From an optimization exercise on the open Yosys and OpenROAD flow, aimed at small area; shortcuts taken in it are not production practice. The RTL was checked by simulation tests, not by an equivalence proof against the original design. The series may have gaps, and a smaller design here may also do less where the tests do not look.

File: design/flow/run.sh
#!/bin/bash
# synth_recipe.tcl (not shown) runs the flow's synth.tcl, then flattens the netlist and writes it again
# the make line also repeats each setting of config.mk as NAME=value (left out here)
make -C /OpenROAD-flow-scripts/flow DESIGN_CONFIG=/design/flow/config.mk WORK_HOME=/design/flow/orfs CLKGATE_MAP_FILE= SYNTH_SCRIPT=/design/flow/synth_recipe.tcl finish
File: design/flow/config.mk
export PLATFORM = sky130hd
export DESIGN_NAME = tresholding
export DESIGN_NICKNAME = tresholding
export VERILOG_FILES = /design/flow/design.v
export SDC_FILE = /design/flow/constraint.sdc
export NUM_CORES = 4
export LEC_CHECK = 0
export CAP_MARGIN = 20
export CORE_MARGIN = 2
export CORE_UTILIZATION = 40
export PLACE_DENSITY = 0.6
export SLEW_MARGIN = 20
File: design/flow/constraint.sdc
create_clock -name core_clock -period 8.0 [get_ports {clk}]
set_input_delay 1.6000 -clock core_clock [delete_from_list [all_inputs] [get_ports {clk}]]
set_output_delay 1.6000 -clock core_clock [all_outputs]
set_load 0.01 [all_outputs]
File: design/flow/design.v
`timescale 1ns / 1ps
module median_searcher_i # 
(
    parameter ADC_WIDTH= 14,  
    parameter MAX_WINDOW_SIZE = 1024,  
    localparam MAX_WINDOW_LOG = $clog2(MAX_WINDOW_SIZE)  
)
(
    input  [ADC_WIDTH-1:0]  		median_i,
	input  [ADC_WIDTH-1:0]			detail_level,
	input  [MAX_WINDOW_LOG-1:0]		window_size_cfg,
    input                   		clk,
    input                           rst,
    input                           reset,
    output [MAX_WINDOW_LOG:0]    median_i_out,
	output reg						a_or_b
);
    reg	[MAX_WINDOW_LOG:0]      bigger_than_cnt;
	reg	[MAX_WINDOW_LOG:0]      smaller_than_cnt;
	reg [MAX_WINDOW_LOG:0]	   substact_reg;
	wire 							a_or_b_temp;
	wire 							biggen_than;
	wire [MAX_WINDOW_LOG:0]  	a_bigger_than_b;
	wire [MAX_WINDOW_LOG:0]  	b_biger_than_a;
	assign biggen_than = detail_level>=median_i;
	assign a_or_b_temp = bigger_than_cnt>=smaller_than_cnt;
	assign a_bigger_than_b = a_or_b_temp ? bigger_than_cnt : smaller_than_cnt;
	assign b_biger_than_a = a_or_b_temp ?  smaller_than_cnt : bigger_than_cnt;
	assign median_i_out = substact_reg;
always @(posedge clk) 
    begin
        if(rst | reset)
			bigger_than_cnt <= {{MAX_WINDOW_LOG{1'b0}}};
		else begin
			if(biggen_than)
				bigger_than_cnt <= bigger_than_cnt + {{MAX_WINDOW_LOG-1{1'b0}},1'b1};
		    else
				bigger_than_cnt <= bigger_than_cnt;
		end 
    end 
always @(posedge clk) 
    begin
		if(rst | reset)
			smaller_than_cnt <= {{MAX_WINDOW_LOG{1'b0}}};
		else begin
			if(~biggen_than)
				smaller_than_cnt <= smaller_than_cnt + {{MAX_WINDOW_LOG-1{1'b0}},1'b1};
		    else
				smaller_than_cnt <= smaller_than_cnt;
		end
    end 	
always@(posedge clk)
	if(rst)
        begin
            substact_reg <= 'b0;
            a_or_b <= 1'b0;
        end
	else if(reset)
        begin
            substact_reg <= a_bigger_than_b-b_biger_than_a;
            a_or_b <= a_or_b_temp;
        end
endmodule
`timescale 1ns / 1ps
module median_searcher # 
(
    parameter ADC_WIDTH = 14,
    parameter MAX_WINDOW_SIZE = 1024,
    localparam MAX_WINDOW_LOG = $clog2(MAX_WINDOW_SIZE)
)
(
    input [ADC_WIDTH*8 - 1:0] median_i,
    input [ADC_WIDTH-1:0] detail_level,
    input [MAX_WINDOW_LOG-1:0] window_size_cfg,
    input clk,
    input rst,
    input denoised_en,
    output reg median_dist_i_valid_out,
    output [(MAX_WINDOW_LOG+1)*8 -1:0] median_dist_i_out,
    output[7:0] a_or_b
);
	reg	[MAX_WINDOW_LOG-1:0]	   rst_cnt;
    wire reset;
    reg not_first;
    wire [ADC_WIDTH - 1:0] median_i_array[7:0];
    wire [MAX_WINDOW_LOG:0] median_i_out_array[7:0];
genvar i;
generate
  for (i = 0; i < 8; i = i + 1) begin
    assign median_i_array[i] = median_i[(i+1)*ADC_WIDTH - 1:i*ADC_WIDTH];
  end
endgenerate
assign reset = rst_cnt == 'b0;
always @(posedge clk) begin
    if(rst)
        rst_cnt <= 'b0;
    else if(reset | ~denoised_en)
        rst_cnt <= window_size_cfg;
	else
        rst_cnt <= rst_cnt-1'b1;
    end
always @(posedge clk) begin
        if(rst) begin
            not_first <= 1'b0;
            median_dist_i_valid_out <= 1'b0;
        end else if(not_first)
            median_dist_i_valid_out <= reset;
        else
            not_first <= 1'b1;
    end
generate
    for (i = 0; i < 8; i = i + 1) begin : median_searcher_i_inst
        median_searcher_i #(
            .ADC_WIDTH(ADC_WIDTH),
            .MAX_WINDOW_SIZE(MAX_WINDOW_SIZE)
        ) median_inst (
            .median_i(median_i_array[i]),
            .detail_level(detail_level),
            .window_size_cfg(window_size_cfg),
            .clk(clk),
            .rst(rst),
            .reset(reset),
            .median_i_out(median_i_out_array[i]),
            .a_or_b(a_or_b[i])
        );
    end
endgenerate
assign median_dist_i_out = {median_i_out_array[7],median_i_out_array[6],median_i_out_array[5],median_i_out_array[4],median_i_out_array[3],median_i_out_array[2],median_i_out_array[1],median_i_out_array[0]};
endmodule
`timescale 1ns / 1ps
module find_min # 
(
    parameter ADC_WIDTH = 14,
    parameter MAX_WINDOW_SIZE = 1024,
    localparam MAX_WINDOW_LOG = $clog2(MAX_WINDOW_SIZE)
)
(
    input clk,
    input rst,
    input [(MAX_WINDOW_LOG+1)*8 -1:0] median_i,
    input                    median_i_valid_in,
    output [MAX_WINDOW_LOG:0] min_median_out,
    output reg                   min_median_valid_out,
    output [2:0] min_index
);
wire [MAX_WINDOW_LOG:0] median_i_array[7:0];
genvar i;
generate
  for (i = 0; i < 8; i = i + 1) begin
    assign median_i_array[i] = median_i[(i+1)*(MAX_WINDOW_LOG+1) - 1:i*(MAX_WINDOW_LOG+1)];
  end
endgenerate
    reg [MAX_WINDOW_LOG:0] sampled_median_i[7:0];
    reg [MAX_WINDOW_LOG:0] median_i_stage_1[3:0];
    reg [MAX_WINDOW_LOG:0] median_i_stage_2[1:0];
    reg [MAX_WINDOW_LOG:0] median_i_stage_3;
    reg [2:0] i_stage_1[3:0];
    reg [2:0] i_stage_2[1:0];
    reg [2:0] i_stage_3;
    reg sampled_1_median_i_valid;
    reg sampled_2_median_i_valid;
    reg sampled_3_median_i_valid;
    always @(posedge clk) begin
        sampled_median_i[0] <= median_i_array[0];
        sampled_median_i[1] <= median_i_array[1];
        sampled_median_i[2] <= median_i_array[2];
        sampled_median_i[3] <= median_i_array[3];
        sampled_median_i[4] <= median_i_array[4];
        sampled_median_i[5] <= median_i_array[5];
        sampled_median_i[6] <= median_i_array[6];
        sampled_median_i[7] <= median_i_array[7];
        if (rst) begin
            sampled_1_median_i_valid <= 1'b0;
            sampled_2_median_i_valid <= 1'b0;
            sampled_3_median_i_valid <= 1'b0;
            min_median_valid_out <= 1'b0;
        end else begin
            sampled_1_median_i_valid <= median_i_valid_in;
            sampled_2_median_i_valid <= sampled_1_median_i_valid;
            sampled_3_median_i_valid <= sampled_2_median_i_valid;
            min_median_valid_out <= sampled_3_median_i_valid;
        end
    end
    genvar j;
    generate
        for (j = 0; j < 4; j = j + 1) begin : stage1
            always @(posedge clk) begin
                if (sampled_median_i[j*2] <= sampled_median_i[j*2 + 1]) begin
                    median_i_stage_1[j] <= sampled_median_i[j*2];
                    i_stage_1[j] <= j*2;
                end else begin
                    median_i_stage_1[j] <= sampled_median_i[j*2 + 1];
                    i_stage_1[j] <= j*2 + 1;
                end
            end
        end
    endgenerate
    genvar k;
    generate
        for (k = 0; k < 2; k = k + 1) begin : stage2
            always @(posedge clk) begin
                if (median_i_stage_1[k*2] <= median_i_stage_1[k*2 + 1]) begin
                    median_i_stage_2[k] <= median_i_stage_1[k*2];
                    i_stage_2[k] <= i_stage_1[k*2];
                end else begin
                    median_i_stage_2[k] <= median_i_stage_1[k*2 + 1];
                    i_stage_2[k] <= i_stage_1[k*2 + 1];
                end
            end
        end
    endgenerate
    always @(posedge clk) begin
        if (median_i_stage_2[0] <= median_i_stage_2[1]) begin
            median_i_stage_3 <= median_i_stage_2[0];
            i_stage_3 <= i_stage_2[0];
        end else begin
            median_i_stage_3 <= median_i_stage_2[1];
            i_stage_3 <= i_stage_2[1];
        end
    end
    assign min_median_out = median_i_stage_3;
    assign min_index =  i_stage_3;
endmodule
`timescale 1ns / 1ps
module binary_searcher # 
(
    parameter ADC_WIDTH = 14,
    parameter MAX_WINDOW_SIZE = 1024,
    localparam MAX_WINDOW_LOG = $clog2(MAX_WINDOW_SIZE),
    localparam ADC_WIDTH_LOG = $clog2(ADC_WIDTH)
)
(
    input clk,
    input rst,
    input [ADC_WIDTH*8 -1:0] median_i,
    input [(ADC_WIDTH_LOG+1)*8 -1:0] median_log_i,
    input [7:0]median_a_or_b,
    input [2:0] min_index,
    input[ADC_WIDTH-1:0] min_median_out,
    input min_median_valid,
    input [ADC_WIDTH-1:0] detail_level,
    input [MAX_WINDOW_LOG-1:0] window_size_cfg,
    output   lock_median_posedge,
    output reg [ADC_WIDTH:0] median_out
);
    reg[2:0] sampled_index;
    reg reset_median;
    reg [ADC_WIDTH-1:0] sampled_median_i_array;
    reg [ADC_WIDTH-1:0] sampled_median_low;
    reg [ADC_WIDTH-1:0] sampled_median_high;
    reg [ADC_WIDTH_LOG:0] sampled_median_log_i;
    reg[ADC_WIDTH-1:0] sampled_min_median_out;
    reg sample_median_a_or_b;
    reg not_first;
    reg [ADC_WIDTH-1:0] sampled_final_median_i;
    reg [ADC_WIDTH-1:0] sampled_final_median_low;
    reg [ADC_WIDTH-1:0] sampled_final_median_high;
    reg [ADC_WIDTH-1:0] sampled_final_median_log_i_array;
    reg [ADC_WIDTH-1:0] sampled_min_median_out_2;
     reg [ADC_WIDTH-1:0] bs_dist_median_i_sampled;
     reg [ADC_WIDTH-1:0] prev_bs_dist_median_i_sampled;
    reg                  lock_median;
    reg                  lock_median_s1;
    reg [ADC_WIDTH-1:0]  final_avg_low;
    reg [ADC_WIDTH-1:0]  final_avg_high;
    reg [ADC_WIDTH-1:0] bs_median_i;
    wire  bs_median_a_or_b;
    wire [MAX_WINDOW_LOG:0] bs_dist_median_i;
    reg [1:0] state;
    parameter IDLE = 2'b00;
    parameter CAL_VALUES_1 = 2'b01;
    parameter CAL_VALUES_2 = 2'b10;
    parameter CAL_AVG = 2'b11;
    reg[ADC_WIDTH_LOG:0] iter_cnt; 
    always @(posedge clk) begin
        case (state)
            IDLE: begin
                if (min_median_valid && ~(lock_median)) begin
                    state <= CAL_VALUES_1;
                end
            end       
            CAL_VALUES_1: begin
                state <= CAL_VALUES_2;
            end
            CAL_VALUES_2: begin
                state <= CAL_AVG;              
            end
            CAL_AVG: begin  
                state <= IDLE;              
            end
            default: begin 
                state <= IDLE;
            end
        endcase
        if (rst) begin
            state <= 'd0;
        end
    end
wire [ADC_WIDTH - 1:0] median_i_array[7:0];
wire [ADC_WIDTH_LOG:0] median_log_i_array[7:0];
genvar i;
generate
  for (i = 0; i < 8; i = i + 1) begin
    assign median_i_array[i] = median_i[(i+1)*ADC_WIDTH - 1:i*ADC_WIDTH];
  end
endgenerate
generate
  for (i = 0; i < 8; i = i + 1) begin
    assign median_log_i_array[i] = median_log_i[(i+1)*(ADC_WIDTH_LOG+1) - 1:i*(ADC_WIDTH_LOG+1)];
  end
endgenerate    
    always @(posedge clk) begin
        case (min_index)  
            3'd0: begin
                if(min_median_valid) begin
                    sampled_median_i_array <= median_i_array[0];  
                    sampled_median_low <= median_i_array[0] >> 1;  
                    sampled_median_high <= median_i_array[1];    
                    sampled_median_log_i <= median_log_i_array[0];  
                    sample_median_a_or_b <= median_a_or_b[0];  
                end
            end
            3'd1: begin
                if(min_median_valid) begin
                    sampled_median_i_array <= median_i_array[1];
                    sampled_median_low <= median_i_array[0];
                    sampled_median_high <= median_i_array[2];
                    sampled_median_log_i <= median_log_i_array[1];
                    sample_median_a_or_b <= median_a_or_b[1];
                end
            end
            3'd2: begin
                if(min_median_valid) begin
                    sampled_median_i_array <= median_i_array[2];
                    sampled_median_low <= median_i_array[1];
                    sampled_median_high <= median_i_array[3];
                    sampled_median_log_i <= median_log_i_array[2];
                    sample_median_a_or_b <= median_a_or_b[2];
                end
            end
            3'd3: begin
                if(min_median_valid) begin
                    sampled_median_i_array <= median_i_array[3];
                    sampled_median_low <= median_i_array[2];
                    sampled_median_high <= median_i_array[4];
                    sampled_median_log_i <= median_log_i_array[3];
                    sample_median_a_or_b <= median_a_or_b[3];
                end
            end
            3'd4: begin
                if(min_median_valid) begin
                    sampled_median_i_array <= median_i_array[4];
                    sampled_median_low <= median_i_array[3];
                    sampled_median_high <= median_i_array[5];
                    sampled_median_log_i <= median_log_i_array[4];
                    sample_median_a_or_b <= median_a_or_b[4];
                end
            end
            3'd5: begin
                if(min_median_valid) begin
                    sampled_median_i_array <= median_i_array[5];
                    sampled_median_low <= median_i_array[4];
                    sampled_median_high <= median_i_array[6];
                    sampled_median_log_i <= median_log_i_array[5];
                    sample_median_a_or_b <= median_a_or_b[5];
                end
            end
            3'd6: begin
                if(min_median_valid) begin
                    sampled_median_i_array <= median_i_array[6];
                    sampled_median_low <= median_i_array[5];
                    sampled_median_high <= median_i_array[7];
                    sampled_median_log_i <= median_log_i_array[6];
                    sample_median_a_or_b <= median_a_or_b[6];
                end
            end
            3'd7: begin
                if(min_median_valid) begin
                    sampled_median_i_array <= median_i_array[7];
                    sampled_median_low <= median_i_array[6];
                    sampled_median_high <= median_i_array[7] << 1;
                    sampled_median_log_i <= median_log_i_array[7];
                    sample_median_a_or_b <= median_a_or_b[7];
                end
            end
            default: begin
                    sampled_median_i_array <= median_i_array[3];
                    sampled_median_low <= median_i_array[2];
                    sampled_median_high <= median_i_array[4];
                    sampled_median_log_i <= median_log_i_array[3];
                    sample_median_a_or_b <= median_a_or_b[3];
                end
        endcase
        if (rst) begin
            sampled_median_i_array <= 'd0;
            sampled_median_low <= 'd0;
            sampled_median_high <= 'd0;
            sampled_median_log_i <= 'd0;
            sample_median_a_or_b <= 'd0;
        end
    end
    always @(posedge clk) begin
        if(min_median_valid) begin  
            sampled_index <= min_index;  
            sampled_min_median_out <= min_median_out;  
            if(iter_cnt != 0) begin  
                if(state == CAL_VALUES_1)  
                    reset_median <= 1'b0;
                if((state == IDLE) && (sampled_index != min_index))  
                    reset_median <=1'b1;  
            end
        end
        if (rst) begin
            sampled_index <= 'd0;
            sampled_min_median_out <= 'd0;
            reset_median <= 'd0;
        end
    end
    always @(posedge clk) begin
        if(state == CAL_VALUES_1) begin  
            if (~reset_median && not_first) begin  
                iter_cnt <= iter_cnt +1;  
                sampled_final_median_log_i_array <= sampled_final_median_log_i_array;  
                if (bs_median_a_or_b) begin  
                    sampled_final_median_low <= bs_median_i;
                    sampled_final_median_high <= sampled_final_median_high;
                end else begin
                    sampled_final_median_low <= sampled_final_median_low;
                    sampled_final_median_high <= bs_median_i;
                end 
            end else begin
                iter_cnt <= 0;  
                if (sample_median_a_or_b) begin  
                    sampled_final_median_low <= sampled_median_i_array;
                    sampled_final_median_high <= sampled_median_high;
                    sampled_final_median_log_i_array <= sampled_median_log_i + 14'd1;
                end else begin
                    sampled_final_median_low <= sampled_median_low;
                    sampled_final_median_high <= sampled_median_i_array;
                    sampled_final_median_log_i_array <= sampled_median_log_i;
                end
            end
        end
        if (rst) begin
            iter_cnt <= 'd0;
            sampled_final_median_low <= 'd0;
            sampled_final_median_high <= 'd0;
            sampled_final_median_log_i_array <= 'd0;
        end
    end
    always @(posedge clk) begin
        if(state == CAL_VALUES_1) begin
            bs_dist_median_i_sampled <= bs_dist_median_i;
            sampled_min_median_out_2 <= sampled_min_median_out;
            not_first <= 1'b1;  
        end
        if (rst) begin
            bs_dist_median_i_sampled <= 'd0;
            sampled_min_median_out_2 <= 'd0;
            not_first <= 'd0;
        end
    end
        always @(posedge clk) begin
            if(state == CAL_VALUES_1) begin
                if (reset_median || ~not_first) begin  
                    lock_median <= 0;
                    median_out <= sampled_median_i_array;
                    prev_bs_dist_median_i_sampled <=sampled_median_i_array;
                end
            end
            if((state == CAL_VALUES_2)) begin   
                if(iter_cnt !=0 && bs_dist_median_i_sampled == 0 || bs_dist_median_i_sampled == {{(ADC_WIDTH-1){1'b0}},1'b1}) begin 
                    lock_median <= 1'b1;
                    median_out <= bs_median_i;
                end
                else if(sampled_min_median_out_2 == 0 || sampled_min_median_out_2 == {{(ADC_WIDTH-1){1'b0}},1'b1}) begin
                    lock_median <= 1'b1;
                    median_out <= sampled_median_i_array;
                end
                else if(iter_cnt == sampled_final_median_log_i_array-14'b1) begin
                    lock_median <= 1'b1;
                    median_out <= median_out;
                end
                else begin  
                    if(iter_cnt ==0 || prev_bs_dist_median_i_sampled < bs_dist_median_i_sampled) begin
                        median_out <= median_out;
                    end else begin
                        median_out <= bs_median_i;  
                        prev_bs_dist_median_i_sampled <= bs_dist_median_i_sampled;  
                    end
                end
            end
            if (rst) begin
            lock_median <= 'd0;
            median_out <= 'd0;
            prev_bs_dist_median_i_sampled <= 'd0;
            end
        end
    always @(posedge clk) begin
        if (rst)
            lock_median_s1 <= 1'b0;
        else
            lock_median_s1 <= lock_median;
    end
assign lock_median_posedge = lock_median & ~lock_median_s1;
        wire reset_bs_median;
        assign reset_bs_median = (state == CAL_AVG) & ~lock_median;  
        always @(posedge clk) begin
            if(reset_bs_median) begin 
                bs_median_i <= (sampled_final_median_high + sampled_final_median_low) >> 1;  
            end
            if (rst) begin
            bs_median_i <= 'd0;
            end
         end
    median_searcher_i #(
        .ADC_WIDTH(ADC_WIDTH),
        .MAX_WINDOW_SIZE(MAX_WINDOW_SIZE)
    ) median_i_arraynst (
        .median_i(bs_median_i),
        .detail_level(detail_level),
        .window_size_cfg(window_size_cfg), 
        .clk(clk),
        .rst(rst),
        .reset(min_median_valid | reset_bs_median),
        .median_i_out(bs_dist_median_i),
        .a_or_b(bs_median_a_or_b)
    );
endmodule
`timescale 1ns / 1ps
module median_estimator # 
(
    parameter ADC_WIDTH = 14,
    parameter MAX_WINDOW_SIZE = 1024,
    localparam MAX_WINDOW_LOG = $clog2(MAX_WINDOW_SIZE),
    localparam ADC_WIDTH_LOG = $clog2(ADC_WIDTH)
)
(
    input                   		clk,
    input                           rst,
    input [ADC_WIDTH*8-1:0] median_i,
    input [(ADC_WIDTH_LOG+1)*8-1:0] median_log_i,
	input  [ADC_WIDTH-1:0]			detail_level,
	input  [MAX_WINDOW_LOG-1:0]		window_size_cfg,
    input    denoised_en,
    output    lock_median_posedge,
    output [ADC_WIDTH:0] median_out
);
wire median_dist_i_valid_out;
wire [(MAX_WINDOW_LOG+1)*8-1:0] median_dist_i_out;
wire [7:0] a_or_b;
median_searcher #(ADC_WIDTH, MAX_WINDOW_SIZE) inst_median_searcher (
    .median_i(median_i),    
    .detail_level(detail_level),
    .window_size_cfg(window_size_cfg),
    .denoised_en(denoised_en),
    .clk(clk),
    .rst(rst),
    .median_dist_i_valid_out(median_dist_i_valid_out),
    .median_dist_i_out(median_dist_i_out),    
    .a_or_b(a_or_b)
);
wire [MAX_WINDOW_LOG:0] min_median_out;
wire                    min_median_valid_out;
wire [2:0]              min_index;
find_min #(ADC_WIDTH, MAX_WINDOW_SIZE) inst_find_min (
    .clk(clk),
    .rst(rst),
    .median_i(median_dist_i_out),
    .median_i_valid_in(median_dist_i_valid_out),
    .min_median_out(min_median_out),
    .min_median_valid_out(min_median_valid_out),
    .min_index(min_index)
);
binary_searcher #(ADC_WIDTH, MAX_WINDOW_SIZE) inst_binary_searcher (
    .clk(clk),
    .rst(rst),
    .median_i(median_i),
    .median_log_i(median_log_i),
    .median_a_or_b(a_or_b),
    .min_index(min_index),
    .min_median_out(min_median_out),
    .min_median_valid(min_median_valid_out),
    .detail_level(detail_level),
    .window_size_cfg(window_size_cfg),
    .lock_median_posedge(lock_median_posedge),
    .median_out(median_out)
);
endmodule
`timescale 1ns / 1ps
module apply_thresholding #(
    parameter ADC_WIDTH = 14,
    parameter MAX_WINDOW_SIZE = 1024,
    localparam MAX_WINDOW_LOG = $clog2(MAX_WINDOW_SIZE)
)
(
    input clk,
    input [ADC_WIDTH-1:0] detail_level,
    input soft_or_hard,
    input signed[ADC_WIDTH-1:0] universal_threshold_positive,
    input signed[ADC_WIDTH-1:0] universal_threshold_negative,
    output reg [ADC_WIDTH-1:0] threshold_detail_level
);
    reg [ADC_WIDTH-1:0] soft_threshold_detail_level_reg;
    reg [ADC_WIDTH-1:0] hard_threshold_detail_level_reg;
    always @(posedge clk) begin
        if (detail_level[ADC_WIDTH-1] == 1'b0) begin
            if ($signed(detail_level) >= $signed(universal_threshold_positive))
                soft_threshold_detail_level_reg <= detail_level - universal_threshold_positive;
            else
                soft_threshold_detail_level_reg <= 0;
        end
        else begin
            if ($signed(detail_level) <= $signed(universal_threshold_negative))
                soft_threshold_detail_level_reg <= detail_level - universal_threshold_negative;
            else
                soft_threshold_detail_level_reg <= 0;
        end
        if (detail_level[ADC_WIDTH-1] == 1'b0) begin
            if ($signed(detail_level) >= $signed(universal_threshold_positive))
                hard_threshold_detail_level_reg <= detail_level;
            else
                hard_threshold_detail_level_reg <= 0;
        end
        else begin
            if ($signed(detail_level) <= $signed(universal_threshold_negative))
                hard_threshold_detail_level_reg <= detail_level;
            else
                hard_threshold_detail_level_reg <= 0;
        end
    end
    always @(posedge clk) begin
        if (soft_or_hard)
            threshold_detail_level <= soft_threshold_detail_level_reg;
        else
            threshold_detail_level <= hard_threshold_detail_level_reg;
    end
endmodule
`timescale 1ns / 1ps
module tresholding # 
(
    parameter ADC_WIDTH = 14
)
(
    input                   		        clk,
    input                                   rst,
	input  signed[ADC_WIDTH-1:0]			detail_level,
	input  [31:0]		                    gpio_cfg,
	input  [31:0]		                    gpio_cfg_2,
	input  [27:0]		                    multresult,
    output [ADC_WIDTH-1:0]                  threshold_detail_level,
	output  [ADC_WIDTH-1:0]			        median_out,
	output  [ADC_WIDTH-1:0]			        threshold_out_dbg,
	output  [5:0]universal_threshold_constant_level_1,
	output  [5:0]universal_threshold_constant_level_2,
    output  [31:0]window_len,
    output      window_len_valid,
	output  denoise_lvl_1,	
	output  denoise_lvl_2,	
	output  reconsruct_lvl_2
);
    localparam MAX_WINDOW_SIZE = 17'h1_FFFF;
    localparam MAX_WINDOW_LOG = $clog2(MAX_WINDOW_SIZE);
    localparam ADC_WIDTH_LOG = $clog2(ADC_WIDTH);
    wire [ADC_WIDTH-1:0] median_i[7:0];
    wire [ADC_WIDTH_LOG:0] median_log_i[7:0];
    wire[MAX_WINDOW_LOG-1:0]		window_size_cfg;
    wire                            soft_or_hard;
    wire                            one_time_lock;
    wire                            release_median;
	reg  [ADC_WIDTH-1:0]			abs_detail_level;
    assign {median_i[0],median_i[1],median_i[2],median_i[3],median_i[4],median_i[5],median_i[6],median_i[7]} = {14'd8,14'd16,14'd32,14'd64,14'd128,14'd256,14'd512,14'd1024};
    assign {median_log_i[0],median_log_i[1],median_log_i[2],median_log_i[3],median_log_i[4],median_log_i[5],median_log_i[6],median_log_i[7]} = {5'd3,5'd4,5'd5,5'd6,5'd7,5'd8,5'd9,5'd10};
    assign window_size_cfg = gpio_cfg_2[MAX_WINDOW_LOG-1:0];
    assign universal_threshold_constant_level_1 = gpio_cfg[30:25];
    assign universal_threshold_constant_level_2 = gpio_cfg[24:19];
    assign soft_or_hard = gpio_cfg[31];
    assign denoise_lvl_1 =  gpio_cfg[14];
    assign denoise_lvl_2 =  gpio_cfg[15];
    assign reconsruct_lvl_2 =  gpio_cfg[16];
    assign one_time_lock =  gpio_cfg[17];
    assign release_median =  gpio_cfg[18];
    assign window_len = window_size_cfg; 
    assign window_len_valid = 1'b1; 
    always @(posedge clk) begin
        if ($signed(detail_level) < 0) begin
            abs_detail_level <= -detail_level;
        end else begin
            abs_detail_level <= detail_level;
    end
    end
wire lock_median_posedge;
median_estimator #(
    .ADC_WIDTH(ADC_WIDTH),
    .MAX_WINDOW_SIZE(MAX_WINDOW_SIZE)
) median_inst (
    .clk(clk),
    .rst(rst),
    .median_i({median_i[7],median_i[6],median_i[5],median_i[4],median_i[3],median_i[2],median_i[1],median_i[0]}),
    .median_log_i({median_log_i[7],median_log_i[6],median_log_i[5],median_log_i[4],median_log_i[3],median_log_i[2],median_log_i[1],median_log_i[0]}),
    .detail_level(abs_detail_level),
    .window_size_cfg(window_size_cfg),
    .denoised_en(denoise_lvl_1),
    .lock_median_posedge(lock_median_posedge),
    .median_out(median_out)
);
    wire [27:0] shifted_value;
    wire [27:0] positive_value;
    wire [27:0] negative_value;
    reg [ADC_WIDTH-1:0] universal_threshold_positive;
    reg [ADC_WIDTH-1:0] universal_threshold_negative;
assign shifted_value = multresult >> 28'd4;
assign threshold_out_dbg = shifted_value[ADC_WIDTH-1:0];
assign positive_value = shifted_value;
assign negative_value = -shifted_value;
reg lock_threshold;
always @(posedge clk) begin
    if (rst) begin
        lock_threshold <= 1'b0;
    end else begin
     if(release_median) begin
        lock_threshold <= 1'b0;
    end
    if(lock_median_posedge && one_time_lock) begin
        lock_threshold <= 1'b1;
    end
    end
end
always @(posedge clk) begin
    if(~lock_threshold) begin
        universal_threshold_positive <= positive_value[ADC_WIDTH-1:0];
        universal_threshold_negative <=    negative_value[ADC_WIDTH-1:0];
    end else begin
        universal_threshold_positive <= universal_threshold_positive;
        universal_threshold_negative <= universal_threshold_negative;
    end
end
apply_thresholding instance_name (
    .clk(clk),
    .detail_level(detail_level),
    .soft_or_hard(soft_or_hard),
    .universal_threshold_positive(universal_threshold_positive),
    .universal_threshold_negative(universal_threshold_negative),
    .threshold_detail_level(threshold_detail_level)
);  
endmodule
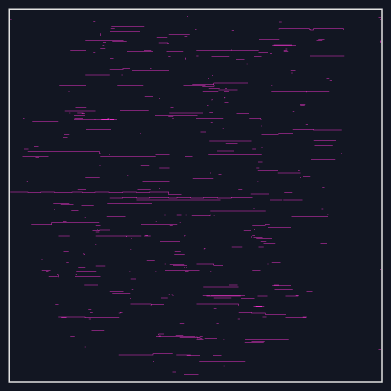
Fig. 1. Metal 3 (run 1).
Scale: 1 px per um.
The layer carries 4090 um of wire. The longest straight run is 83.7 um. The layer holds 3.1% of the routed length. The wires run mostly horizontal.

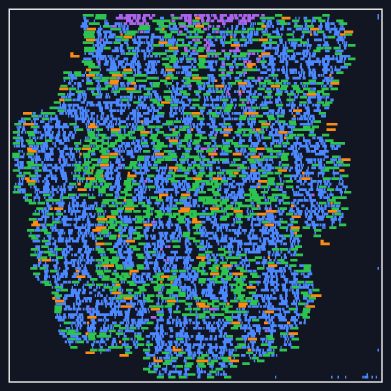
Fig. 2. Placement by cell class (run 1).
Scale: 1 px per um.
clock drivers and dummy loads: drawn in orange, cells 196. remaining logic cells: drawn in blue, cells 5009. remaining buffers and delay cells: drawn in purple, cells 148. registers: drawn in green, cells 1012.
fin util: 44.9%
area of all placed cells without fillers: 0.0599 mm2
floorplan row count: 134
Core Region: 0.134 mm2
share of the final layout cell area in sequential cells: 34.3%

==> reports/qor.tcl, run 1 <==
set qor(grt_antenna_before_repair) 0
set qor(postSynth.asyncResetShare_pct) 0
set qor(post-route-worst-setup-slack_ns) 2.43
set qor(synth.yosys.warnings) 13
set qor(arrival_ns) 6.11
set qor(initial_core_util_pct) 40.4
set qor(mux_cell_area_share_after_synthesis_pct) 4.98
set qor(drt_pass1_iterations) 6
set qor(commonest_non_fill_non_tap_cells_in_the_layout) {984 x dfxtp_1, 628 x nand2_1, 616 x nor2_1, 444 x inv_1, 391 x ha_1}
set qor(setup_total_negative_slack_ns) 0
set qor(signal_buffers) 148
set qor(largest_family_of_logic_cells_by_synthesized_area) {simple AND/OR/NAND/NOR gates}
set qor(yosys.area_share.adder_pct) 9.20
set qor(post-route-drc-count) 0
set qor(crit_path_depth) 17
set qor(cp-start-kind) {flop}
set qor(total_routed_length_mm) 131
set qor(grt_pass1_wl_mm) 214
set qor(cap_viol_max_count) 0
set qor(num_tap_cells) 1768
set qor(synthDominantAreaCellType) {dfxtp_1}
set qor(place_area_mm2) 0.0562
set qor(outcome) {no timing/DRC/antenna violations}
set qor(clock_latency_ns) 0.74
set qor(finClkSkew_ns) 0.0577
set qor(worst_path_dominant_cell_family) {compound AO/OA/AOI/OAI gates}
set qor(crit_path_frequent_cell) {o21ai_1}
set qor(number_of_cells_in_the_finished_layout_apart_from_fillers) 8133
set qor(ys_types) 96
set qor(wl_met1_mm) 65.7
set qor(achievable-frequency_mhz) 179
set qor(number_of_buffer_cells_added_on_primary_ports) 109
set qor(post-cts-setup-buffer-count) 0
set qor(grt_setup_unrepaired) {false}
set qor(worst_setup_hold_path_clk_slew_ns) 0.06
set qor(largestClassByArea) {multi-input gates}
set qor(top_signal_layer_used) {met4}
set qor(fillCellCount) 12900
set qor(yosys-top-cells-count) {985 x dfxtp_1, 630 x nand2_1, 620 x nor2_1}
set qor(required_ns) 8.54
set qor(path_class) {flop to flop}
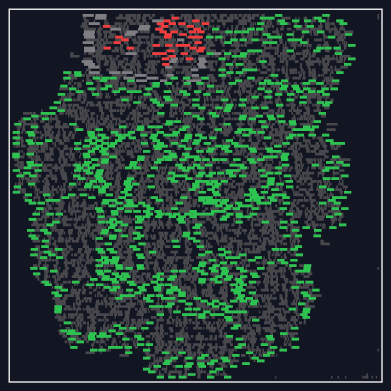
Fig. 3. Hierarchy map of the flops (run 1).
Scale: 1 px per um.
median_inst: drawn in green, placed flops 928. instance_name: drawn in red, placed flops 42, where top center.

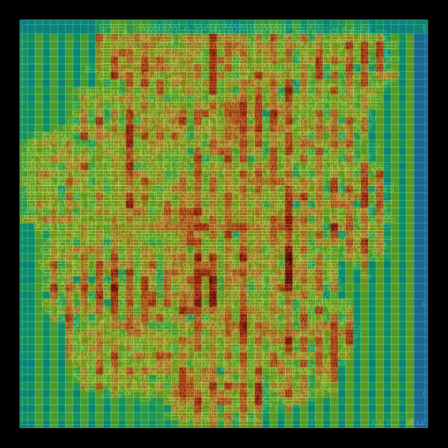
Fig. 4. Congestion heat map (run 1).
Avg WL per Cell: 16.2 um
global routing usage on met3: 2.14%
Total GRT Usage: 18.8%
global routing usage on met1: 26.7%
most heavily used metal layer in global routing: met2

Fig. 5: run 1, wiring heat map
Scale: 1 px per um. 37 x 37 tiles, from black (low) to pale yellow (high), scaled to the fullest tile. Values are wire area over tile area, all layers added.
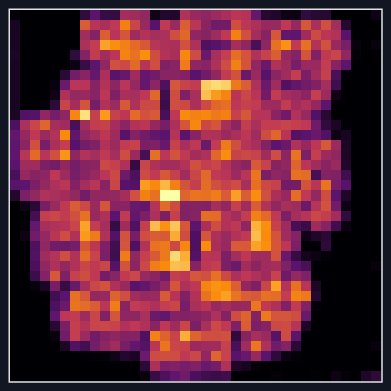

==> run 2: a larger rewrite; changed files in full <==
==> design/flow/design.v <==
`timescale 1ns / 1ps
module tresholding #
(
    parameter ADC_WIDTH = 14
)
(
    input                                   clk,
    input                                   rst,
    input  signed [ADC_WIDTH-1:0]           detail_level,
    input  [31:0]                           gpio_cfg,
    input  [31:0]                           gpio_cfg_2,
    input  [27:0]                           multresult,
    output [ADC_WIDTH-1:0]                  threshold_detail_level,
    output [ADC_WIDTH-1:0]                  median_out,
    output [ADC_WIDTH-1:0]                  threshold_out_dbg,
    output [5:0]                            universal_threshold_constant_level_1,
    output [5:0]                            universal_threshold_constant_level_2,
    output [31:0]                           window_len,
    output                                  window_len_valid,
    output                                  denoise_lvl_1,
    output                                  denoise_lvl_2,
    output                                  reconsruct_lvl_2
);
    wire [16:0] window_size_cfg = gpio_cfg_2[16:0];
    wire        soft_or_hard    = gpio_cfg[31];
    wire        one_time_lock   = gpio_cfg[17];
    wire        release_median  = gpio_cfg[18];
    wire        denoised_en     = gpio_cfg[14];
    assign universal_threshold_constant_level_1 = gpio_cfg[30:25];
    assign universal_threshold_constant_level_2 = gpio_cfg[24:19];
    assign denoise_lvl_1    = gpio_cfg[14];
    assign denoise_lvl_2    = gpio_cfg[15];
    assign reconsruct_lvl_2 = gpio_cfg[16];
    assign window_len       = {15'd0, window_size_cfg};
    assign window_len_valid = 1'b1;
    assign threshold_out_dbg = multresult[17:4];
    wire [13:0] dabs = detail_level[13] ? (14'd0 - detail_level) : detail_level;
    reg  [7:0]  ge;         
    reg         bs_ge;      
    wire [10:0] bs_median_nx;
    reg  [10:0] bs_median;
    always @(posedge clk) begin
        ge[0] <= |dabs[13:3];
        ge[1] <= |dabs[13:4];
        ge[2] <= |dabs[13:5];
        ge[3] <= |dabs[13:6];
        ge[4] <= |dabs[13:7];
        ge[5] <= |dabs[13:8];
        ge[6] <= |dabs[13:9];
        ge[7] <= |dabs[13:10];
        bs_ge <= dabs >= {3'd0, bs_median_nx};
    end
    reg  [16:0] rst_cnt;
    wire        wend = (rst_cnt == 17'd0);
    reg         ms_not_first;
    reg  [4:0]  vpipe;       
    always @(posedge clk) begin
        if (rst)
            rst_cnt <= 17'd0;
        else if (wend | ~denoised_en)
            rst_cnt <= window_size_cfg;
        else
            rst_cnt <= rst_cnt - 17'd1;
    end
    always @(posedge clk) begin
        if (rst) begin
            ms_not_first <= 1'b0;
            vpipe        <= 5'd0;
        end else begin
            ms_not_first <= 1'b1;
            vpipe        <= {vpipe[3:0], ms_not_first & wend};
        end
    end
    reg  [17:0] cnt_all;
    reg  [17:0] cnt_ge [0:7];
    reg  [7:0]  a_or_b;
    wire [17:0] cdist [0:7];
    wire [7:0]  a_or_b_nx;
    always @(posedge clk) begin
        if (wend)
            cnt_all <= 18'd0;
        else
            cnt_all <= cnt_all + 18'd1;
    end
    genvar k;
    generate
        for (k = 0; k < 8; k = k + 1) begin : srch
            wire [17:0] big = cnt_ge[k];
            wire [17:0] sml = cnt_all - cnt_ge[k];
            assign a_or_b_nx[k] = big >= sml;
            assign cdist[k] = a_or_b_nx[k] ? (big - sml) : (sml - big);
            always @(posedge clk) begin
                if (wend)
                    cnt_ge[k] <= 18'd0;
                else
                    cnt_ge[k] <= cnt_ge[k] + {17'd0, ge[k]};
                if (wend)
                    a_or_b[k] <= a_or_b_nx[k];
            end
        end
    endgenerate
    wire        c10 = cdist[0] <= cdist[1];
    wire        c11 = cdist[2] <= cdist[3];
    wire        c12 = cdist[4] <= cdist[5];
    wire        c13 = cdist[6] <= cdist[7];
    wire [17:0] m10 = c10 ? cdist[0] : cdist[1];
    wire [17:0] m11 = c11 ? cdist[2] : cdist[3];
    wire [17:0] m12 = c12 ? cdist[4] : cdist[5];
    wire [17:0] m13 = c13 ? cdist[6] : cdist[7];
    wire [2:0]  i10 = c10 ? 3'd0 : 3'd1;
    wire [2:0]  i11 = c11 ? 3'd2 : 3'd3;
    wire [2:0]  i12 = c12 ? 3'd4 : 3'd5;
    wire [2:0]  i13 = c13 ? 3'd6 : 3'd7;
    wire        c20 = m10 <= m11;
    wire        c21 = m12 <= m13;
    wire [17:0] m20 = c20 ? m10 : m11;
    wire [17:0] m21 = c21 ? m12 : m13;
    wire [2:0]  i20 = c20 ? i10 : i11;
    wire [2:0]  i21 = c21 ? i12 : i13;
    wire        c30 = m20 <= m21;
    wire [17:0] m30 = c30 ? m20 : m21;
    wire [2:0]  i30 = c30 ? i20 : i21;
    wire        min_le1 = (m30[13:1] == 13'd0);
    reg  [3:0]  pd1, pd2, pd3, pd4, pd5;
    always @(posedge clk) begin
        pd1 <= {i30, min_le1};
        pd2 <= pd1;
        pd3 <= pd2;
        pd4 <= pd3;
        pd5 <= pd4;
    end
    wire        min_valid = vpipe[4];
    wire [2:0]  min_index = pd5[3:1];
    wire        min_flag  = pd5[0];
    localparam IDLE = 2'd0, CAL1 = 2'd1, CAL2 = 2'd2, CAVG = 2'd3;
    reg  [1:0]  state;
    reg         lock_median;
    reg         lock_median_s1;
    reg  [2:0]  sidx;           
    reg         sa;             
    reg         reset_median;
    reg         bs_not_first;
    reg         iter_nz;
    reg  [3:0]  rcode;          
    reg  [10:0] flow;           
    reg  [13:0] bsd;            
    reg         bsa;            
    reg         mm_flag;        
    reg  [13:0] prev_bsd;
    reg  [10:0] med;
    wire        go = min_valid & ~lock_median & (state == IDLE);
    wire [10:0] smi = 11'd8 << sidx;
    wire        reset_bs = (state == CAVG) & ~lock_median;
    wire [10:0] half_rng = (rcode == 4'd0) ? 11'd0 : (11'd1 << (rcode - 4'd1));
    wire [10:0] mid = flow | half_rng;
    assign bs_median_nx = rst ? 11'd0 : (reset_bs ? mid : bs_median);
    always @(posedge clk) begin
        if (rst)
            state <= IDLE;
        else case (state)
            IDLE: if (go) state <= CAL1;
            CAL1: state <= CAL2;
            CAL2: state <= CAVG;
            default: state <= IDLE;
        endcase
    end
    always @(posedge clk) begin
        if (min_valid)
            sidx <= min_index;
        if (go)
            sa <= a_or_b[min_index];
    end
    always @(posedge clk) begin
        if (rst)
            reset_median <= 1'b0;
        else if (min_valid & iter_nz) begin
            if (state == CAL1)
                reset_median <= 1'b0;
            if ((state == IDLE) && (sidx != min_index))
                reset_median <= 1'b1;
        end
    end
    always @(posedge clk) begin
        if (state == CAL1) begin
            if (~reset_median & bs_not_first) begin
                iter_nz <= 1'b1;
                rcode   <= rcode - 4'd1;
                if (bsa)
                    flow <= bs_median;
            end else begin
                iter_nz <= 1'b0;
                rcode   <= {1'b0, sidx} + 4'd2 + {3'd0, sa};
                flow    <= (sa ? 11'd8 : 11'd4) << sidx;
            end
        end
        if (rst)
            iter_nz <= 1'b0;
    end
    always @(posedge clk) begin
        if (rst)
            bs_not_first <= 1'b0;
        else if (state == CAL1)
            bs_not_first <= 1'b1;
    end
    reg  [17:0] bs_big, bs_sml;
    wire        bs_clr = min_valid | reset_bs;
    wire        bsa_nx = bs_big >= bs_sml;
    wire [17:0] bsd_nx = bsa_nx ? (bs_big - bs_sml) : (bs_sml - bs_big);
    always @(posedge clk) begin
        if (rst | bs_clr) begin
            bs_big <= 18'd0;
            bs_sml <= 18'd0;
        end else if (bs_ge)
            bs_big <= bs_big + 18'd1;
        else
            bs_sml <= bs_sml + 18'd1;
    end
    always @(posedge clk) begin
        if (go) begin
            bsd     <= bsd_nx[13:0];
            bsa     <= bsa_nx;
            mm_flag <= min_flag;
        end
    end
    always @(posedge clk) begin
        if (state == CAL1) begin
            if (reset_median | ~bs_not_first) begin
                med      <= smi;
                prev_bsd <= {3'd0, smi};
            end
        end
        if (state == CAL2) begin
            if ((iter_nz && bsd == 14'd0) || bsd == 14'd1) begin
                lock_median <= 1'b1;
                med         <= bs_median;
            end else if (mm_flag) begin
                lock_median <= 1'b1;
                med         <= smi;
            end else if (rcode == 4'd0) begin
                lock_median <= 1'b1;
            end else if (iter_nz && !(prev_bsd < bsd)) begin
                med      <= bs_median;
                prev_bsd <= bsd;
            end
        end
        if (rst) begin
            lock_median <= 1'b0;
            med         <= 11'd0;
        end
    end
    always @(posedge clk) begin
        if (rst)
            lock_median_s1 <= 1'b0;
        else
            lock_median_s1 <= lock_median;
        bs_median <= bs_median_nx;
    end
    assign median_out = {3'd0, med};
    wire lock_median_posedge = lock_median & ~lock_median_s1;
    reg         lock_threshold;
    reg  [13:0] thr_pos;
    wire [13:0] thr_neg = 14'd0 - thr_pos;
    always @(posedge clk) begin
        if (rst)
            lock_threshold <= 1'b0;
        else if (lock_median_posedge && one_time_lock)
            lock_threshold <= 1'b1;
        else if (release_median)
            lock_threshold <= 1'b0;
    end
    always @(posedge clk) begin
        if (~lock_threshold)
            thr_pos <= multresult[17:4];
    end
    reg  [13:0] soft_r, hard_r, thr_out;
    wire        pass = detail_level[13] ? ($signed(detail_level) <= $signed(thr_neg))
                                        : ($signed(detail_level) >= $signed(thr_pos));
    wire [13:0] soft_val = detail_level - (detail_level[13] ? thr_neg : thr_pos);
    always @(posedge clk) begin
        soft_r  <= pass ? soft_val : 14'd0;
        hard_r  <= pass ? detail_level : 14'd0;
        thr_out <= soft_or_hard ? soft_r : hard_r;
    end
    assign threshold_detail_level = thr_out;
endmodule
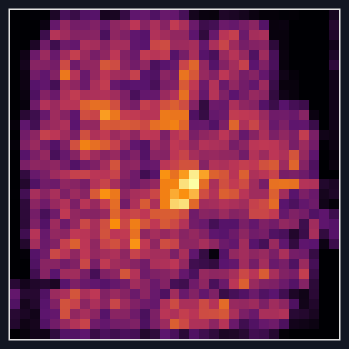
Fig. 6. Wiring heat map (run 2).
Scale: 1 px per um. 33 x 33 tiles, from black (low) to pale yellow (high), scaled to the fullest tile. Values are wire area over tile area, all layers added.
10% of the tiles are nearly empty. The densest ninth of the die: center. The mean over all tiles is 0.21. 17% of the tiles are over half the peak.

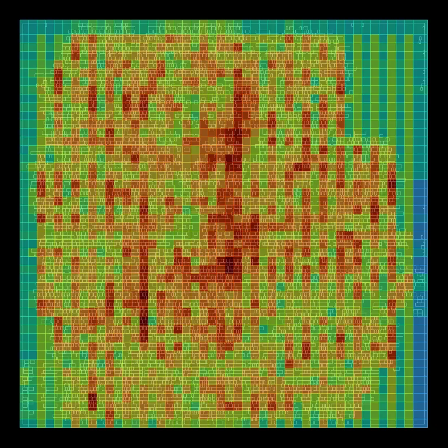
Fig. 7. Congestion heat map (run 2).
Avg WL per Cell: 16.8 um
Total GRT Usage: 25.2%

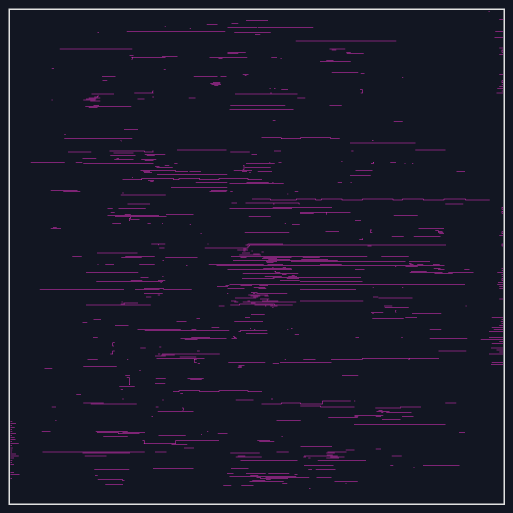
Fig. 8. Metal 3 (run 2).
Scale: 1.5 px per um.
The layer holds 4.8% of the routed length. 404 nets have wire on it.
Total Routed Length: 139 mm
global routing usage on met3: 3.17%
via count: 42500

==> run 2 against run 1 <==
  * Now fails the layout checks on negative setup slack
  * Cell count increased by 1.9%
  * Sequential cell count is 619 lower
  * Register-to-register slack got worse by 5.5 ns
  * Core utilization grew 12 points
  * Largest cell class unchanged
  * Synthesized cell count decreased by 16%
  * Global-route usage is 6.4 points higher
  * Sequential share of layout area is 20 points lower
==> reports/qor.tcl, run 2 <==
set qor(clock_latency_ns) 0.67 ;# -0.07 ns
set qor(finClkSkew_ns) 0.0430 ;# -0.0147 ns
set qor(row_count) 119 ;# -11%
set qor(wl_met1_mm) 65.9 ;# +0.22%
set qor(cp-start-kind) {flop}
set qor(use_met1_pct) 34.4 ;# +7.7 points
set qor(initial_core_util_pct) 40.2 ;# -0.13 points
set qor(grt_setup_unrepaired) {true}
set qor(ys_types) 106 ;# +10%
set qor(crit_path_depth) 65 ;# +48
set qor(required_ns) 8.58 ;# +0.04 ns
set qor(path_class) {flop to flop}
set qor(arrival_ns) 11.67 ;# +5.56 ns
set qor(fillCellCount) 9616 ;# -26%
set qor(yosys.area_share.adder_pct) 21.2 ;# +12 points
set qor(largestClassByArea) {multi-input gates}
set qor(synthDominantAreaCellType) {ha_1}
set qor(mux_cell_area_share_after_synthesis_pct) 4.06 ;# -0.92 points
set qor(drt_pass1_iterations) 5 ;# -1
set qor(number_of_cells_in_the_finished_layout_apart_from_fillers) 8288 ;# +1.9%
set qor(grt_antenna_before_repair) 2 ;# +2
set qor(yosys-top-cells-count) {671 x ha_1, 519 x inv_1, 471 x nor2_1}
set qor(seqAreaFraction_pct) 14.2 ;# -20 points
set qor(crit_path_frequent_cell) {buf_4}
set qor(finish.instance_area_mm2) 0.0596 ;# -0.53%
set qor(finalSetupViolCount) 4
set qor(grt_pass1_wl_mm) 221 ;# +3.0%
set qor(setup_total_negative_slack_ns) -10.81 ;# -10.81 ns
set qor(commonest_non_fill_non_tap_cells_in_the_layout) {1552 x buf_4, 655 x ha_1, 514 x inv_1, 461 x nor2_1, 335 x a21oi_1}
set qor(busiest_layer) {met2}
set qor(fin_util_pct) 56.8 ;# +12 points
set qor(post-route-drc-count) 0 ;# unchanged
set qor(postSynth.asyncResetShare_pct) 0 ;# unchanged
set qor(post-route-worst-setup-slack_ns) -3.09 ;# -5.51 ns
set qor(outcome) {complete, but fails checks}
set qor(num_tap_cells) 1391 ;# -21%
set qor(synth.yosys.warnings) 2 ;# -11
set qor(check.faults) {negative setup slack}
set qor(place_area_mm2) 0.0556 ;# -1.1%
set qor(number_of_buffer_cells_added_on_primary_ports) 107 ;# -1.8%
set qor(post-cts-setup-buffer-count) 107 ;# +107
Fig. 9: run 2, placement by cell class
Scale: 1.5 px per um.
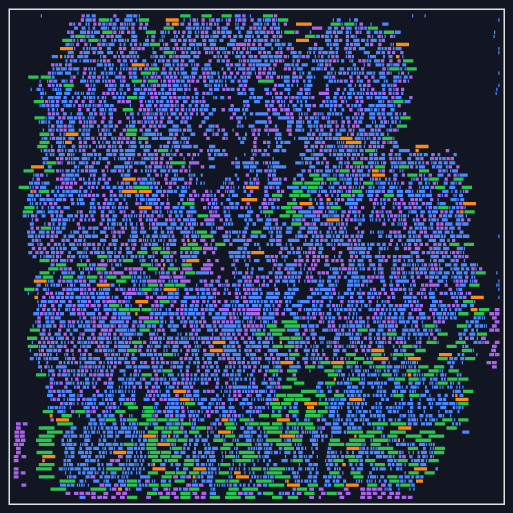

--- run 3 (diff from run 2) ---
--- a/design/flow/design.v
+++ b/design/flow/design.v
@@ -73,61 +73,126 @@
     end
     reg  [17:0] cnt_all;
     reg  [17:0] cnt_ge [0:7];
+    reg  [2:0]  y_all;           
+    reg  [2:0]  y_ge [0:7];
     reg  [7:0]  a_or_b;
-    wire [17:0] cdist [0:7];
-    wire [7:0]  a_or_b_nx;
-    always @(posedge clk) begin
-        if (wend)
-            cnt_all <= 18'd0;
-        else
-            cnt_all <= cnt_all + 18'd1;
-    end
+    reg  [2:0]  ph;              
+    reg         cancel;          
+    reg  [17:0] run_min;
+    reg  [2:0]  run_idx;
+    wire        young  = (y_all != 3'd5);
+    wire        frozen = (ph == 3'd1) || (ph == 3'd2) || (ph == 3'd3);
+    wire        start_long = (ph == 3'd0) & wend & ~young;
+    wire [2:0]  y_all_nx = wend ? 3'd0 : ((y_all == 3'd5) ? 3'd5 : y_all + 3'd1);
+    wire [2:0]  y_ge_nx [0:7];
+    wire [2:0]  sd [0:7];
+    wire [7:0]  sa_nx;
     genvar k;
     generate
         for (k = 0; k < 8; k = k + 1) begin : srch
-            wire [17:0] big = cnt_ge[k];
-            wire [17:0] sml = cnt_all - cnt_ge[k];
-            assign a_or_b_nx[k] = big >= sml;
-            assign cdist[k] = a_or_b_nx[k] ? (big - sml) : (sml - big);
+            wire signed [4:0] sx = $signed({1'b0, y_ge[k], 1'b0}) - $signed({2'b0, y_all});
+            assign sa_nx[k] = ~sx[4];
+            assign sd[k] = sx[4] ? -sx[2:0] : sx[2:0];
+            assign y_ge_nx[k] = wend ? 3'd0 : y_ge[k] + {2'd0, ge[k]};
             always @(posedge clk) begin
-                if (wend)
-                    cnt_ge[k] <= 18'd0;
-                else
-                    cnt_ge[k] <= cnt_ge[k] + {17'd0, ge[k]};
-                if (wend)
-                    a_or_b[k] <= a_or_b_nx[k];
+                y_ge[k] <= y_ge_nx[k];
+                if (ph == 3'd3)
+                    cnt_ge[k] <= {15'd0, y_ge_nx[k]};
+                else if (!frozen) begin
+                    if (wend) begin
+                        if (young)
+                            cnt_ge[k] <= 18'd0;
+                    end else
+                        cnt_ge[k] <= cnt_ge[k] + {17'd0, ge[k]};
+                end
             end
         end
     endgenerate
-    wire        c10 = cdist[0] <= cdist[1];
-    wire        c11 = cdist[2] <= cdist[3];
-    wire        c12 = cdist[4] <= cdist[5];
-    wire        c13 = cdist[6] <= cdist[7];
-    wire [17:0] m10 = c10 ? cdist[0] : cdist[1];
-    wire [17:0] m11 = c11 ? cdist[2] : cdist[3];
-    wire [17:0] m12 = c12 ? cdist[4] : cdist[5];
-    wire [17:0] m13 = c13 ? cdist[6] : cdist[7];
+    always @(posedge clk) begin
+        y_all <= y_all_nx;
+        if (ph == 3'd3)
+            cnt_all <= {15'd0, y_all_nx};
+        else if (!frozen) begin
+            if (wend) begin
+                if (young)
+                    cnt_all <= 18'd0;
+            end else
+                cnt_all <= cnt_all + 18'd1;
+        end
+    end
+    always @(posedge clk) begin
+        if (rst)
+            ph <= 3'd0;
+        else if (ph == 3'd0)
+            ph <= start_long ? 3'd1 : 3'd0;
+        else
+            ph <= (ph == 3'd4) ? 3'd0 : ph + 3'd1;
+    end
+    wire [17:0] lb0 = cnt_ge[{ph[1:0], 1'b0}];
+    wire [17:0] lb1 = cnt_ge[{ph[1:0], 1'b1}];
+    wire [17:0] ls0 = cnt_all - lb0;
+    wire [17:0] ls1 = cnt_all - lb1;
+    wire [18:0] lx0 = {1'b0, lb0} - {1'b0, ls0};
+    wire [18:0] lx1 = {1'b0, lb1} - {1'b0, ls1};
+    wire        la0 = ~lx0[18];
+    wire        la1 = ~lx1[18];
+    wire [17:0] ld0 = la0 ? lx0[17:0] : (18'd0 - lx0[17:0]);
+    wire [17:0] ld1 = la1 ? lx1[17:0] : (18'd0 - lx1[17:0]);
+    wire        lc  = ld0 <= ld1;
+    wire [17:0] lpd = lc ? ld0 : ld1;
+    wire [2:0]  lpi = {ph[1:0], ~lc};
+    always @(posedge clk) begin
+        if (ph == 3'd0) begin
+            run_min <= lpd;
+            run_idx <= lpi;
+        end else if (lpd < run_min) begin
+            run_min <= lpd;
+            run_idx <= lpi;
+        end
+    end
+    always @(posedge clk) begin
+        if (ph == 3'd0)
+            cancel <= 1'b0;
+        else if (wend)
+            cancel <= 1'b1;
+    end
+    always @(posedge clk) begin
+        if (start_long || (frozen && !cancel)) begin
+            a_or_b[{ph[1:0], 1'b0}] <= la0;
+            a_or_b[{ph[1:0], 1'b1}] <= la1;
+        end
+        if (wend && young)
+            a_or_b <= sa_nx;
+    end
+    wire        c10 = sd[0] <= sd[1];
+    wire        c11 = sd[2] <= sd[3];
+    wire        c12 = sd[4] <= sd[5];
+    wire        c13 = sd[6] <= sd[7];
+    wire [2:0]  m10 = c10 ? sd[0] : sd[1];
+    wire [2:0]  m11 = c11 ? sd[2] : sd[3];
+    wire [2:0]  m12 = c12 ? sd[4] : sd[5];
+    wire [2:0]  m13 = c13 ? sd[6] : sd[7];
     wire [2:0]  i10 = c10 ? 3'd0 : 3'd1;
     wire [2:0]  i11 = c11 ? 3'd2 : 3'd3;
     wire [2:0]  i12 = c12 ? 3'd4 : 3'd5;
     wire [2:0]  i13 = c13 ? 3'd6 : 3'd7;
     wire        c20 = m10 <= m11;
     wire        c21 = m12 <= m13;
-    wire [17:0] m20 = c20 ? m10 : m11;
-    wire [17:0] m21 = c21 ? m12 : m13;
+    wire [2:0]  m20 = c20 ? m10 : m11;
+    wire [2:0]  m21 = c21 ? m12 : m13;
     wire [2:0]  i20 = c20 ? i10 : i11;
     wire [2:0]  i21 = c21 ? i12 : i13;
     wire        c30 = m20 <= m21;
-    wire [17:0] m30 = c30 ? m20 : m21;
+    wire [2:0]  m30 = c30 ? m20 : m21;
     wire [2:0]  i30 = c30 ? i20 : i21;
-    wire        min_le1 = (m30[13:1] == 13'd0);
+    wire        min_le1 = (m30[2:1] == 2'd0);
     reg  [3:0]  pd1, pd2, pd3, pd4, pd5;
     always @(posedge clk) begin
         pd1 <= {i30, min_le1};
         pd2 <= pd1;
         pd3 <= pd2;
         pd4 <= pd3;
-        pd5 <= pd4;
+        pd5 <= (ph == 3'd4) ? {run_idx, run_min[13:1] == 13'd0} : pd4;
     end
     wire        min_valid = vpipe[4];
     wire [2:0]  min_index = pd5[3:1];
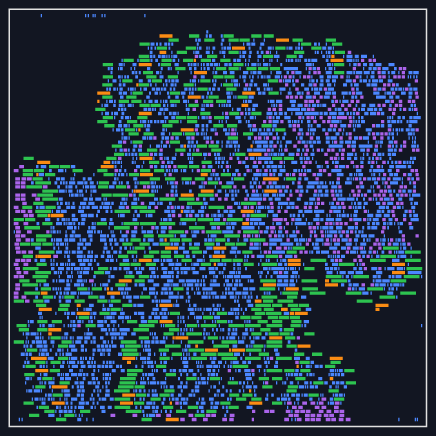
Fig. 10. Placement by cell class (run 3).
Scale: 1.5 px per um.
registers: drawn in green, cells 445. clock drivers and dummy loads: drawn in orange, cells 95. remaining buffers and delay cells: drawn in purple, cells 569. remaining logic cells: drawn in blue, cells 2818.

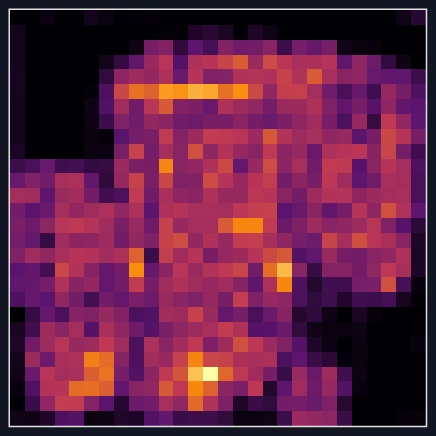
Fig. 11. Wiring heat map (run 3).
Scale: 1.5 px per um. 28 x 28 tiles, from black (low) to pale yellow (high), scaled to the fullest tile. Values are wire area over tile area, all layers added.
12% of the tiles are over half the peak. The emptiest ninth of the die: upper left. The densest ninth of the die: center. The mean over all tiles is 0.15. 16% of the tiles are nearly empty. The fullest tile reaches 0.53.
via count: 25100
Total GRT Usage: 19.3%
Total Routed Length: 76.2 mm
Avg WL per Cell: 15.6 um

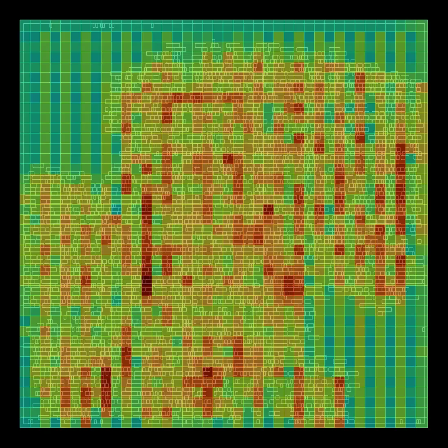
Fig. 12. Congestion heat map (run 3).
fin util: 50.1%
global routing usage on met1: 26.9%
fraction of met2 tracks used by global routing: 32.0%
global routing usage on met3: 2.30%

==> run 3 against run 2 <==
  * The layout still fails its checks (negative setup slack)
  * First-iteration DRC count decreased by 44%
  * Setup slack improved by 2.0 ns
  * Worst hold slack improved by 0.0044 ns
  * Sequential share of layout area increased by 13 points
  * Count of clock-buffer cells in the layout increased by 1
  * Critical endpoint is now run_min[2]
  * Via count decreased by 41%
  * Clock skew decreased by 0.0075 ns
  * Register-to-register slack improved by 2.0 ns
  * Largest cell class unchanged
  * Final area decreased by 38%
==> reports/qor.tcl, run 3 <==
set qor(grt.overflow.total) 0
set qor(row_count) 100 ;# -16%
set qor(wl_met1_mm) 37.2 ;# -44%
set qor(initial_core_util_pct) 40.2 ;# -0.042 points
set qor(outcome) {complete, but fails checks}
set qor(seqAreaFraction_pct) 26.8 ;# +13 points
set qor(fillCellCount) 6968 ;# -28%
set qor(final-seq-area_mm2) 0.00997
set qor(drt-vias-per-instance) 5.13
set qor(vias_in_the_first_global_route) 24200
set qor(grt_pass1_wl_mm) 123 ;# -44%
set qor(final.hold.worst_slack_ns) 0.323
set qor(finish.instance_area_mm2) 0.0372 ;# -38%
set qor(cts_max_path_buffers) 3
set qor(clock_latency_ns) 0.61 ;# -0.06 ns
set qor(grt_antenna_before_repair) 1 ;# -1
set qor(drt_pass1_iterations) 6 ;# +1
set qor(synth.yosys.warnings) 3 ;# +1
set qor(finalSetupViolCount) 21 ;# +17
set qor(post-route-worst-setup-slack_ns) -1.06 ;# +2.03 ns
set qor(arrival_ns) 9.35 ;# -2.32 ns
set qor(synthDominantAreaCellType) {dfxtp_1}
set qor(check.faults) {negative setup slack}
set qor(ys_types) 98 ;# -7.5%
set qor(num_tap_cells) 969 ;# -30%
set qor(die_width_um) 277
set qor(number_of_buffer_cells_added_on_primary_ports) 107 ;# unchanged
set qor(finClkSkew_ns) 0.0355 ;# -0.00745 ns
set qor(place_area_mm2) 0.0346 ;# -38%
set qor(post-cts-setup-buffer-count) 17 ;# -84%
set qor(crit_path_frequent_cell) {a21o_1}
set qor(mux_cell_area_share_after_synthesis_pct) 3.49 ;# -0.56 points
set qor(largestClassByArea) {multi-input gates}
set qor(crit_path_depth) 50 ;# -23%
set qor(clock_tree_from_tritoncts) {built}
set qor(grt_setup_unrepaired) {true}
set qor(path_class) {flop to flop}
set qor(worst_setup_hold_path_clk_slew_ns) 0.06
set qor(yosys.area_share.adder_pct) 13.3 ;# -7.8 points
set qor(required_ns) 8.30 ;# -0.28 ns
set qor(number_of_cells_in_the_finished_layout_apart_from_fillers) 4896 ;# -41%
set qor(setup_total_negative_slack_ns) -21.91 ;# -11.10 ns
set qor(post-route-drc-count) 0 ;# unchanged
set qor(busiest_layer) {met2}
set qor(postCtsResizedCells) 39
set qor(floorplan.die.height_um) 277
set qor(commonest_non_fill_non_tap_cells_in_the_layout) {453 x buf_4, 338 x dfxtp_1, 336 x nor2_1, 275 x ha_1, 249 x nand2_1}
set qor(cp-start-kind) {flop}
set qor(seq_cell_count) 445
set qor(yosys-top-cells-count) {342 x nor2_1, 340 x dfxtp_1, 291 x ha_1}
--- run 4 (diff from run 3) ---
--- a/design/flow/design.v
+++ b/design/flow/design.v
@@ -83,6 +83,8 @@
     wire        young  = (y_all != 3'd5);
     wire        frozen = (ph == 3'd1) || (ph == 3'd2) || (ph == 3'd3);
     wire        start_long = (ph == 3'd0) & wend & ~young;
+    wire        cnt_clr = ~frozen & wend & young;
+    wire        cnt_en  = ~frozen & ~wend;
     wire [2:0]  y_all_nx = wend ? 3'd0 : ((y_all == 3'd5) ? 3'd5 : y_all + 3'd1);
     wire [2:0]  y_ge_nx [0:7];
     wire [2:0]  sd [0:7];
@@ -98,13 +100,10 @@
                 y_ge[k] <= y_ge_nx[k];
                 if (ph == 3'd3)
                     cnt_ge[k] <= {15'd0, y_ge_nx[k]};
-                else if (!frozen) begin
-                    if (wend) begin
-                        if (young)
-                            cnt_ge[k] <= 18'd0;
-                    end else
-                        cnt_ge[k] <= cnt_ge[k] + {17'd0, ge[k]};
-                end
+                else if (cnt_clr)
+                    cnt_ge[k] <= 18'd0;
+                else
+                    cnt_ge[k] <= cnt_ge[k] + {17'd0, ge[k] & cnt_en};
             end
         end
     endgenerate
@@ -112,13 +111,10 @@
         y_all <= y_all_nx;
         if (ph == 3'd3)
             cnt_all <= {15'd0, y_all_nx};
-        else if (!frozen) begin
-            if (wend) begin
-                if (young)
-                    cnt_all <= 18'd0;
-            end else
-                cnt_all <= cnt_all + 18'd1;
-        end
+        else if (cnt_clr)
+            cnt_all <= 18'd0;
+        else
+            cnt_all <= cnt_all + {17'd0, cnt_en};
     end
     always @(posedge clk) begin
         if (rst)
@@ -130,14 +126,16 @@
     end
     wire [17:0] lb0 = cnt_ge[{ph[1:0], 1'b0}];
     wire [17:0] lb1 = cnt_ge[{ph[1:0], 1'b1}];
-    wire [17:0] ls0 = cnt_all - lb0;
-    wire [17:0] ls1 = cnt_all - lb1;
-    wire [18:0] lx0 = {1'b0, lb0} - {1'b0, ls0};
-    wire [18:0] lx1 = {1'b0, lb1} - {1'b0, ls1};
-    wire        la0 = ~lx0[18];
-    wire        la1 = ~lx1[18];
-    wire [17:0] ld0 = la0 ? lx0[17:0] : (18'd0 - lx0[17:0]);
-    wire [17:0] ld1 = la1 ? lx1[17:0] : (18'd0 - lx1[17:0]);
+    wire [19:0] lu0 = {1'b0, lb0, 1'b0} - {2'b0, cnt_all};
+    wire [19:0] lu1 = {1'b0, lb1, 1'b0} - {2'b0, cnt_all};
+    wire [17:0] lv0 = cnt_all - {lb0[16:0], 1'b0};
+    wire [17:0] lv1 = cnt_all - {lb1[16:0], 1'b0};
+    wire        lw0 = lb0 > cnt_all;
+    wire        lw1 = lb1 > cnt_all;
+    wire        la0 = lw0 ? (~lu0[19] & lu0[18]) : ~lu0[19];
+    wire        la1 = lw1 ? (~lu1[19] & lu1[18]) : ~lu1[19];
+    wire [17:0] ld0 = la0 ? lu0[17:0] : lv0;
+    wire [17:0] ld1 = la1 ? lu1[17:0] : lv1;
     wire        lc  = ld0 <= ld1;
     wire [17:0] lpd = lc ? ld0 : ld1;
     wire [2:0]  lpi = {ph[1:0], ~lc};
@@ -324,7 +322,6 @@
     wire lock_median_posedge = lock_median & ~lock_median_s1;
     reg         lock_threshold;
     reg  [13:0] thr_pos;
-    wire [13:0] thr_neg = 14'd0 - thr_pos;
     always @(posedge clk) begin
         if (rst)
             lock_threshold <= 1'b0;
@@ -338,11 +335,14 @@
             thr_pos <= multresult[17:4];
     end
     reg  [13:0] soft_r, hard_r, thr_out;
-    wire        pass = detail_level[13] ? ($signed(detail_level) <= $signed(thr_neg))
-                                        : ($signed(detail_level) >= $signed(thr_pos));
-    wire [13:0] soft_val = detail_level - (detail_level[13] ? thr_neg : thr_pos);
+    wire        dneg = detail_level[13];
+    wire [14:0] thr_x = {thr_pos[13], thr_pos} ^ {15{~dneg}};
+    wire [14:0] tsum  = {detail_level[13], detail_level} + thr_x + {14'd0, ~dneg};
+    wire        tsum_lo0 = (tsum[13:0] == 14'd0);
+    wire        p_min = (thr_pos == 14'h2000);
+    wire        pass = dneg ? (tsum_lo0 | (tsum[14] & ~p_min)) : ~tsum[14];
     always @(posedge clk) begin
-        soft_r  <= pass ? soft_val : 14'd0;
+        soft_r  <= pass ? tsum[13:0] : 14'd0;
         hard_r  <= pass ? detail_level : 14'd0;
         thr_out <= soft_or_hard ? soft_r : hard_r;
     end
==> run 4 against run 3 <==
  * The layout still fails its checks (negative setup slack)
  * Global-route usage down 0.16 points
  * Sequential cell count unchanged
  * Synthesized cell count down 5.6%
  * Final area down 9.9%
  * Routed wire length down 6.9%
  * Worst hold slack better by 0.0027 ns
  * Critical path depth down 10
  * Clock skew up 0.025 ns
  * Via count down 9.1%
  * Fmax up 12%
  * Critical endpoint is now run_min[9]
  * Highest routed layer unchanged
==> reports/qor.tcl, run 4 <==
set qor(clock_tree_from_tritoncts) {built}
set qor(fillCellCount) 6761 ;# -3.0%
set qor(die_width_um) 270 ;# -2.4%
set qor(synth.yosys.warnings) 3 ;# unchanged
set qor(drt_pass1_iterations) 5 ;# -1
set qor(grt_pass1_wl_mm) 116 ;# -6.1%
set qor(floorplan.die.height_um) 270 ;# -2.4%
set qor(clock_latency_ns) 0.63 ;# +0.02 ns
set qor(required_ns) 8.29 ;# about the same
set qor(vias_in_the_first_global_route) 22200 ;# -8.5%
set qor(arrival_ns) 8.34 ;# -1.01 ns
set qor(drt-vias-per-instance) 5.19 ;# +1.2%
set qor(crit_path_frequent_cell) {buf_4}
set qor(largestClassByArea) {multi-input gates}
set qor(row_count) 97 ;# -3.0%
set qor(path_class) {flop to flop}
set qor(post-cts-setup-buffer-count) 13 ;# -4
set qor(grt_setup_unrepaired) {true}
set qor(check.faults) {negative setup slack}
set qor(grt.overflow.total) 0 ;# unchanged
set qor(ys_types) 87 ;# -11%
set qor(grt_antenna_before_repair) 0 ;# -1
set qor(finClkSkew_ns) 0.0607 ;# +0.0252 ns
set qor(yosys-top-cells-count) {382 x nor2_1, 367 x dfxtp_1, 302 x ha_1}
set qor(initial_core_util_pct) 40.5 ;# +0.29 points
set qor(place_area_mm2) 0.0311 ;# -10%
set qor(outcome) {complete, but fails checks}
set qor(finish.instance_area_mm2) 0.0335 ;# -9.9%
set qor(final.hold.worst_slack_ns) 0.326 ;# +0.00268 ns
set qor(number_of_buffer_cells_added_on_primary_ports) 107 ;# unchanged
set qor(post-route-worst-setup-slack_ns) -0.0516 ;# +1.00 ns
set qor(worst_setup_hold_path_clk_slew_ns) 0.06 ;# about the same
set qor(finalSetupViolCount) 17 ;# -19%
set qor(postCtsResizedCells) 45 ;# +15%
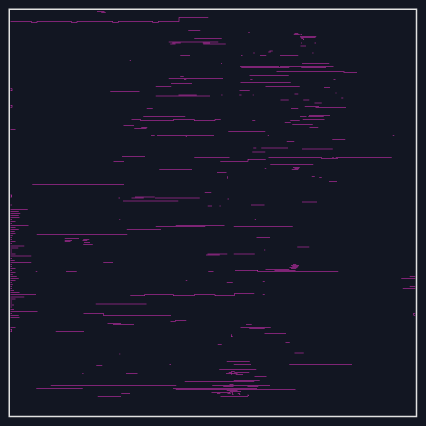
Fig. 13. Metal 3 (run 4).
Scale: 1.5 px per um.
The longest straight run is 83.3 um. The wires run mostly horizontal. The layer carries 3020 um of wire.
Total Routed Length: 71.0 mm
global routing usage on met3: 2.79%
via count: 22800

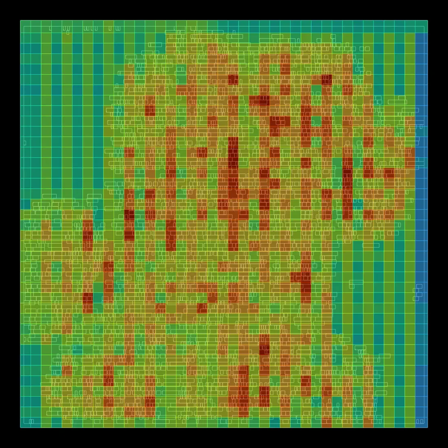
Fig. 14. Congestion heat map (run 4).
fin util: 47.7%
Total GRT Usage: 19.2%
global routing usage on met1: 27.4%
Avg WL per Cell: 16.1 um
fraction of met2 tracks used by global routing: 30.3%

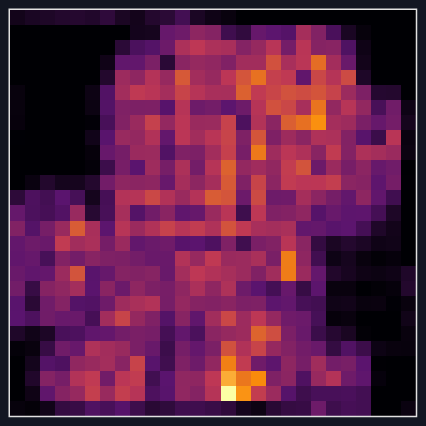
Fig. 15. Wiring heat map (run 4).
Scale: 1.5 px per um. 27 x 27 tiles, from black (low) to pale yellow (high), scaled to the fullest tile. Values are wire area over tile area, all layers added.
The densest ninth of the die: center. The emptiest ninth of the die: upper left. 17% of the tiles are nearly empty. The mean over all tiles is 0.15. 10% of the tiles are over half the peak. The fullest tile reaches 0.56.

--- run 5 (diff from run 4) ---
--- a/design/flow/design.v
+++ b/design/flow/design.v
@@ -124,8 +124,15 @@
         else
             ph <= (ph == 3'd4) ? 3'd0 : ph + 3'd1;
     end
-    wire [17:0] lb0 = cnt_ge[{ph[1:0], 1'b0}];
-    wire [17:0] lb1 = cnt_ge[{ph[1:0], 1'b1}];
+    reg  [17:0] lb0, lb1;
+    always @(*) begin
+        case (ph[1:0])
+            2'd0:    begin lb0 = cnt_ge[0]; lb1 = cnt_ge[1]; end
+            2'd1:    begin lb0 = cnt_ge[2]; lb1 = cnt_ge[3]; end
+            2'd2:    begin lb0 = cnt_ge[4]; lb1 = cnt_ge[5]; end
+            default: begin lb0 = cnt_ge[6]; lb1 = cnt_ge[7]; end
+        endcase
+    end
     wire [19:0] lu0 = {1'b0, lb0, 1'b0} - {2'b0, cnt_all};
     wire [19:0] lu1 = {1'b0, lb1, 1'b0} - {2'b0, cnt_all};
     wire [17:0] lv0 = cnt_all - {lb0[16:0], 1'b0};
@@ -139,11 +146,11 @@
     wire        lc  = ld0 <= ld1;
     wire [17:0] lpd = lc ? ld0 : ld1;
     wire [2:0]  lpi = {ph[1:0], ~lc};
+    wire        lt0 = ld0 < run_min;
+    wire        lt1 = ld1 < run_min;
+    wire        upd = (ph == 3'd0) | (lc ? lt0 : lt1);
     always @(posedge clk) begin
-        if (ph == 3'd0) begin
-            run_min <= lpd;
-            run_idx <= lpi;
-        end else if (lpd < run_min) begin
+        if (upd) begin
             run_min <= lpd;
             run_idx <= lpi;
         end
==> run 5 against run 4 <==
  * Now clean on timing, DRC and antenna
  * Via count increased by 0.19%
  * Count of clock-buffer cells in the layout increased by 9
  * Worst hold slack got worse by 0.0028 ns
  * Cell count decreased by 0.93%
  * Setup slack improved by 0.51 ns
  * Area after synthesis increased by 2.1%
  * Critical path type unchanged
==> reports/qor.tcl, run 5 <==
set qor(grt_antenna_before_repair) 1 ;# +1
set qor(fillCellCount) 7095 ;# +4.9%
set qor(post-cts-setup-buffer-count) 0 ;# -13
set qor(largestClassByArea) {multi-input gates}
set qor(floorplan.die.height_um) 273 ;# +1.0%
set qor(synth.yosys.warnings) 3 ;# unchanged
set qor(postCtsResizedCells) 0 ;# -100%
set qor(die_width_um) 273 ;# +1.0%
set qor(path_class) {flop to flop}
set qor(grt.overflow.total) 0 ;# unchanged
set qor(clock_latency_ns) 0.60 ;# -0.03 ns
set qor(groute.usage.overall_pct) 19.0 ;# -0.19 points
set qor(initial_core_util_pct) 40.5 ;# about the same
set qor(avg_wl_per_cell_um) 16.4 ;# +1.8%
set qor(row_count) 98 ;# +1.0%
set qor(finClkSkew_ns) 0.0152 ;# -0.0455 ns
set qor(drt_pass1_iterations) 5 ;# unchanged
set qor(outcome) {no timing/DRC/antenna violations}
set qor(vias_in_the_first_global_route) 22100 ;# -0.36%
set qor(number_of_buffer_cells_added_on_primary_ports) 107 ;# unchanged
set qor(arrival_ns) 7.89 ;# -0.45 ns
set qor(ys_types) 81 ;# -6.9%
set qor(required_ns) 8.34 ;# +0.05 ns
set qor(drt-vias-per-instance) 5.25 ;# +1.1%
set qor(clock_tree_from_tritoncts) {built}
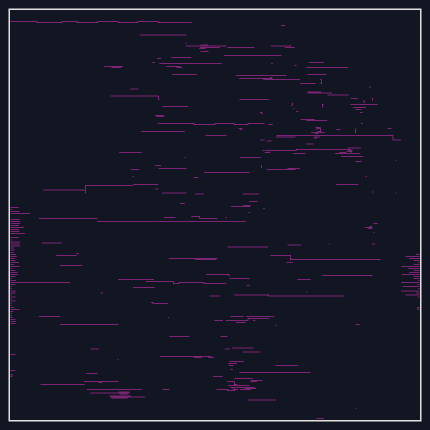
Fig. 16. Metal 3 (run 5).
Scale: 1.5 px per um.
The layer holds 4.2% of the routed length. 219 nets have wire on it. The longest straight run is 77.5 um. The wires run mostly horizontal. The layer carries 3020 um of wire.
Total Routed Length: 71.6 mm
global routing usage on met3: 2.68%
via count: 22900

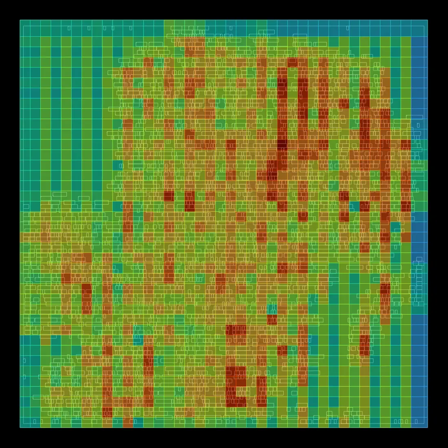
Fig. 17. Congestion heat map (run 5).
fraction of met2 tracks used by global routing: 30.4%
fin util: 45.6%
global routing usage on met1: 26.8%

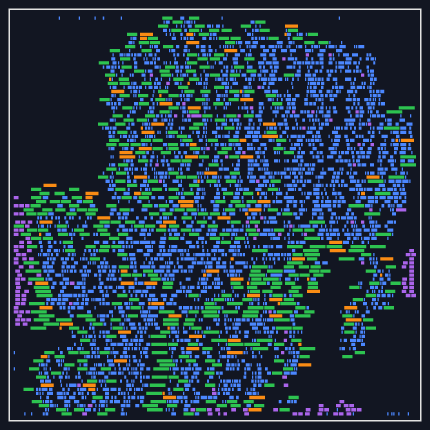
Fig. 18. Placement by cell class (run 5).
Scale: 1.5 px per um.
registers: drawn in green, cells 445. remaining buffers and delay cells: drawn in purple, cells 156. remaining logic cells: drawn in blue, cells 2711. clock drivers and dummy loads: drawn in orange, cells 95.

Fig. 19: run 5, wiring heat map
Scale: 1.5 px per um. 27 x 27 tiles, from black (low) to pale yellow (high), scaled to the fullest tile. Values are wire area over tile area, all layers added.
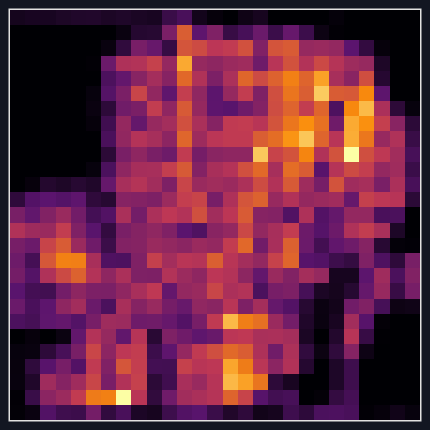

--- run 6 (diff from run 5) ---
--- a/design/flow/config.mk
+++ b/design/flow/config.mk
@@ -7,6 +7,6 @@
 export LEC_CHECK = 0
 export CAP_MARGIN = 20
 export CORE_MARGIN = 2
-export CORE_UTILIZATION = 40
-export PLACE_DENSITY = 0.6
+export CORE_UTILIZATION = 60
+export PLACE_DENSITY = 0.75
 export SLEW_MARGIN = 20
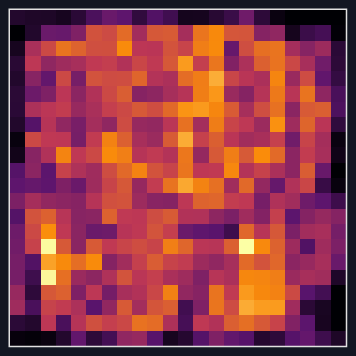
Fig. 20. Wiring heat map (run 6).
Scale: 1.5 px per um. 22 x 22 tiles, from black (low) to pale yellow (high), scaled to the fullest tile. Values are wire area over tile area, all layers added.
2.5% of the tiles are nearly empty. 41% of the tiles are over half the peak. The fullest tile reaches 0.53. The mean over all tiles is 0.23.

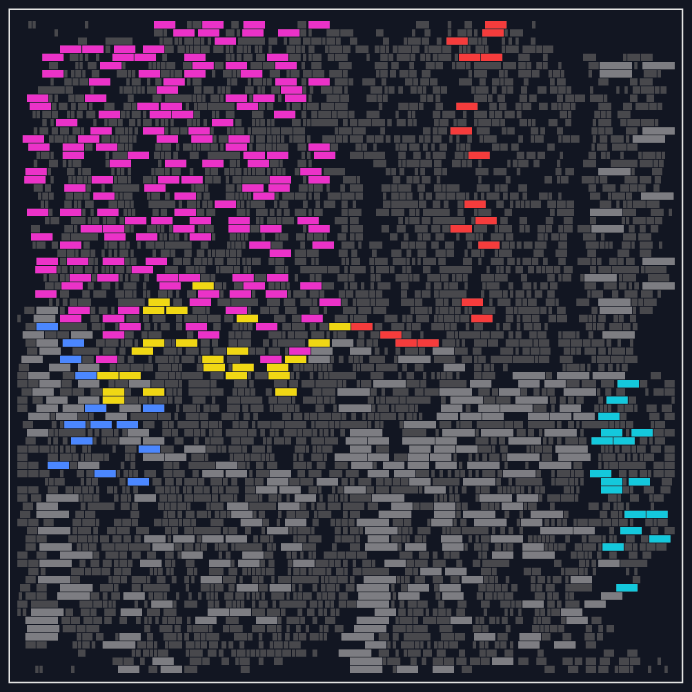
Fig. 21. Where the registers sit (run 6).
Scale: 3 px per um.
cnt_all: drawn in red, placed flops 18. y_ge: drawn in yellow, placed flops 24. soft_r: drawn in blue, placed flops 14. cnt_ge: drawn in magenta, placed flops 144. rst_cnt: drawn in cyan, placed flops 17.
share of the final layout cell area in sequential cells: 30.3%
flip-flop and latch area: 0.00969 mm2

==> run 6 against run 5 <==
  * Still clean
  * Setup slack lost 0.15 ns
  * Sequential share of layout area rose by 0.60 points
  * Count of clock-buffer cells in the layout unchanged
  * Critical endpoint is now run_min[3]
  * Final area is 2.0% lower
  * First-iteration DRC count grew 8.2%
==> reports/qor.tcl, run 6 <==
set qor(outcome) {no timing/DRC/antenna violations}
set qor(total_routed_length_mm) 73.2 ;# +2.2%
set qor(path_class) {flop to flop}
set qor(arrival_ns) 8.01 ;# +0.12 ns
set qor(groute.usage.overall_pct) 28.8 ;# +9.8 points
set qor(post-cts-setup-buffer-count) 0 ;# unchanged
set qor(number_of_buffer_cells_added_on_primary_ports) 107 ;# unchanged
set qor(grt_use_met3_pct) 4.09 ;# +1.4 points
set qor(synth.yosys.warnings) 3 ;# unchanged
set qor(drt_pass1_iterations) 7 ;# +2
set qor(die_width_um) 224 ;# -18%
set qor(grt.overflow.total) 0 ;# unchanged
set qor(postCtsResizedCells) 0 ;# unchanged
set qor(ys_types) 81 ;# unchanged
set qor(fraction_of_met2_tracks_used_by_global_routing_pct) 48.4 ;# +18 points
set qor(finClkSkew_ns) 0.0114 ;# -0.00379 ns
set qor(routed-via-count) 23900 ;# +4.4%
set qor(largestClassByArea) {multi-input gates}
set qor(use_met1_pct) 38.6 ;# +12 points
set qor(initial_core_util_pct) 60.8 ;# +20 points
set qor(fillCellCount) 3875 ;# -45%
set qor(grt_antenna_before_repair) 1 ;# unchanged
set qor(required_ns) 8.31 ;# -0.03 ns
set qor(floorplan.die.height_um) 224 ;# -18%
set qor(clock_latency_ns) 0.60 ;# about the same
set qor(vias_in_the_first_global_route) 23300 ;# +5.7%
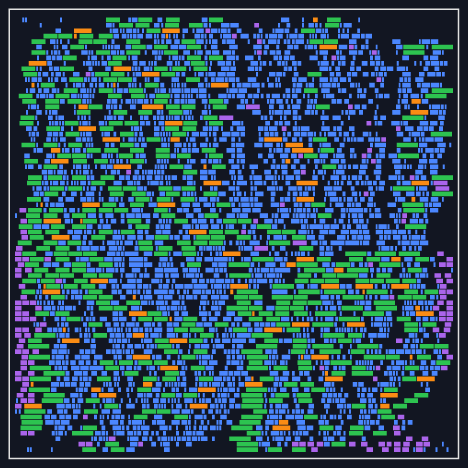
Fig. 22. Placement by cell class (run 6).
Scale: 2 px per um.
remaining logic cells: drawn in blue, cells 2710. clock drivers and dummy loads: drawn in orange, cells 88. remaining buffers and delay cells: drawn in purple, cells 149. registers: drawn in green, cells 445.
Core Region: 0.0477 mm2
fin util: 67.0%
floorplan row count: 80
area of all placed cells without fillers: 0.0320 mm2

--- run 7 (diff from run 6) ---
--- a/design/flow/design.v
+++ b/design/flow/design.v
@@ -74,32 +74,32 @@
     reg  [17:0] cnt_all;
     reg  [17:0] cnt_ge [0:7];
     reg  [2:0]  y_all;           
-    reg  [2:0]  y_ge [0:7];
+    reg  [1:0]  y_ge [0:7];
     reg  [7:0]  a_or_b;
     reg  [2:0]  ph;              
     reg         cancel;          
     reg  [17:0] run_min;
     reg  [2:0]  run_idx;
-    wire        young  = (y_all != 3'd5);
+    wire        young  = (y_all != 3'd4);
     wire        frozen = (ph == 3'd1) || (ph == 3'd2) || (ph == 3'd3);
     wire        start_long = (ph == 3'd0) & wend & ~young;
     wire        cnt_clr = ~frozen & wend & young;
     wire        cnt_en  = ~frozen & ~wend;
-    wire [2:0]  y_all_nx = wend ? 3'd0 : ((y_all == 3'd5) ? 3'd5 : y_all + 3'd1);
-    wire [2:0]  y_ge_nx [0:7];
-    wire [2:0]  sd [0:7];
+    wire [2:0]  y_all_nx = wend ? 3'd0 : ((y_all == 3'd4) ? 3'd4 : y_all + 3'd1);
+    wire [1:0]  y_ge_nx [0:7];
+    wire [7:0]  smid;
     wire [7:0]  sa_nx;
     genvar k;
     generate
         for (k = 0; k < 8; k = k + 1) begin : srch
-            wire signed [4:0] sx = $signed({1'b0, y_ge[k], 1'b0}) - $signed({2'b0, y_all});
-            assign sa_nx[k] = ~sx[4];
-            assign sd[k] = sx[4] ? -sx[2:0] : sx[2:0];
-            assign y_ge_nx[k] = wend ? 3'd0 : y_ge[k] + {2'd0, ge[k]};
+            assign sa_nx[k] = {y_ge[k], 1'b0} >= y_all;
+            assign smid[k] = (y_all[1:0] == 2'd2) ? (y_ge[k] == 2'd1) :
+                             (y_all[1:0] == 2'd3) ? (y_ge[k] == 2'd1 || y_ge[k] == 2'd2) : 1'b1;
+            assign y_ge_nx[k] = wend ? 2'd0 : y_ge[k] + {1'd0, ge[k]};
             always @(posedge clk) begin
                 y_ge[k] <= y_ge_nx[k];
                 if (ph == 3'd3)
-                    cnt_ge[k] <= {15'd0, y_ge_nx[k]};
+                    cnt_ge[k] <= {16'd0, y_ge_nx[k]};
                 else if (cnt_clr)
                     cnt_ge[k] <= 18'd0;
                 else
@@ -169,28 +169,21 @@
         if (wend && young)
             a_or_b <= sa_nx;
     end
-    wire        c10 = sd[0] <= sd[1];
-    wire        c11 = sd[2] <= sd[3];
-    wire        c12 = sd[4] <= sd[5];
-    wire        c13 = sd[6] <= sd[7];
-    wire [2:0]  m10 = c10 ? sd[0] : sd[1];
-    wire [2:0]  m11 = c11 ? sd[2] : sd[3];
-    wire [2:0]  m12 = c12 ? sd[4] : sd[5];
-    wire [2:0]  m13 = c13 ? sd[6] : sd[7];
-    wire [2:0]  i10 = c10 ? 3'd0 : 3'd1;
-    wire [2:0]  i11 = c11 ? 3'd2 : 3'd3;
-    wire [2:0]  i12 = c12 ? 3'd4 : 3'd5;
-    wire [2:0]  i13 = c13 ? 3'd6 : 3'd7;
-    wire        c20 = m10 <= m11;
-    wire        c21 = m12 <= m13;
-    wire [2:0]  m20 = c20 ? m10 : m11;
-    wire [2:0]  m21 = c21 ? m12 : m13;
-    wire [2:0]  i20 = c20 ? i10 : i11;
-    wire [2:0]  i21 = c21 ? i12 : i13;
-    wire        c30 = m20 <= m21;
-    wire [2:0]  m30 = c30 ? m20 : m21;
-    wire [2:0]  i30 = c30 ? i20 : i21;
-    wire        min_le1 = (m30[2:1] == 2'd0);
+    reg  [2:0]  i30;
+    always @(*) begin
+        casez (smid)
+            8'b???????1: i30 = 3'd0;
+            8'b??????10: i30 = 3'd1;
+            8'b?????100: i30 = 3'd2;
+            8'b????1000: i30 = 3'd3;
+            8'b???10000: i30 = 3'd4;
+            8'b??100000: i30 = 3'd5;
+            8'b?1000000: i30 = 3'd6;
+            8'b10000000: i30 = 3'd7;
+            default:     i30 = 3'd0;
+        endcase
+    end
+    wire        min_le1 = |smid;
     reg  [3:0]  pd1, pd2, pd3, pd4, pd5;
     always @(posedge clk) begin
         pd1 <= {i30, min_le1};
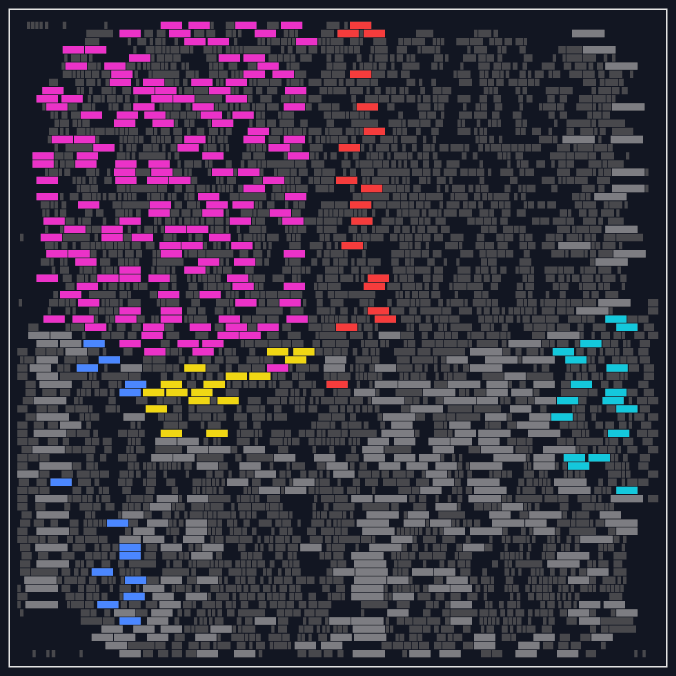
Fig. 23. Where the registers sit (run 7).
Scale: 3 px per um.
y_ge: drawn in yellow, placed flops 16. rst_cnt: drawn in cyan, placed flops 17, where middle right. cnt_all: drawn in red, placed flops 18. soft_r: drawn in blue, placed flops 14, where lower left. cnt_ge: drawn in magenta, placed flops 144.
Another 228 sequential cells are not colored.

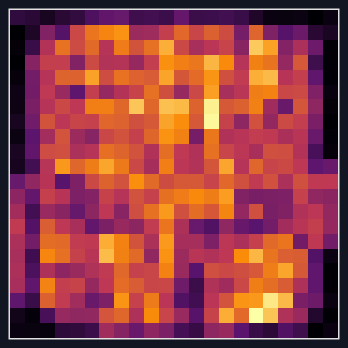
Fig. 24. Wiring heat map (run 7).
Scale: 1.5 px per um. 22 x 22 tiles, from black (low) to pale yellow (high), scaled to the fullest tile. Values are wire area over tile area, all layers added.
3.5% of the tiles are nearly empty. The mean over all tiles is 0.22. 48% of the tiles are over half the peak. The fullest tile reaches 0.49.

==> run 7 against run 6 <==
  * Sequential share of layout area grew 0.84 points
  * Via count decreased by 6.3%
  * Die area is 4.6% lower
  * Synthesized cell count shrank 4.7%
  * Worst hold slack got worse by 0.00052 ns
  * Fmax is 0.35% higher
  * Cell count shrank 3.8%
  * Setup slack improved by 0.027 ns
  * Critical path type unchanged
==> reports/qor.tcl, run 7 <==
set qor(outcome) {no timing/DRC/antenna violations}
set qor(vias_in_the_first_global_route) 21800 ;# -6.8%
set qor(finish.instance_area_mm2) 0.0306 ;# -4.3%
set qor(grt.overflow.total) 0 ;# unchanged
set qor(grt_antenna_before_repair) 0 ;# -1
set qor(fin_util_pct) 67.5 ;# +0.47 points
set qor(finClkSkew_ns) 0.0298 ;# +0.0184 ns
set qor(largestClassByArea) {multi-input gates}
set qor(groute.usage.overall_pct) 28.2 ;# -0.57 points
set qor(arrival_ns) 8.01 ;# about the same
set qor(grt_use_met3_pct) 3.62 ;# -0.47 points
set qor(crit_path_frequent_cell) {ha_1}
set qor(use_met1_pct) 39.1 ;# +0.57 points
set qor(fillCellCount) 3687 ;# -4.9%
set qor(required_ns) 8.33 ;# +0.02 ns
set qor(placeableCoreArea_mm2) 0.0454 ;# -5.0%
set qor(drt_pass1_iterations) 6 ;# -1
set qor(routed-via-count) 22400 ;# -6.3%
set qor(synth.yosys.warnings) 3 ;# unchanged
set qor(largest_family_of_logic_cells_by_synthesized_area) {simple AND/OR/NAND/NOR gates}
set qor(floorplan.die.height_um) 219 ;# -2.3%
set qor(n_antenna_cell) 0
set qor(ys_types) 75 ;# -7.4%
set qor(total_routed_length_mm) 67.5 ;# -7.7%
set qor(initial_core_util_pct) 60.9 ;# +0.15 points
set qor(die_width_um) 219 ;# -2.3%
set qor(path_class) {flop to flop}
set qor(seqAreaFraction_pct) 31.1 ;# +0.84 points
set qor(clock_latency_ns) 0.61 ;# about the same
set qor(postCtsResizedCells) 0 ;# unchanged
set qor(grt_pass1_wl_mm) 110
set qor(post-cts-setup-buffer-count) 0 ;# unchanged
set qor(holdCritPathClass) {flop to flop}
set qor(fraction_of_met2_tracks_used_by_global_routing_pct) 46.6 ;# -1.8 points
set qor(place_worst_setup_slack_ns) 0.151
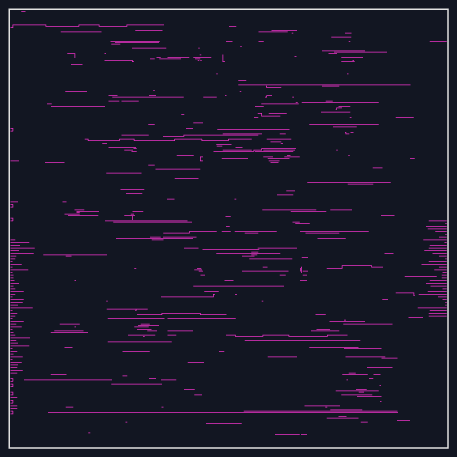
Fig. 25. Metal 3 (run 7).
Scale: 2 px per um.
The layer carries 3660 um of wire. 288 nets have wire on it.

--- run 8 (diff from run 7) ---
--- a/design/flow/config.mk
+++ b/design/flow/config.mk
@@ -5,8 +5,8 @@
 export SDC_FILE = /design/flow/constraint.sdc
 export NUM_CORES = 4
 export LEC_CHECK = 0
-export CAP_MARGIN = 20
+export CAP_MARGIN = 5
 export CORE_MARGIN = 2
 export CORE_UTILIZATION = 60
 export PLACE_DENSITY = 0.75
-export SLEW_MARGIN = 20
+export SLEW_MARGIN = 5
==> run 8 against run 7 <==
  * Cell count unchanged
  * Critical path depth unchanged
  * Routed wire length unchanged
  * Setup slack unchanged
  * Sequential share of layout area unchanged
  * Non-clock buffer count unchanged
  * Via count unchanged
  * Final area unchanged
  * Synthesized cell count unchanged
==> reports/qor.tcl, run 8 <==
set qor(grt_antenna_before_repair) 0 ;# unchanged
set qor(fillCellCount) 3687 ;# unchanged
set qor(vias_in_the_first_global_route) 21800 ;# unchanged
set qor(place_worst_setup_slack_ns) 0.151 ;# unchanged
set qor(crit_path_frequent_cell) {ha_1}
set qor(routed-via-count) 22400 ;# unchanged
set qor(die_width_um) 219 ;# unchanged
set qor(postCtsResizedCells) 0 ;# unchanged
set qor(grt_use_met3_pct) 3.62 ;# unchanged
set qor(ys_types) 75 ;# unchanged
set qor(outcome) {no timing/DRC/antenna violations}
set qor(largestClassByArea) {multi-input gates}
set qor(initial_core_util_pct) 60.9 ;# unchanged
set qor(post-cts-setup-buffer-count) 0 ;# unchanged
set qor(holdCritPathClass) {flop to flop}
set qor(synth.yosys.warnings) 3 ;# unchanged
set qor(floorplan.die.height_um) 219 ;# unchanged
set qor(n_antenna_cell) 0 ;# unchanged
set qor(grt.overflow.total) 0 ;# unchanged
set qor(arrival_ns) 8.01 ;# about the same
set qor(finClkSkew_ns) 0.0298 ;# unchanged
set qor(path_class) {flop to flop}
set qor(fraction_of_met2_tracks_used_by_global_routing_pct) 46.6 ;# unchanged
set qor(total_routed_length_mm) 67.5 ;# unchanged
set qor(grt_pass1_wl_mm) 110 ;# unchanged
set qor(post-route-worst-setup-slack_ns) 0.328
set qor(drt_pass1_iterations) 6 ;# unchanged
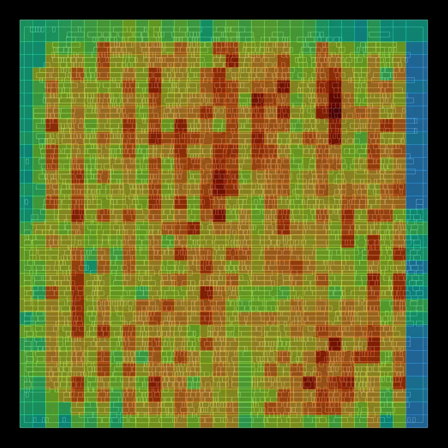
Fig. 26. Congestion heat map (run 8).
fin util: 67.5%
Total GRT Usage: 28.2%

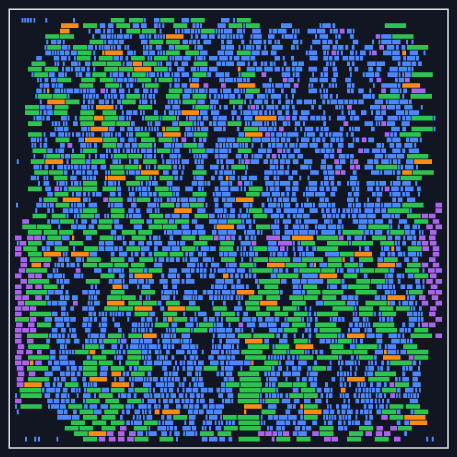
Fig. 27. Placement by cell class (run 8).
Scale: 2 px per um.
registers: drawn in green, cells 437. remaining logic cells: drawn in blue, cells 2571. clock drivers and dummy loads: drawn in orange, cells 82. remaining buffers and delay cells: drawn in purple, cells 164.
share of the final layout cell area in sequential cells: 31.1%
Core Region: 0.0454 mm2
floorplan row count: 78

--- run 9 (diff from run 8) ---
--- a/design/flow/design.v
+++ b/design/flow/design.v
@@ -133,16 +133,16 @@
             default: begin lb0 = cnt_ge[6]; lb1 = cnt_ge[7]; end
         endcase
     end
-    wire [19:0] lu0 = {1'b0, lb0, 1'b0} - {2'b0, cnt_all};
-    wire [19:0] lu1 = {1'b0, lb1, 1'b0} - {2'b0, cnt_all};
-    wire [17:0] lv0 = cnt_all - {lb0[16:0], 1'b0};
-    wire [17:0] lv1 = cnt_all - {lb1[16:0], 1'b0};
+    wire [19:0] ly0 = {1'b0, lb0, 1'b0} + {2'b11, ~cnt_all};
+    wire [19:0] ly1 = {1'b0, lb1, 1'b0} + {2'b11, ~cnt_all};
+    wire [19:0] lu0 = ly0 + 20'd1;
+    wire [19:0] lu1 = ly1 + 20'd1;
     wire        lw0 = lb0 > cnt_all;
     wire        lw1 = lb1 > cnt_all;
     wire        la0 = lw0 ? (~lu0[19] & lu0[18]) : ~lu0[19];
     wire        la1 = lw1 ? (~lu1[19] & lu1[18]) : ~lu1[19];
-    wire [17:0] ld0 = la0 ? lu0[17:0] : lv0;
-    wire [17:0] ld1 = la1 ? lu1[17:0] : lv1;
+    wire [17:0] ld0 = la0 ? lu0[17:0] : ~ly0[17:0];
+    wire [17:0] ld1 = la1 ? lu1[17:0] : ~ly1[17:0];
     wire        lc  = ld0 <= ld1;
     wire [17:0] lpd = lc ? ld0 : ld1;
     wire [2:0]  lpi = {ph[1:0], ~lc};
@@ -206,7 +206,7 @@
     reg         iter_nz;
     reg  [3:0]  rcode;          
     reg  [10:0] flow;           
-    reg  [13:0] bsd;            
+    reg  [13:0] bsx;            
     reg         bsa;            
     reg         mm_flag;        
     reg  [13:0] prev_bsd;
@@ -267,8 +267,9 @@
     end
     reg  [17:0] bs_big, bs_sml;
     wire        bs_clr = min_valid | reset_bs;
-    wire        bsa_nx = bs_big >= bs_sml;
-    wire [17:0] bsd_nx = bsa_nx ? (bs_big - bs_sml) : (bs_sml - bs_big);
+    wire [13:0] bsd = bsa ? bsx : (14'd0 - bsx);
+    wire [18:0] bsx_nx = {1'b0, bs_big} - {1'b0, bs_sml};
+    wire        bsa_nx = ~bsx_nx[18];
     always @(posedge clk) begin
         if (rst | bs_clr) begin
             bs_big <= 18'd0;
@@ -280,7 +281,7 @@
     end
     always @(posedge clk) begin
         if (go) begin
-            bsd     <= bsd_nx[13:0];
+            bsx     <= bsx_nx[13:0];
             bsa     <= bsa_nx;
             mm_flag <= min_flag;
         end
--- a/design/flow/config.mk
+++ b/design/flow/config.mk
@@ -5,8 +5,8 @@
 export SDC_FILE = /design/flow/constraint.sdc
 export NUM_CORES = 4
 export LEC_CHECK = 0
-export CAP_MARGIN = 5
+export CAP_MARGIN = 20
 export CORE_MARGIN = 2
 export CORE_UTILIZATION = 60
 export PLACE_DENSITY = 0.75
-export SLEW_MARGIN = 5
+export SLEW_MARGIN = 20
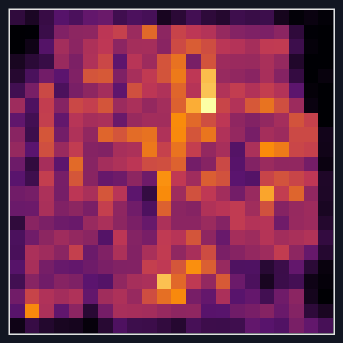
Fig. 28. Wiring heat map (run 9).
Scale: 1.5 px per um. 22 x 22 tiles, from black (low) to pale yellow (high), scaled to the fullest tile. Values are wire area over tile area, all layers added.
The mean over all tiles is 0.23. 22% of the tiles are over half the peak. 3.9% of the tiles are nearly empty. The fullest tile reaches 0.61.

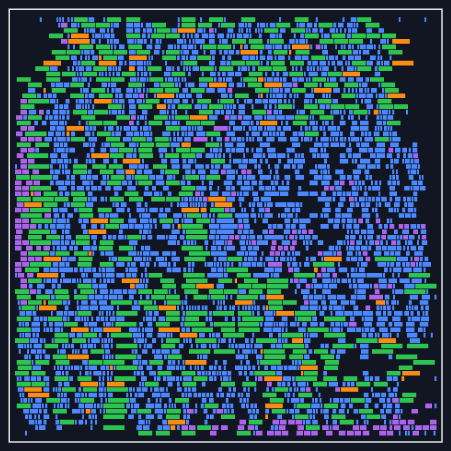
Fig. 29. Placement by cell class (run 9).
Scale: 2 px per um.
remaining buffers and delay cells: drawn in purple, cells 194. clock drivers and dummy loads: drawn in orange, cells 85. registers: drawn in green, cells 437. remaining logic cells: drawn in blue, cells 2455.

==> run 9 against run 8 <==
  * Sequential share of layout area grew 0.23 points
  * Still clean on timing, DRC and antenna
  * Largest cell class unchanged
==> reports/qor.tcl, run 9 <==
set qor(cp_slowest_stage_delay_ns) 0.46
set qor(ys_top_cells_by_area) {dfxtp_1 27%, ha_1 12%, edfxtp_1 8.7%}
set qor(n_antenna_cell) 0 ;# unchanged
set qor(place_worst_setup_slack_ns) -0.0734 ;# -0.224 ns
set qor(clock_tree.root_cell) {clkbuf_16}
set qor(placeableCoreArea_mm2) 0.0442 ;# -2.6%
set qor(drt_pass1_iterations) 7 ;# +1
set qor(synth.yosys.warnings) 3 ;# unchanged
set qor(path_class) {flop to flop}
set qor(fraction_of_met2_tracks_used_by_global_routing_pct) 48.1 ;# +1.5 points
set qor(cp-start-kind) {flop}
set qor(floorplan.die.height_um) 216 ;# -1.4%
set qor(finClkSkew_ns) 0.0302 ;# +0.000436 ns
set qor(signal_buffers) 194
set qor(dp.cells) 3670
set qor(largestClassByArea) {multi-input gates}
set qor(grt_pass1_wl_mm) 108 ;# -2.1%
set qor(number_of_cells_in_the_finished_layout_apart_from_fillers) 3763
set qor(arrival_ns) 8.01 ;# about the same
set qor(outcome) {no timing/DRC/antenna violations}
set qor(grt_use_met3_pct) 3.17 ;# -0.45 points
set qor(total_routed_length_mm) 66.1 ;# -2.1%
set qor(groute.usage.overall_pct) 27.8 ;# -0.35 points
set qor(fillCellCount) 3394 ;# -7.9%
set qor(yosys.area_share.adder_pct) 12.2
set qor(worstMarginPinSlew_ns) 1.16
set qor(multi_input_area_share_pct) 52.5
set qor(timing.critical_path.to) {run_min[0]}
set qor(crit_path_frequent_cell) {a21o_1}
set qor(inv_count) 206
set qor(row_count) 77 ;# -1.3%
set qor(post_synth.cell_area_avg_um2) 8.83
set qor(initial_core_util_pct) 60.8 ;# -0.15 points
set qor(die_width_um) 216 ;# -1.4%
set qor(post-route-worst-setup-slack_ns) 0.257 ;# -0.0708 ns
set qor(holdCritPathClass) {flop to flop}
set qor(largest_reg_flops) 144
set qor(vias_in_the_first_global_route) 21800 ;# +0.34%
set qor(grt_antenna_before_repair) 0 ;# unchanged
set qor(ys_types) 93 ;# +24%
set qor(grt.overflow.total) 0 ;# unchanged
set qor(routed-via-count) 22100 ;# -1.3%
set qor(final.hold.worst_slack_ns) 0.326
set qor(post-cts-setup-buffer-count) 0 ;# unchanged
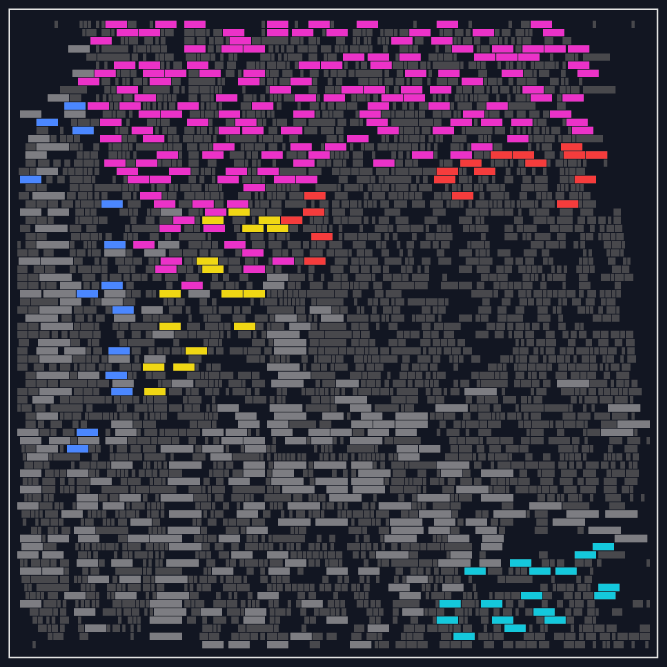
Fig. 30. Where the registers sit (run 9).
Scale: 3 px per um.
cnt_ge: drawn in magenta, placed flops 144. y_ge: drawn in yellow, placed flops 16. soft_r: drawn in blue, placed flops 14. cnt_all: drawn in red, placed flops 18. rst_cnt: drawn in cyan, placed flops 17, where lower right.
flip-flop and latch area: 0.00953 mm2
share of the final layout cell area in sequential cells: 31.3%
fin util: 68.8%

--- run 10 (diff from run 9) ---
--- a/design/flow/config.mk
+++ b/design/flow/config.mk
@@ -7,6 +7,7 @@
 export LEC_CHECK = 0
 export CAP_MARGIN = 20
 export CORE_MARGIN = 2
-export CORE_UTILIZATION = 60
-export PLACE_DENSITY = 0.75
+export CORE_UTILIZATION = 65
+export CTS_BUF_LIST = sky130_fd_sc_hd__clkbuf_4 sky130_fd_sc_hd__clkbuf_8
+export PLACE_DENSITY = 0.8
 export SLEW_MARGIN = 20
==> run 10 against run 9 <==
  * Cell count fell by 0.27%
  * Clock skew fell by 0.0041 ns
  * First-iteration DRC count rose by 19%
  * Routed wire length rose by 2.7%
  * Synthesized cell count did not move
  * Via count rose by 2.1%
  * Sequential cell count did not move
  * Non-clock buffer count did not move
  * Critical path depth did not move
  * Sequential share of layout area fell by 0.21 points
  * Critical path type unchanged
==> reports/qor.tcl, run 10 <==
set qor(place_worst_setup_slack_ns) -0.193 ;# -0.120 ns
set qor(post-cts-setup-buffer-count) 2 ;# +2
set qor(signal_buffers) 194 ;# unchanged
set qor(largest_reg_flops) 144 ;# unchanged
set qor(seqAreaFraction_pct) 31.1 ;# -0.21 points
set qor(timing.critical_path.to) {run_min[0]}
set qor(arrival_ns) 8.17 ;# +0.16 ns
set qor(largestClassByArea) {multi-input gates}
set qor(cp-start-kind) {flop}
set qor(finClkSkew_ns) 0.0261 ;# -0.00410 ns
set qor(worstMarginPinSlew_ns) 1.10 ;# -0.0558 ns
set qor(number_of_cells_in_the_finished_layout_apart_from_fillers) 3753 ;# -0.27%
set qor(worst-path-buf-inv) 4
set qor(ys_types) 93 ;# unchanged
set qor(die_width_um) 207 ;# -3.9%
set qor(path_class) {flop to flop}
set qor(post-route-worst-setup-slack_ns) 0.164 ;# -0.0928 ns
set qor(drt_pass1_iterations) 6 ;# -1
set qor(yosys.area_share.adder_pct) 12.2 ;# unchanged
set qor(row_count) 74 ;# -3.9%
set qor(outcome) {no timing/DRC/antenna violations}
set qor(register_ranked_first_by_flip_flop_count) {cnt_ge}
set qor(grt_pass1_wl_mm) 109 ;# +1.5%
set qor(r2r.worst_path.cells) 31
set qor(placeableCoreArea_mm2) 0.0408 ;# -7.7%
set qor(drt-vias-per-instance) 6.01
set qor(floorplan.die.height_um) 207 ;# -3.9%
set qor(n_antenna_cell) 1 ;# +1
set qor(ys_top_cells_by_area) {dfxtp_1 27%, ha_1 12%, edfxtp_1 8.7%}
set qor(holdCritPathClass) {flop to flop}
set qor(dp.cells) 3603 ;# -1.8%
set qor(final-seq-area_mm2) 0.00953 ;# unchanged
set qor(inv_count) 206 ;# unchanged
set qor(total_routed_length_mm) 67.9 ;# +2.7%
set qor(routed-via-count) 22500 ;# +2.1%
set qor(grt_antenna_before_repair) 1 ;# +1
set qor(multi_input_area_share_pct) 52.6 ;# about the same
set qor(grt.overflow.total) 0 ;# unchanged
set qor(initial_core_util_pct) 65.8 ;# +5.0 points
set qor(place.detailed.hpwl_mm) 49.7
set qor(post_synth.cell_area_avg_um2) 8.83 ;# unchanged
set qor(busiest_layer) {met2}
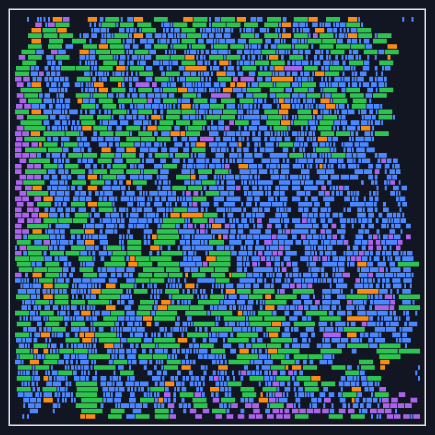
Fig. 31. Placement by cell class (run 10).
Scale: 2 px per um.
registers: drawn in green, cells 437. remaining buffers and delay cells: drawn in purple, cells 194. clock drivers and dummy loads: drawn in orange, cells 134. remaining logic cells: drawn in blue, cells 2455.
area of all placed cells without fillers: 0.0306 mm2
fin util: 75.0%

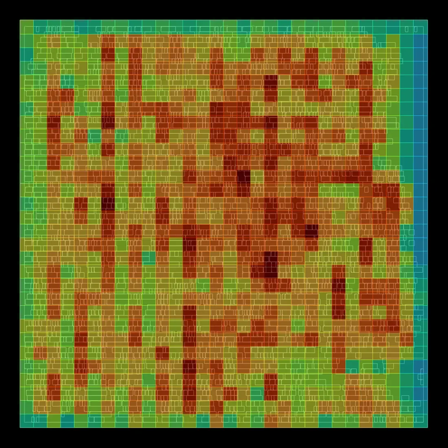
Fig. 32. Congestion heat map (run 10).
fraction of met2 tracks used by global routing: 52.1%
global routing usage on met3: 4.64%
Total GRT Usage: 30.4%
Avg WL per Cell: 18.1 um

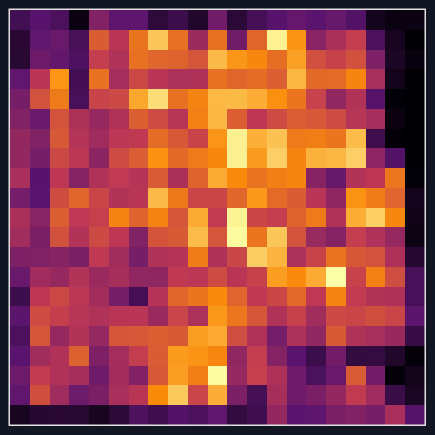
Fig. 33. Wiring heat map (run 10).
Scale: 2 px per um. 21 x 21 tiles, from black (low) to pale yellow (high), scaled to the fullest tile. Values are wire area over tile area, all layers added.
The fullest tile reaches 0.54. 2.5% of the tiles are nearly empty. The mean over all tiles is 0.26. The densest ninth of the die: center. 47% of the tiles are over half the peak.

--- run 11 (diff from run 10) ---
--- a/design/flow/design.v
+++ b/design/flow/design.v
@@ -146,15 +146,19 @@
     wire        lc  = ld0 <= ld1;
     wire [17:0] lpd = lc ? ld0 : ld1;
     wire [2:0]  lpi = {ph[1:0], ~lc};
-    wire        lt0 = ld0 < run_min;
-    wire        lt1 = ld1 < run_min;
-    wire        upd = (ph == 3'd0) | (lc ? lt0 : lt1);
-    always @(posedge clk) begin
-        if (upd) begin
-            run_min <= lpd;
-            run_idx <= lpi;
+    reg  [17:0] pair_min;
+    reg  [2:0]  pair_idx;
+    wire        pair_lt = pair_min < run_min;
+    always @(posedge clk) begin
+        pair_min <= lpd;
+        pair_idx <= lpi;
+        if ((ph == 3'd1) || pair_lt) begin
+            run_min <= pair_min;
+            run_idx <= pair_idx;
         end
     end
+    wire [17:0] fin_min = pair_lt ? pair_min : run_min;
+    wire [2:0]  fin_idx = pair_lt ? pair_idx : run_idx;
     always @(posedge clk) begin
         if (ph == 3'd0)
             cancel <= 1'b0;
@@ -190,7 +194,7 @@
         pd2 <= pd1;
         pd3 <= pd2;
         pd4 <= pd3;
-        pd5 <= (ph == 3'd4) ? {run_idx, run_min[13:1] == 13'd0} : pd4;
+        pd5 <= (ph == 3'd4) ? {fin_idx, fin_min[13:1] == 13'd0} : pd4;
     end
     wire        min_valid = vpipe[4];
     wire [2:0]  min_index = pd5[3:1];
@@ -198,7 +202,6 @@
     localparam IDLE = 2'd0, CAL1 = 2'd1, CAL2 = 2'd2, CAVG = 2'd3;
     reg  [1:0]  state;
     reg         lock_median;
-    reg         lock_median_s1;
     reg  [2:0]  sidx;           
     reg         sa;             
     reg         reset_median;
@@ -313,14 +316,10 @@
         end
     end
     always @(posedge clk) begin
-        if (rst)
-            lock_median_s1 <= 1'b0;
-        else
-            lock_median_s1 <= lock_median;
         bs_median <= bs_median_nx;
     end
     assign median_out = {3'd0, med};
-    wire lock_median_posedge = lock_median & ~lock_median_s1;
+    wire lock_median_posedge = lock_median & (state == CAVG);
     reg         lock_threshold;
     reg  [13:0] thr_pos;
     always @(posedge clk) begin
==> design/flow/config.mk (replaced) <==
export PLATFORM = sky130hd
export DESIGN_NAME = tresholding
export DESIGN_NICKNAME = tresholding
export VERILOG_FILES = /design/flow/design.v
export SDC_FILE = /design/flow/constraint.sdc
export NUM_CORES = 4
export LEC_CHECK = 0
export CAP_MARGIN = 20
export CORE_MARGIN = 2
export CORE_UTILIZATION = 60
export PLACE_DENSITY = 0.75
export SLEW_MARGIN = 20
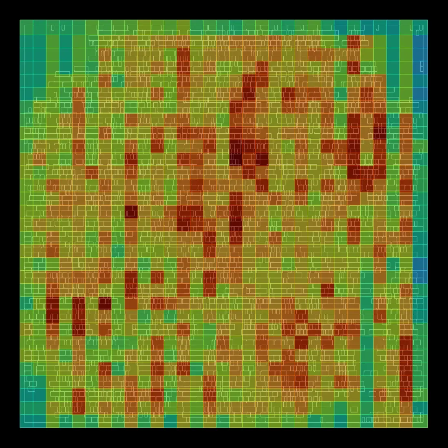
Fig. 34. Congestion heat map (run 11).
global routing usage on met1: 37.8%
global routing usage on met3: 3.68%
Total GRT Usage: 27.4%
fin util: 67.2%
Avg WL per Cell: 17.5 um

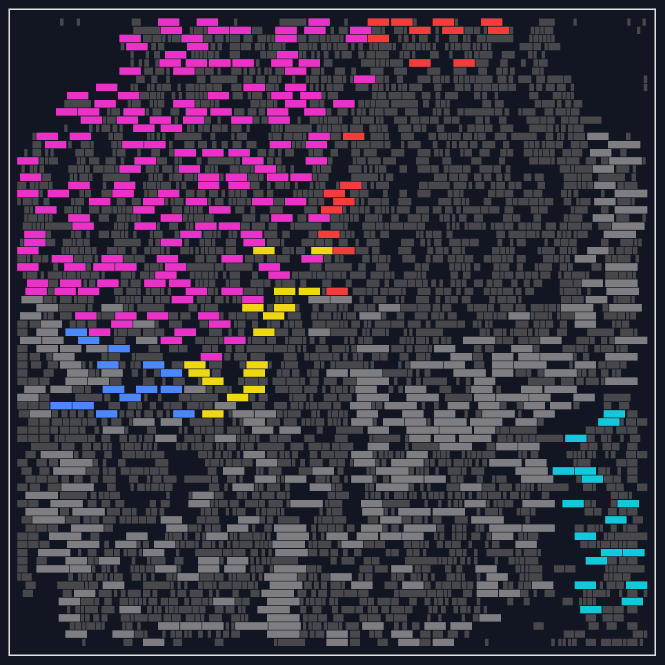
Fig. 35. Where the registers sit (run 11).
Scale: 3 px per um.
rst_cnt: drawn in cyan, placed flops 17, where lower right. cnt_all: drawn in red, placed flops 18. soft_r: drawn in blue, placed flops 14, where middle left. cnt_ge: drawn in magenta, placed flops 144. y_ge: drawn in yellow, placed flops 16.
Another 248 sequential cells are not colored.
flip-flop and latch area: 0.00993 mm2
share of the final layout cell area in sequential cells: 33.5%

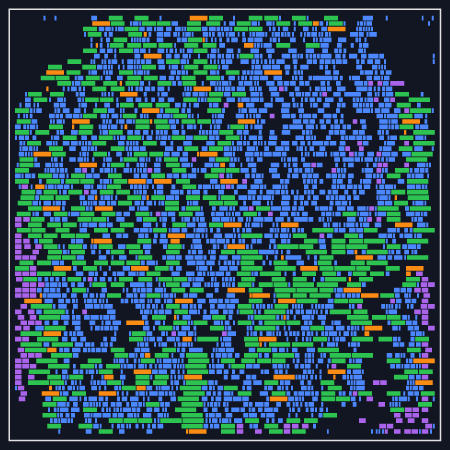
Fig. 36. Placement by cell class (run 11).
Scale: 2 px per um.
remaining logic cells: drawn in blue, cells 2368. remaining buffers and delay cells: drawn in purple, cells 153. registers: drawn in green, cells 457. clock drivers and dummy loads: drawn in orange, cells 90.
area of all placed cells without fillers: 0.0296 mm2
floorplan row count: 77
Core Region: 0.0440 mm2

==> run 11 against run 10 <==
  * First-iteration DRC count decreased by 11%
  * Synthesized cell count decreased by 2.4%
  * Non-clock buffer count shrank 41
  * Sequential share of layout area grew 2.4 points
  * Via count shrank 4.7%
  * Register-to-register slack improved by 0.28 ns
  * Final area is 3.3% lower
  * Largest cell class unchanged
==> reports/qor.tcl, run 11 <==
set qor(routed-via-count) 21500 ;# -4.7%
set qor(signal_buffers) 153 ;# -21%
set qor(post-route-worst-setup-slack_ns) 0.448 ;# +0.284 ns
set qor(dp.cells) 3561 ;# -1.2%
set qor(die_width_um) 215 ;# +3.6%
set qor(drt-vias-per-instance) 5.87 ;# -2.3%
set qor(timing.critical_path.to) {pair_min[4]}
set qor(yosys.area_share.adder_pct) 11.6 ;# -0.62 points
set qor(largest_reg_flops) 144 ;# unchanged
set qor(grt_pass1_wl_mm) 105 ;# -4.2%
set qor(place_area_mm2) 0.0280
set qor(floorplan.die.height_um) 215 ;# +3.6%
set qor(worst-path-buf-inv) 5 ;# +1
set qor(drt_pass1_iterations) 7 ;# +1
set qor(worst-path-max-fanout) 24
set qor(multi_input_area_share_pct) 51.5 ;# -1.1 points
set qor(worstMarginPinSlew_ns) 1.06 ;# -0.0373 ns
set qor(post-cts-setup-buffer-count) 0 ;# -2
set qor(place.detailed.hpwl_mm) 48.3 ;# -2.8%
set qor(holdCritPathClass) {flop to flop}
set qor(arrival_ns) 8.00 ;# -0.17 ns
set qor(busiest_layer) {met2}
set qor(ys_top_cells_by_area) {dfxtp_1 28%, ha_1 11%, edfxtp_1 8.8%}
set qor(inv_count) 188 ;# -8.7%
set qor(place_worst_setup_slack_ns) 0.121 ;# +0.314 ns
set qor(finClkSkew_ns) 0.0237 ;# -0.00245 ns
set qor(outcome) {no timing/DRC/antenna violations}
set qor(grt.overflow.total) 0 ;# unchanged
set qor(initial_core_util_pct) 60.6 ;# -5.2 points
set qor(largestClassByArea) {multi-input gates}
set qor(number_of_cells_in_the_finished_layout_apart_from_fillers) 3660 ;# -2.5%
set qor(worst_path_dominant_cell_family) {compound AO/OA/AOI/OAI gates}
set qor(path_class) {flop to flop}
set qor(post_synth.cell_area_avg_um2) 8.99 ;# +1.7%

==> screenshots <==
Where the registers sit.
shot_01.png
Scale: 2 px per um.
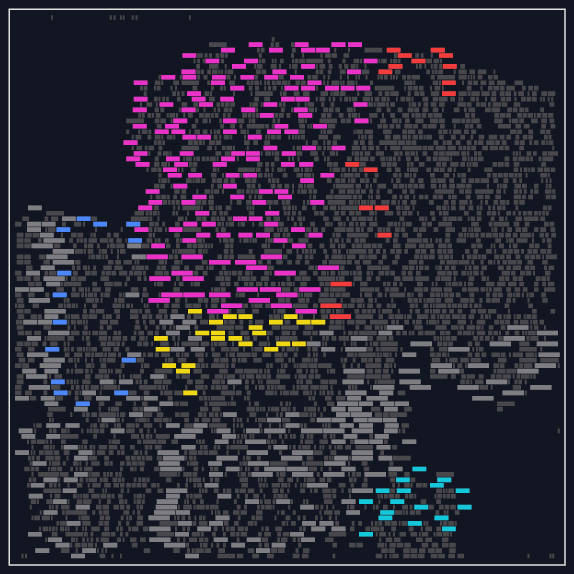
shot_02.png
Scale: 3 px per um.
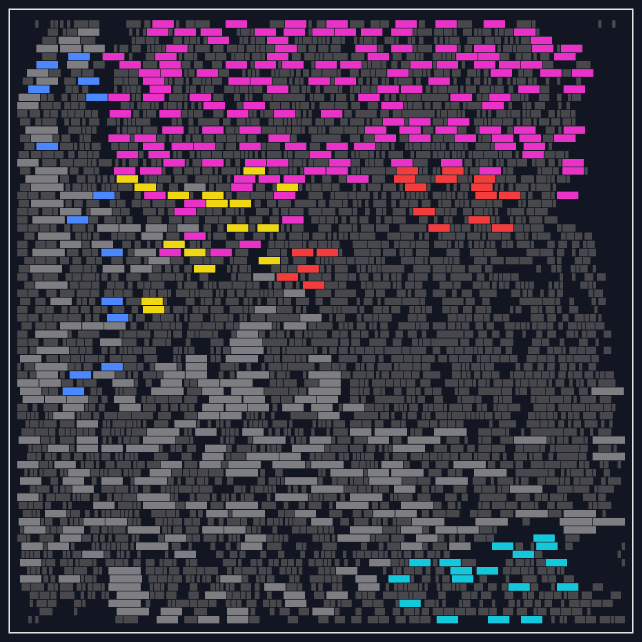
shot_03.png
Scale: 2 px per um.
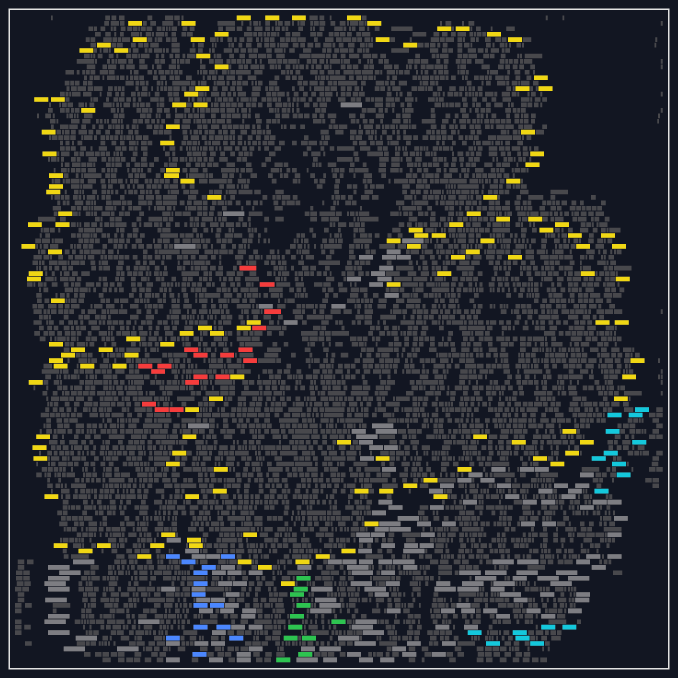
- most cells: shot_03.png
- fewest cells: shot_02.png
| from | picture |
|---|---|
| run 10 | shot_02.png |
| run 3 | shot_01.png |
| run 2 | shot_03.png |

Key to shot_02.png:
cnt_all: drawn in red, placed flops 18. rst_cnt: drawn in cyan, placed flops 17, where lower right. y_ge: drawn in yellow, placed flops 16. soft_r: drawn in blue, placed flops 14. cnt_ge: drawn in magenta, placed flops 144.
Another 228 sequential cells are not colored.


==> gallery <==
Metal 3.
(a)
Scale: 1.5 px per um.
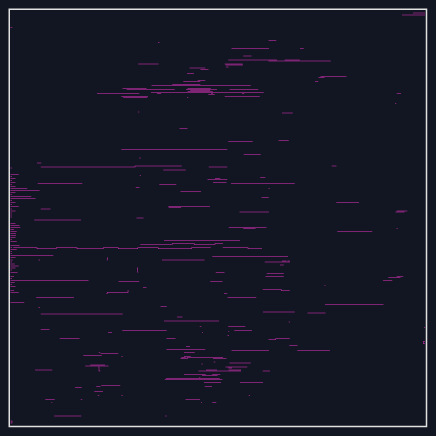
(b)
Scale: 2 px per um.
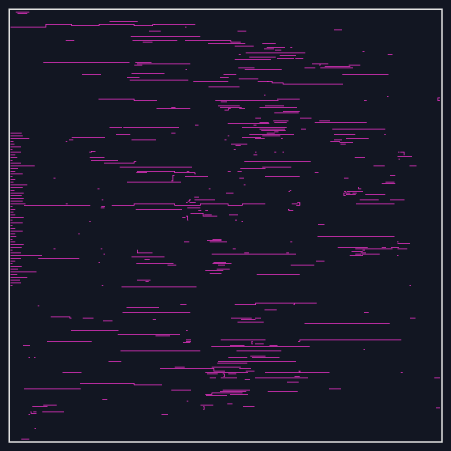
(c)
Scale: 2 px per um.
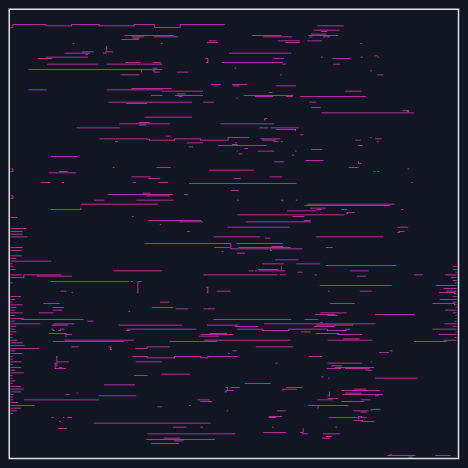
(d)
Scale: 2 px per um.
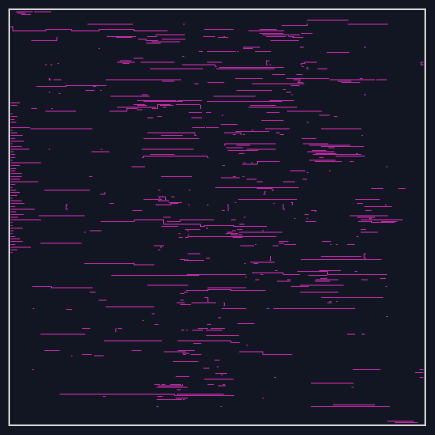
(d) is run 10.
(b) is run 9.
(a) is run 3.
(c) is run 6.
- largest die: (a)

Key to (a):
The longest straight run is 75.0 um. The layer carries 2720 um of wire. 169 nets have wire on it.

separate check: timing with driven ports:
The results above use ideal ports. As a check the final layouts listed here were re-extracted and re-timed, cells and wires unchanged. Step 1, drivers: a clkbuf_16 drives clk and a buf_2 each remaining input, both assumed. Step 2 moves the port delays by t, midway between the first and last clock arrival at a register: inputs arrive t later, outputs are due t later. That takes back most of the time a late clock gives input paths. a / b / c = no drivers / after step 1 / after step 2; a / b = the first two.
run	t, ns	setup WS [ns]	hold WS [ns]	slew at the worst register clock pin (ns)	worst data-port slew with drivers (ns)
run 1	0.776	2.426 / 2.426 / 2.164	0.306 / 0.306 / 0.306	0.07 / 0.07	0.08
run 2	0.717	-3.088 / -3.088 / -3.088	0.319 / 0.319 / 0.319	0.07 / 0.07	0.07
run 3	0.651	-1.056 / -1.056 / -1.056	0.323 / 0.323 / 0.323	0.06 / 0.06	0.07
run 4	0.666	-0.052 / -0.052 / -0.052	0.326 / 0.326 / 0.326	0.06 / 0.06	0.06
run 5	0.657	0.456 / 0.456 / 0.456	0.323 / 0.323 / 0.323	0.06 / 0.06	0.07
run 6	0.653	0.301 / 0.301 / 0.301	0.326 / 0.326 / 0.326	0.06 / 0.06	0.07
run 7	0.652	0.328 / 0.328 / 0.328	0.326 / 0.326 / 0.326	0.07 / 0.07	0.07
run 8	0.652	0.328 / 0.328 / 0.328	0.326 / 0.326 / 0.326	0.07 / 0.07	0.07
run 9	0.633	0.257 / 0.257 / 0.257	0.326 / 0.326 / 0.326	0.07 / 0.07	0.06
run 10	0.678	0.164 / 0.164 / 0.164	0.328 / 0.328 / 0.328	0.07 / 0.07	0.07
run 11	0.639	0.448 / 0.448 / 0.448	0.323 / 0.323 / 0.323	0.06 / 0.06	0.07
For run 1, which loses most, drivers alone change the setup slack by 0.000 ns; drivers and shift together by -0.262 ns.
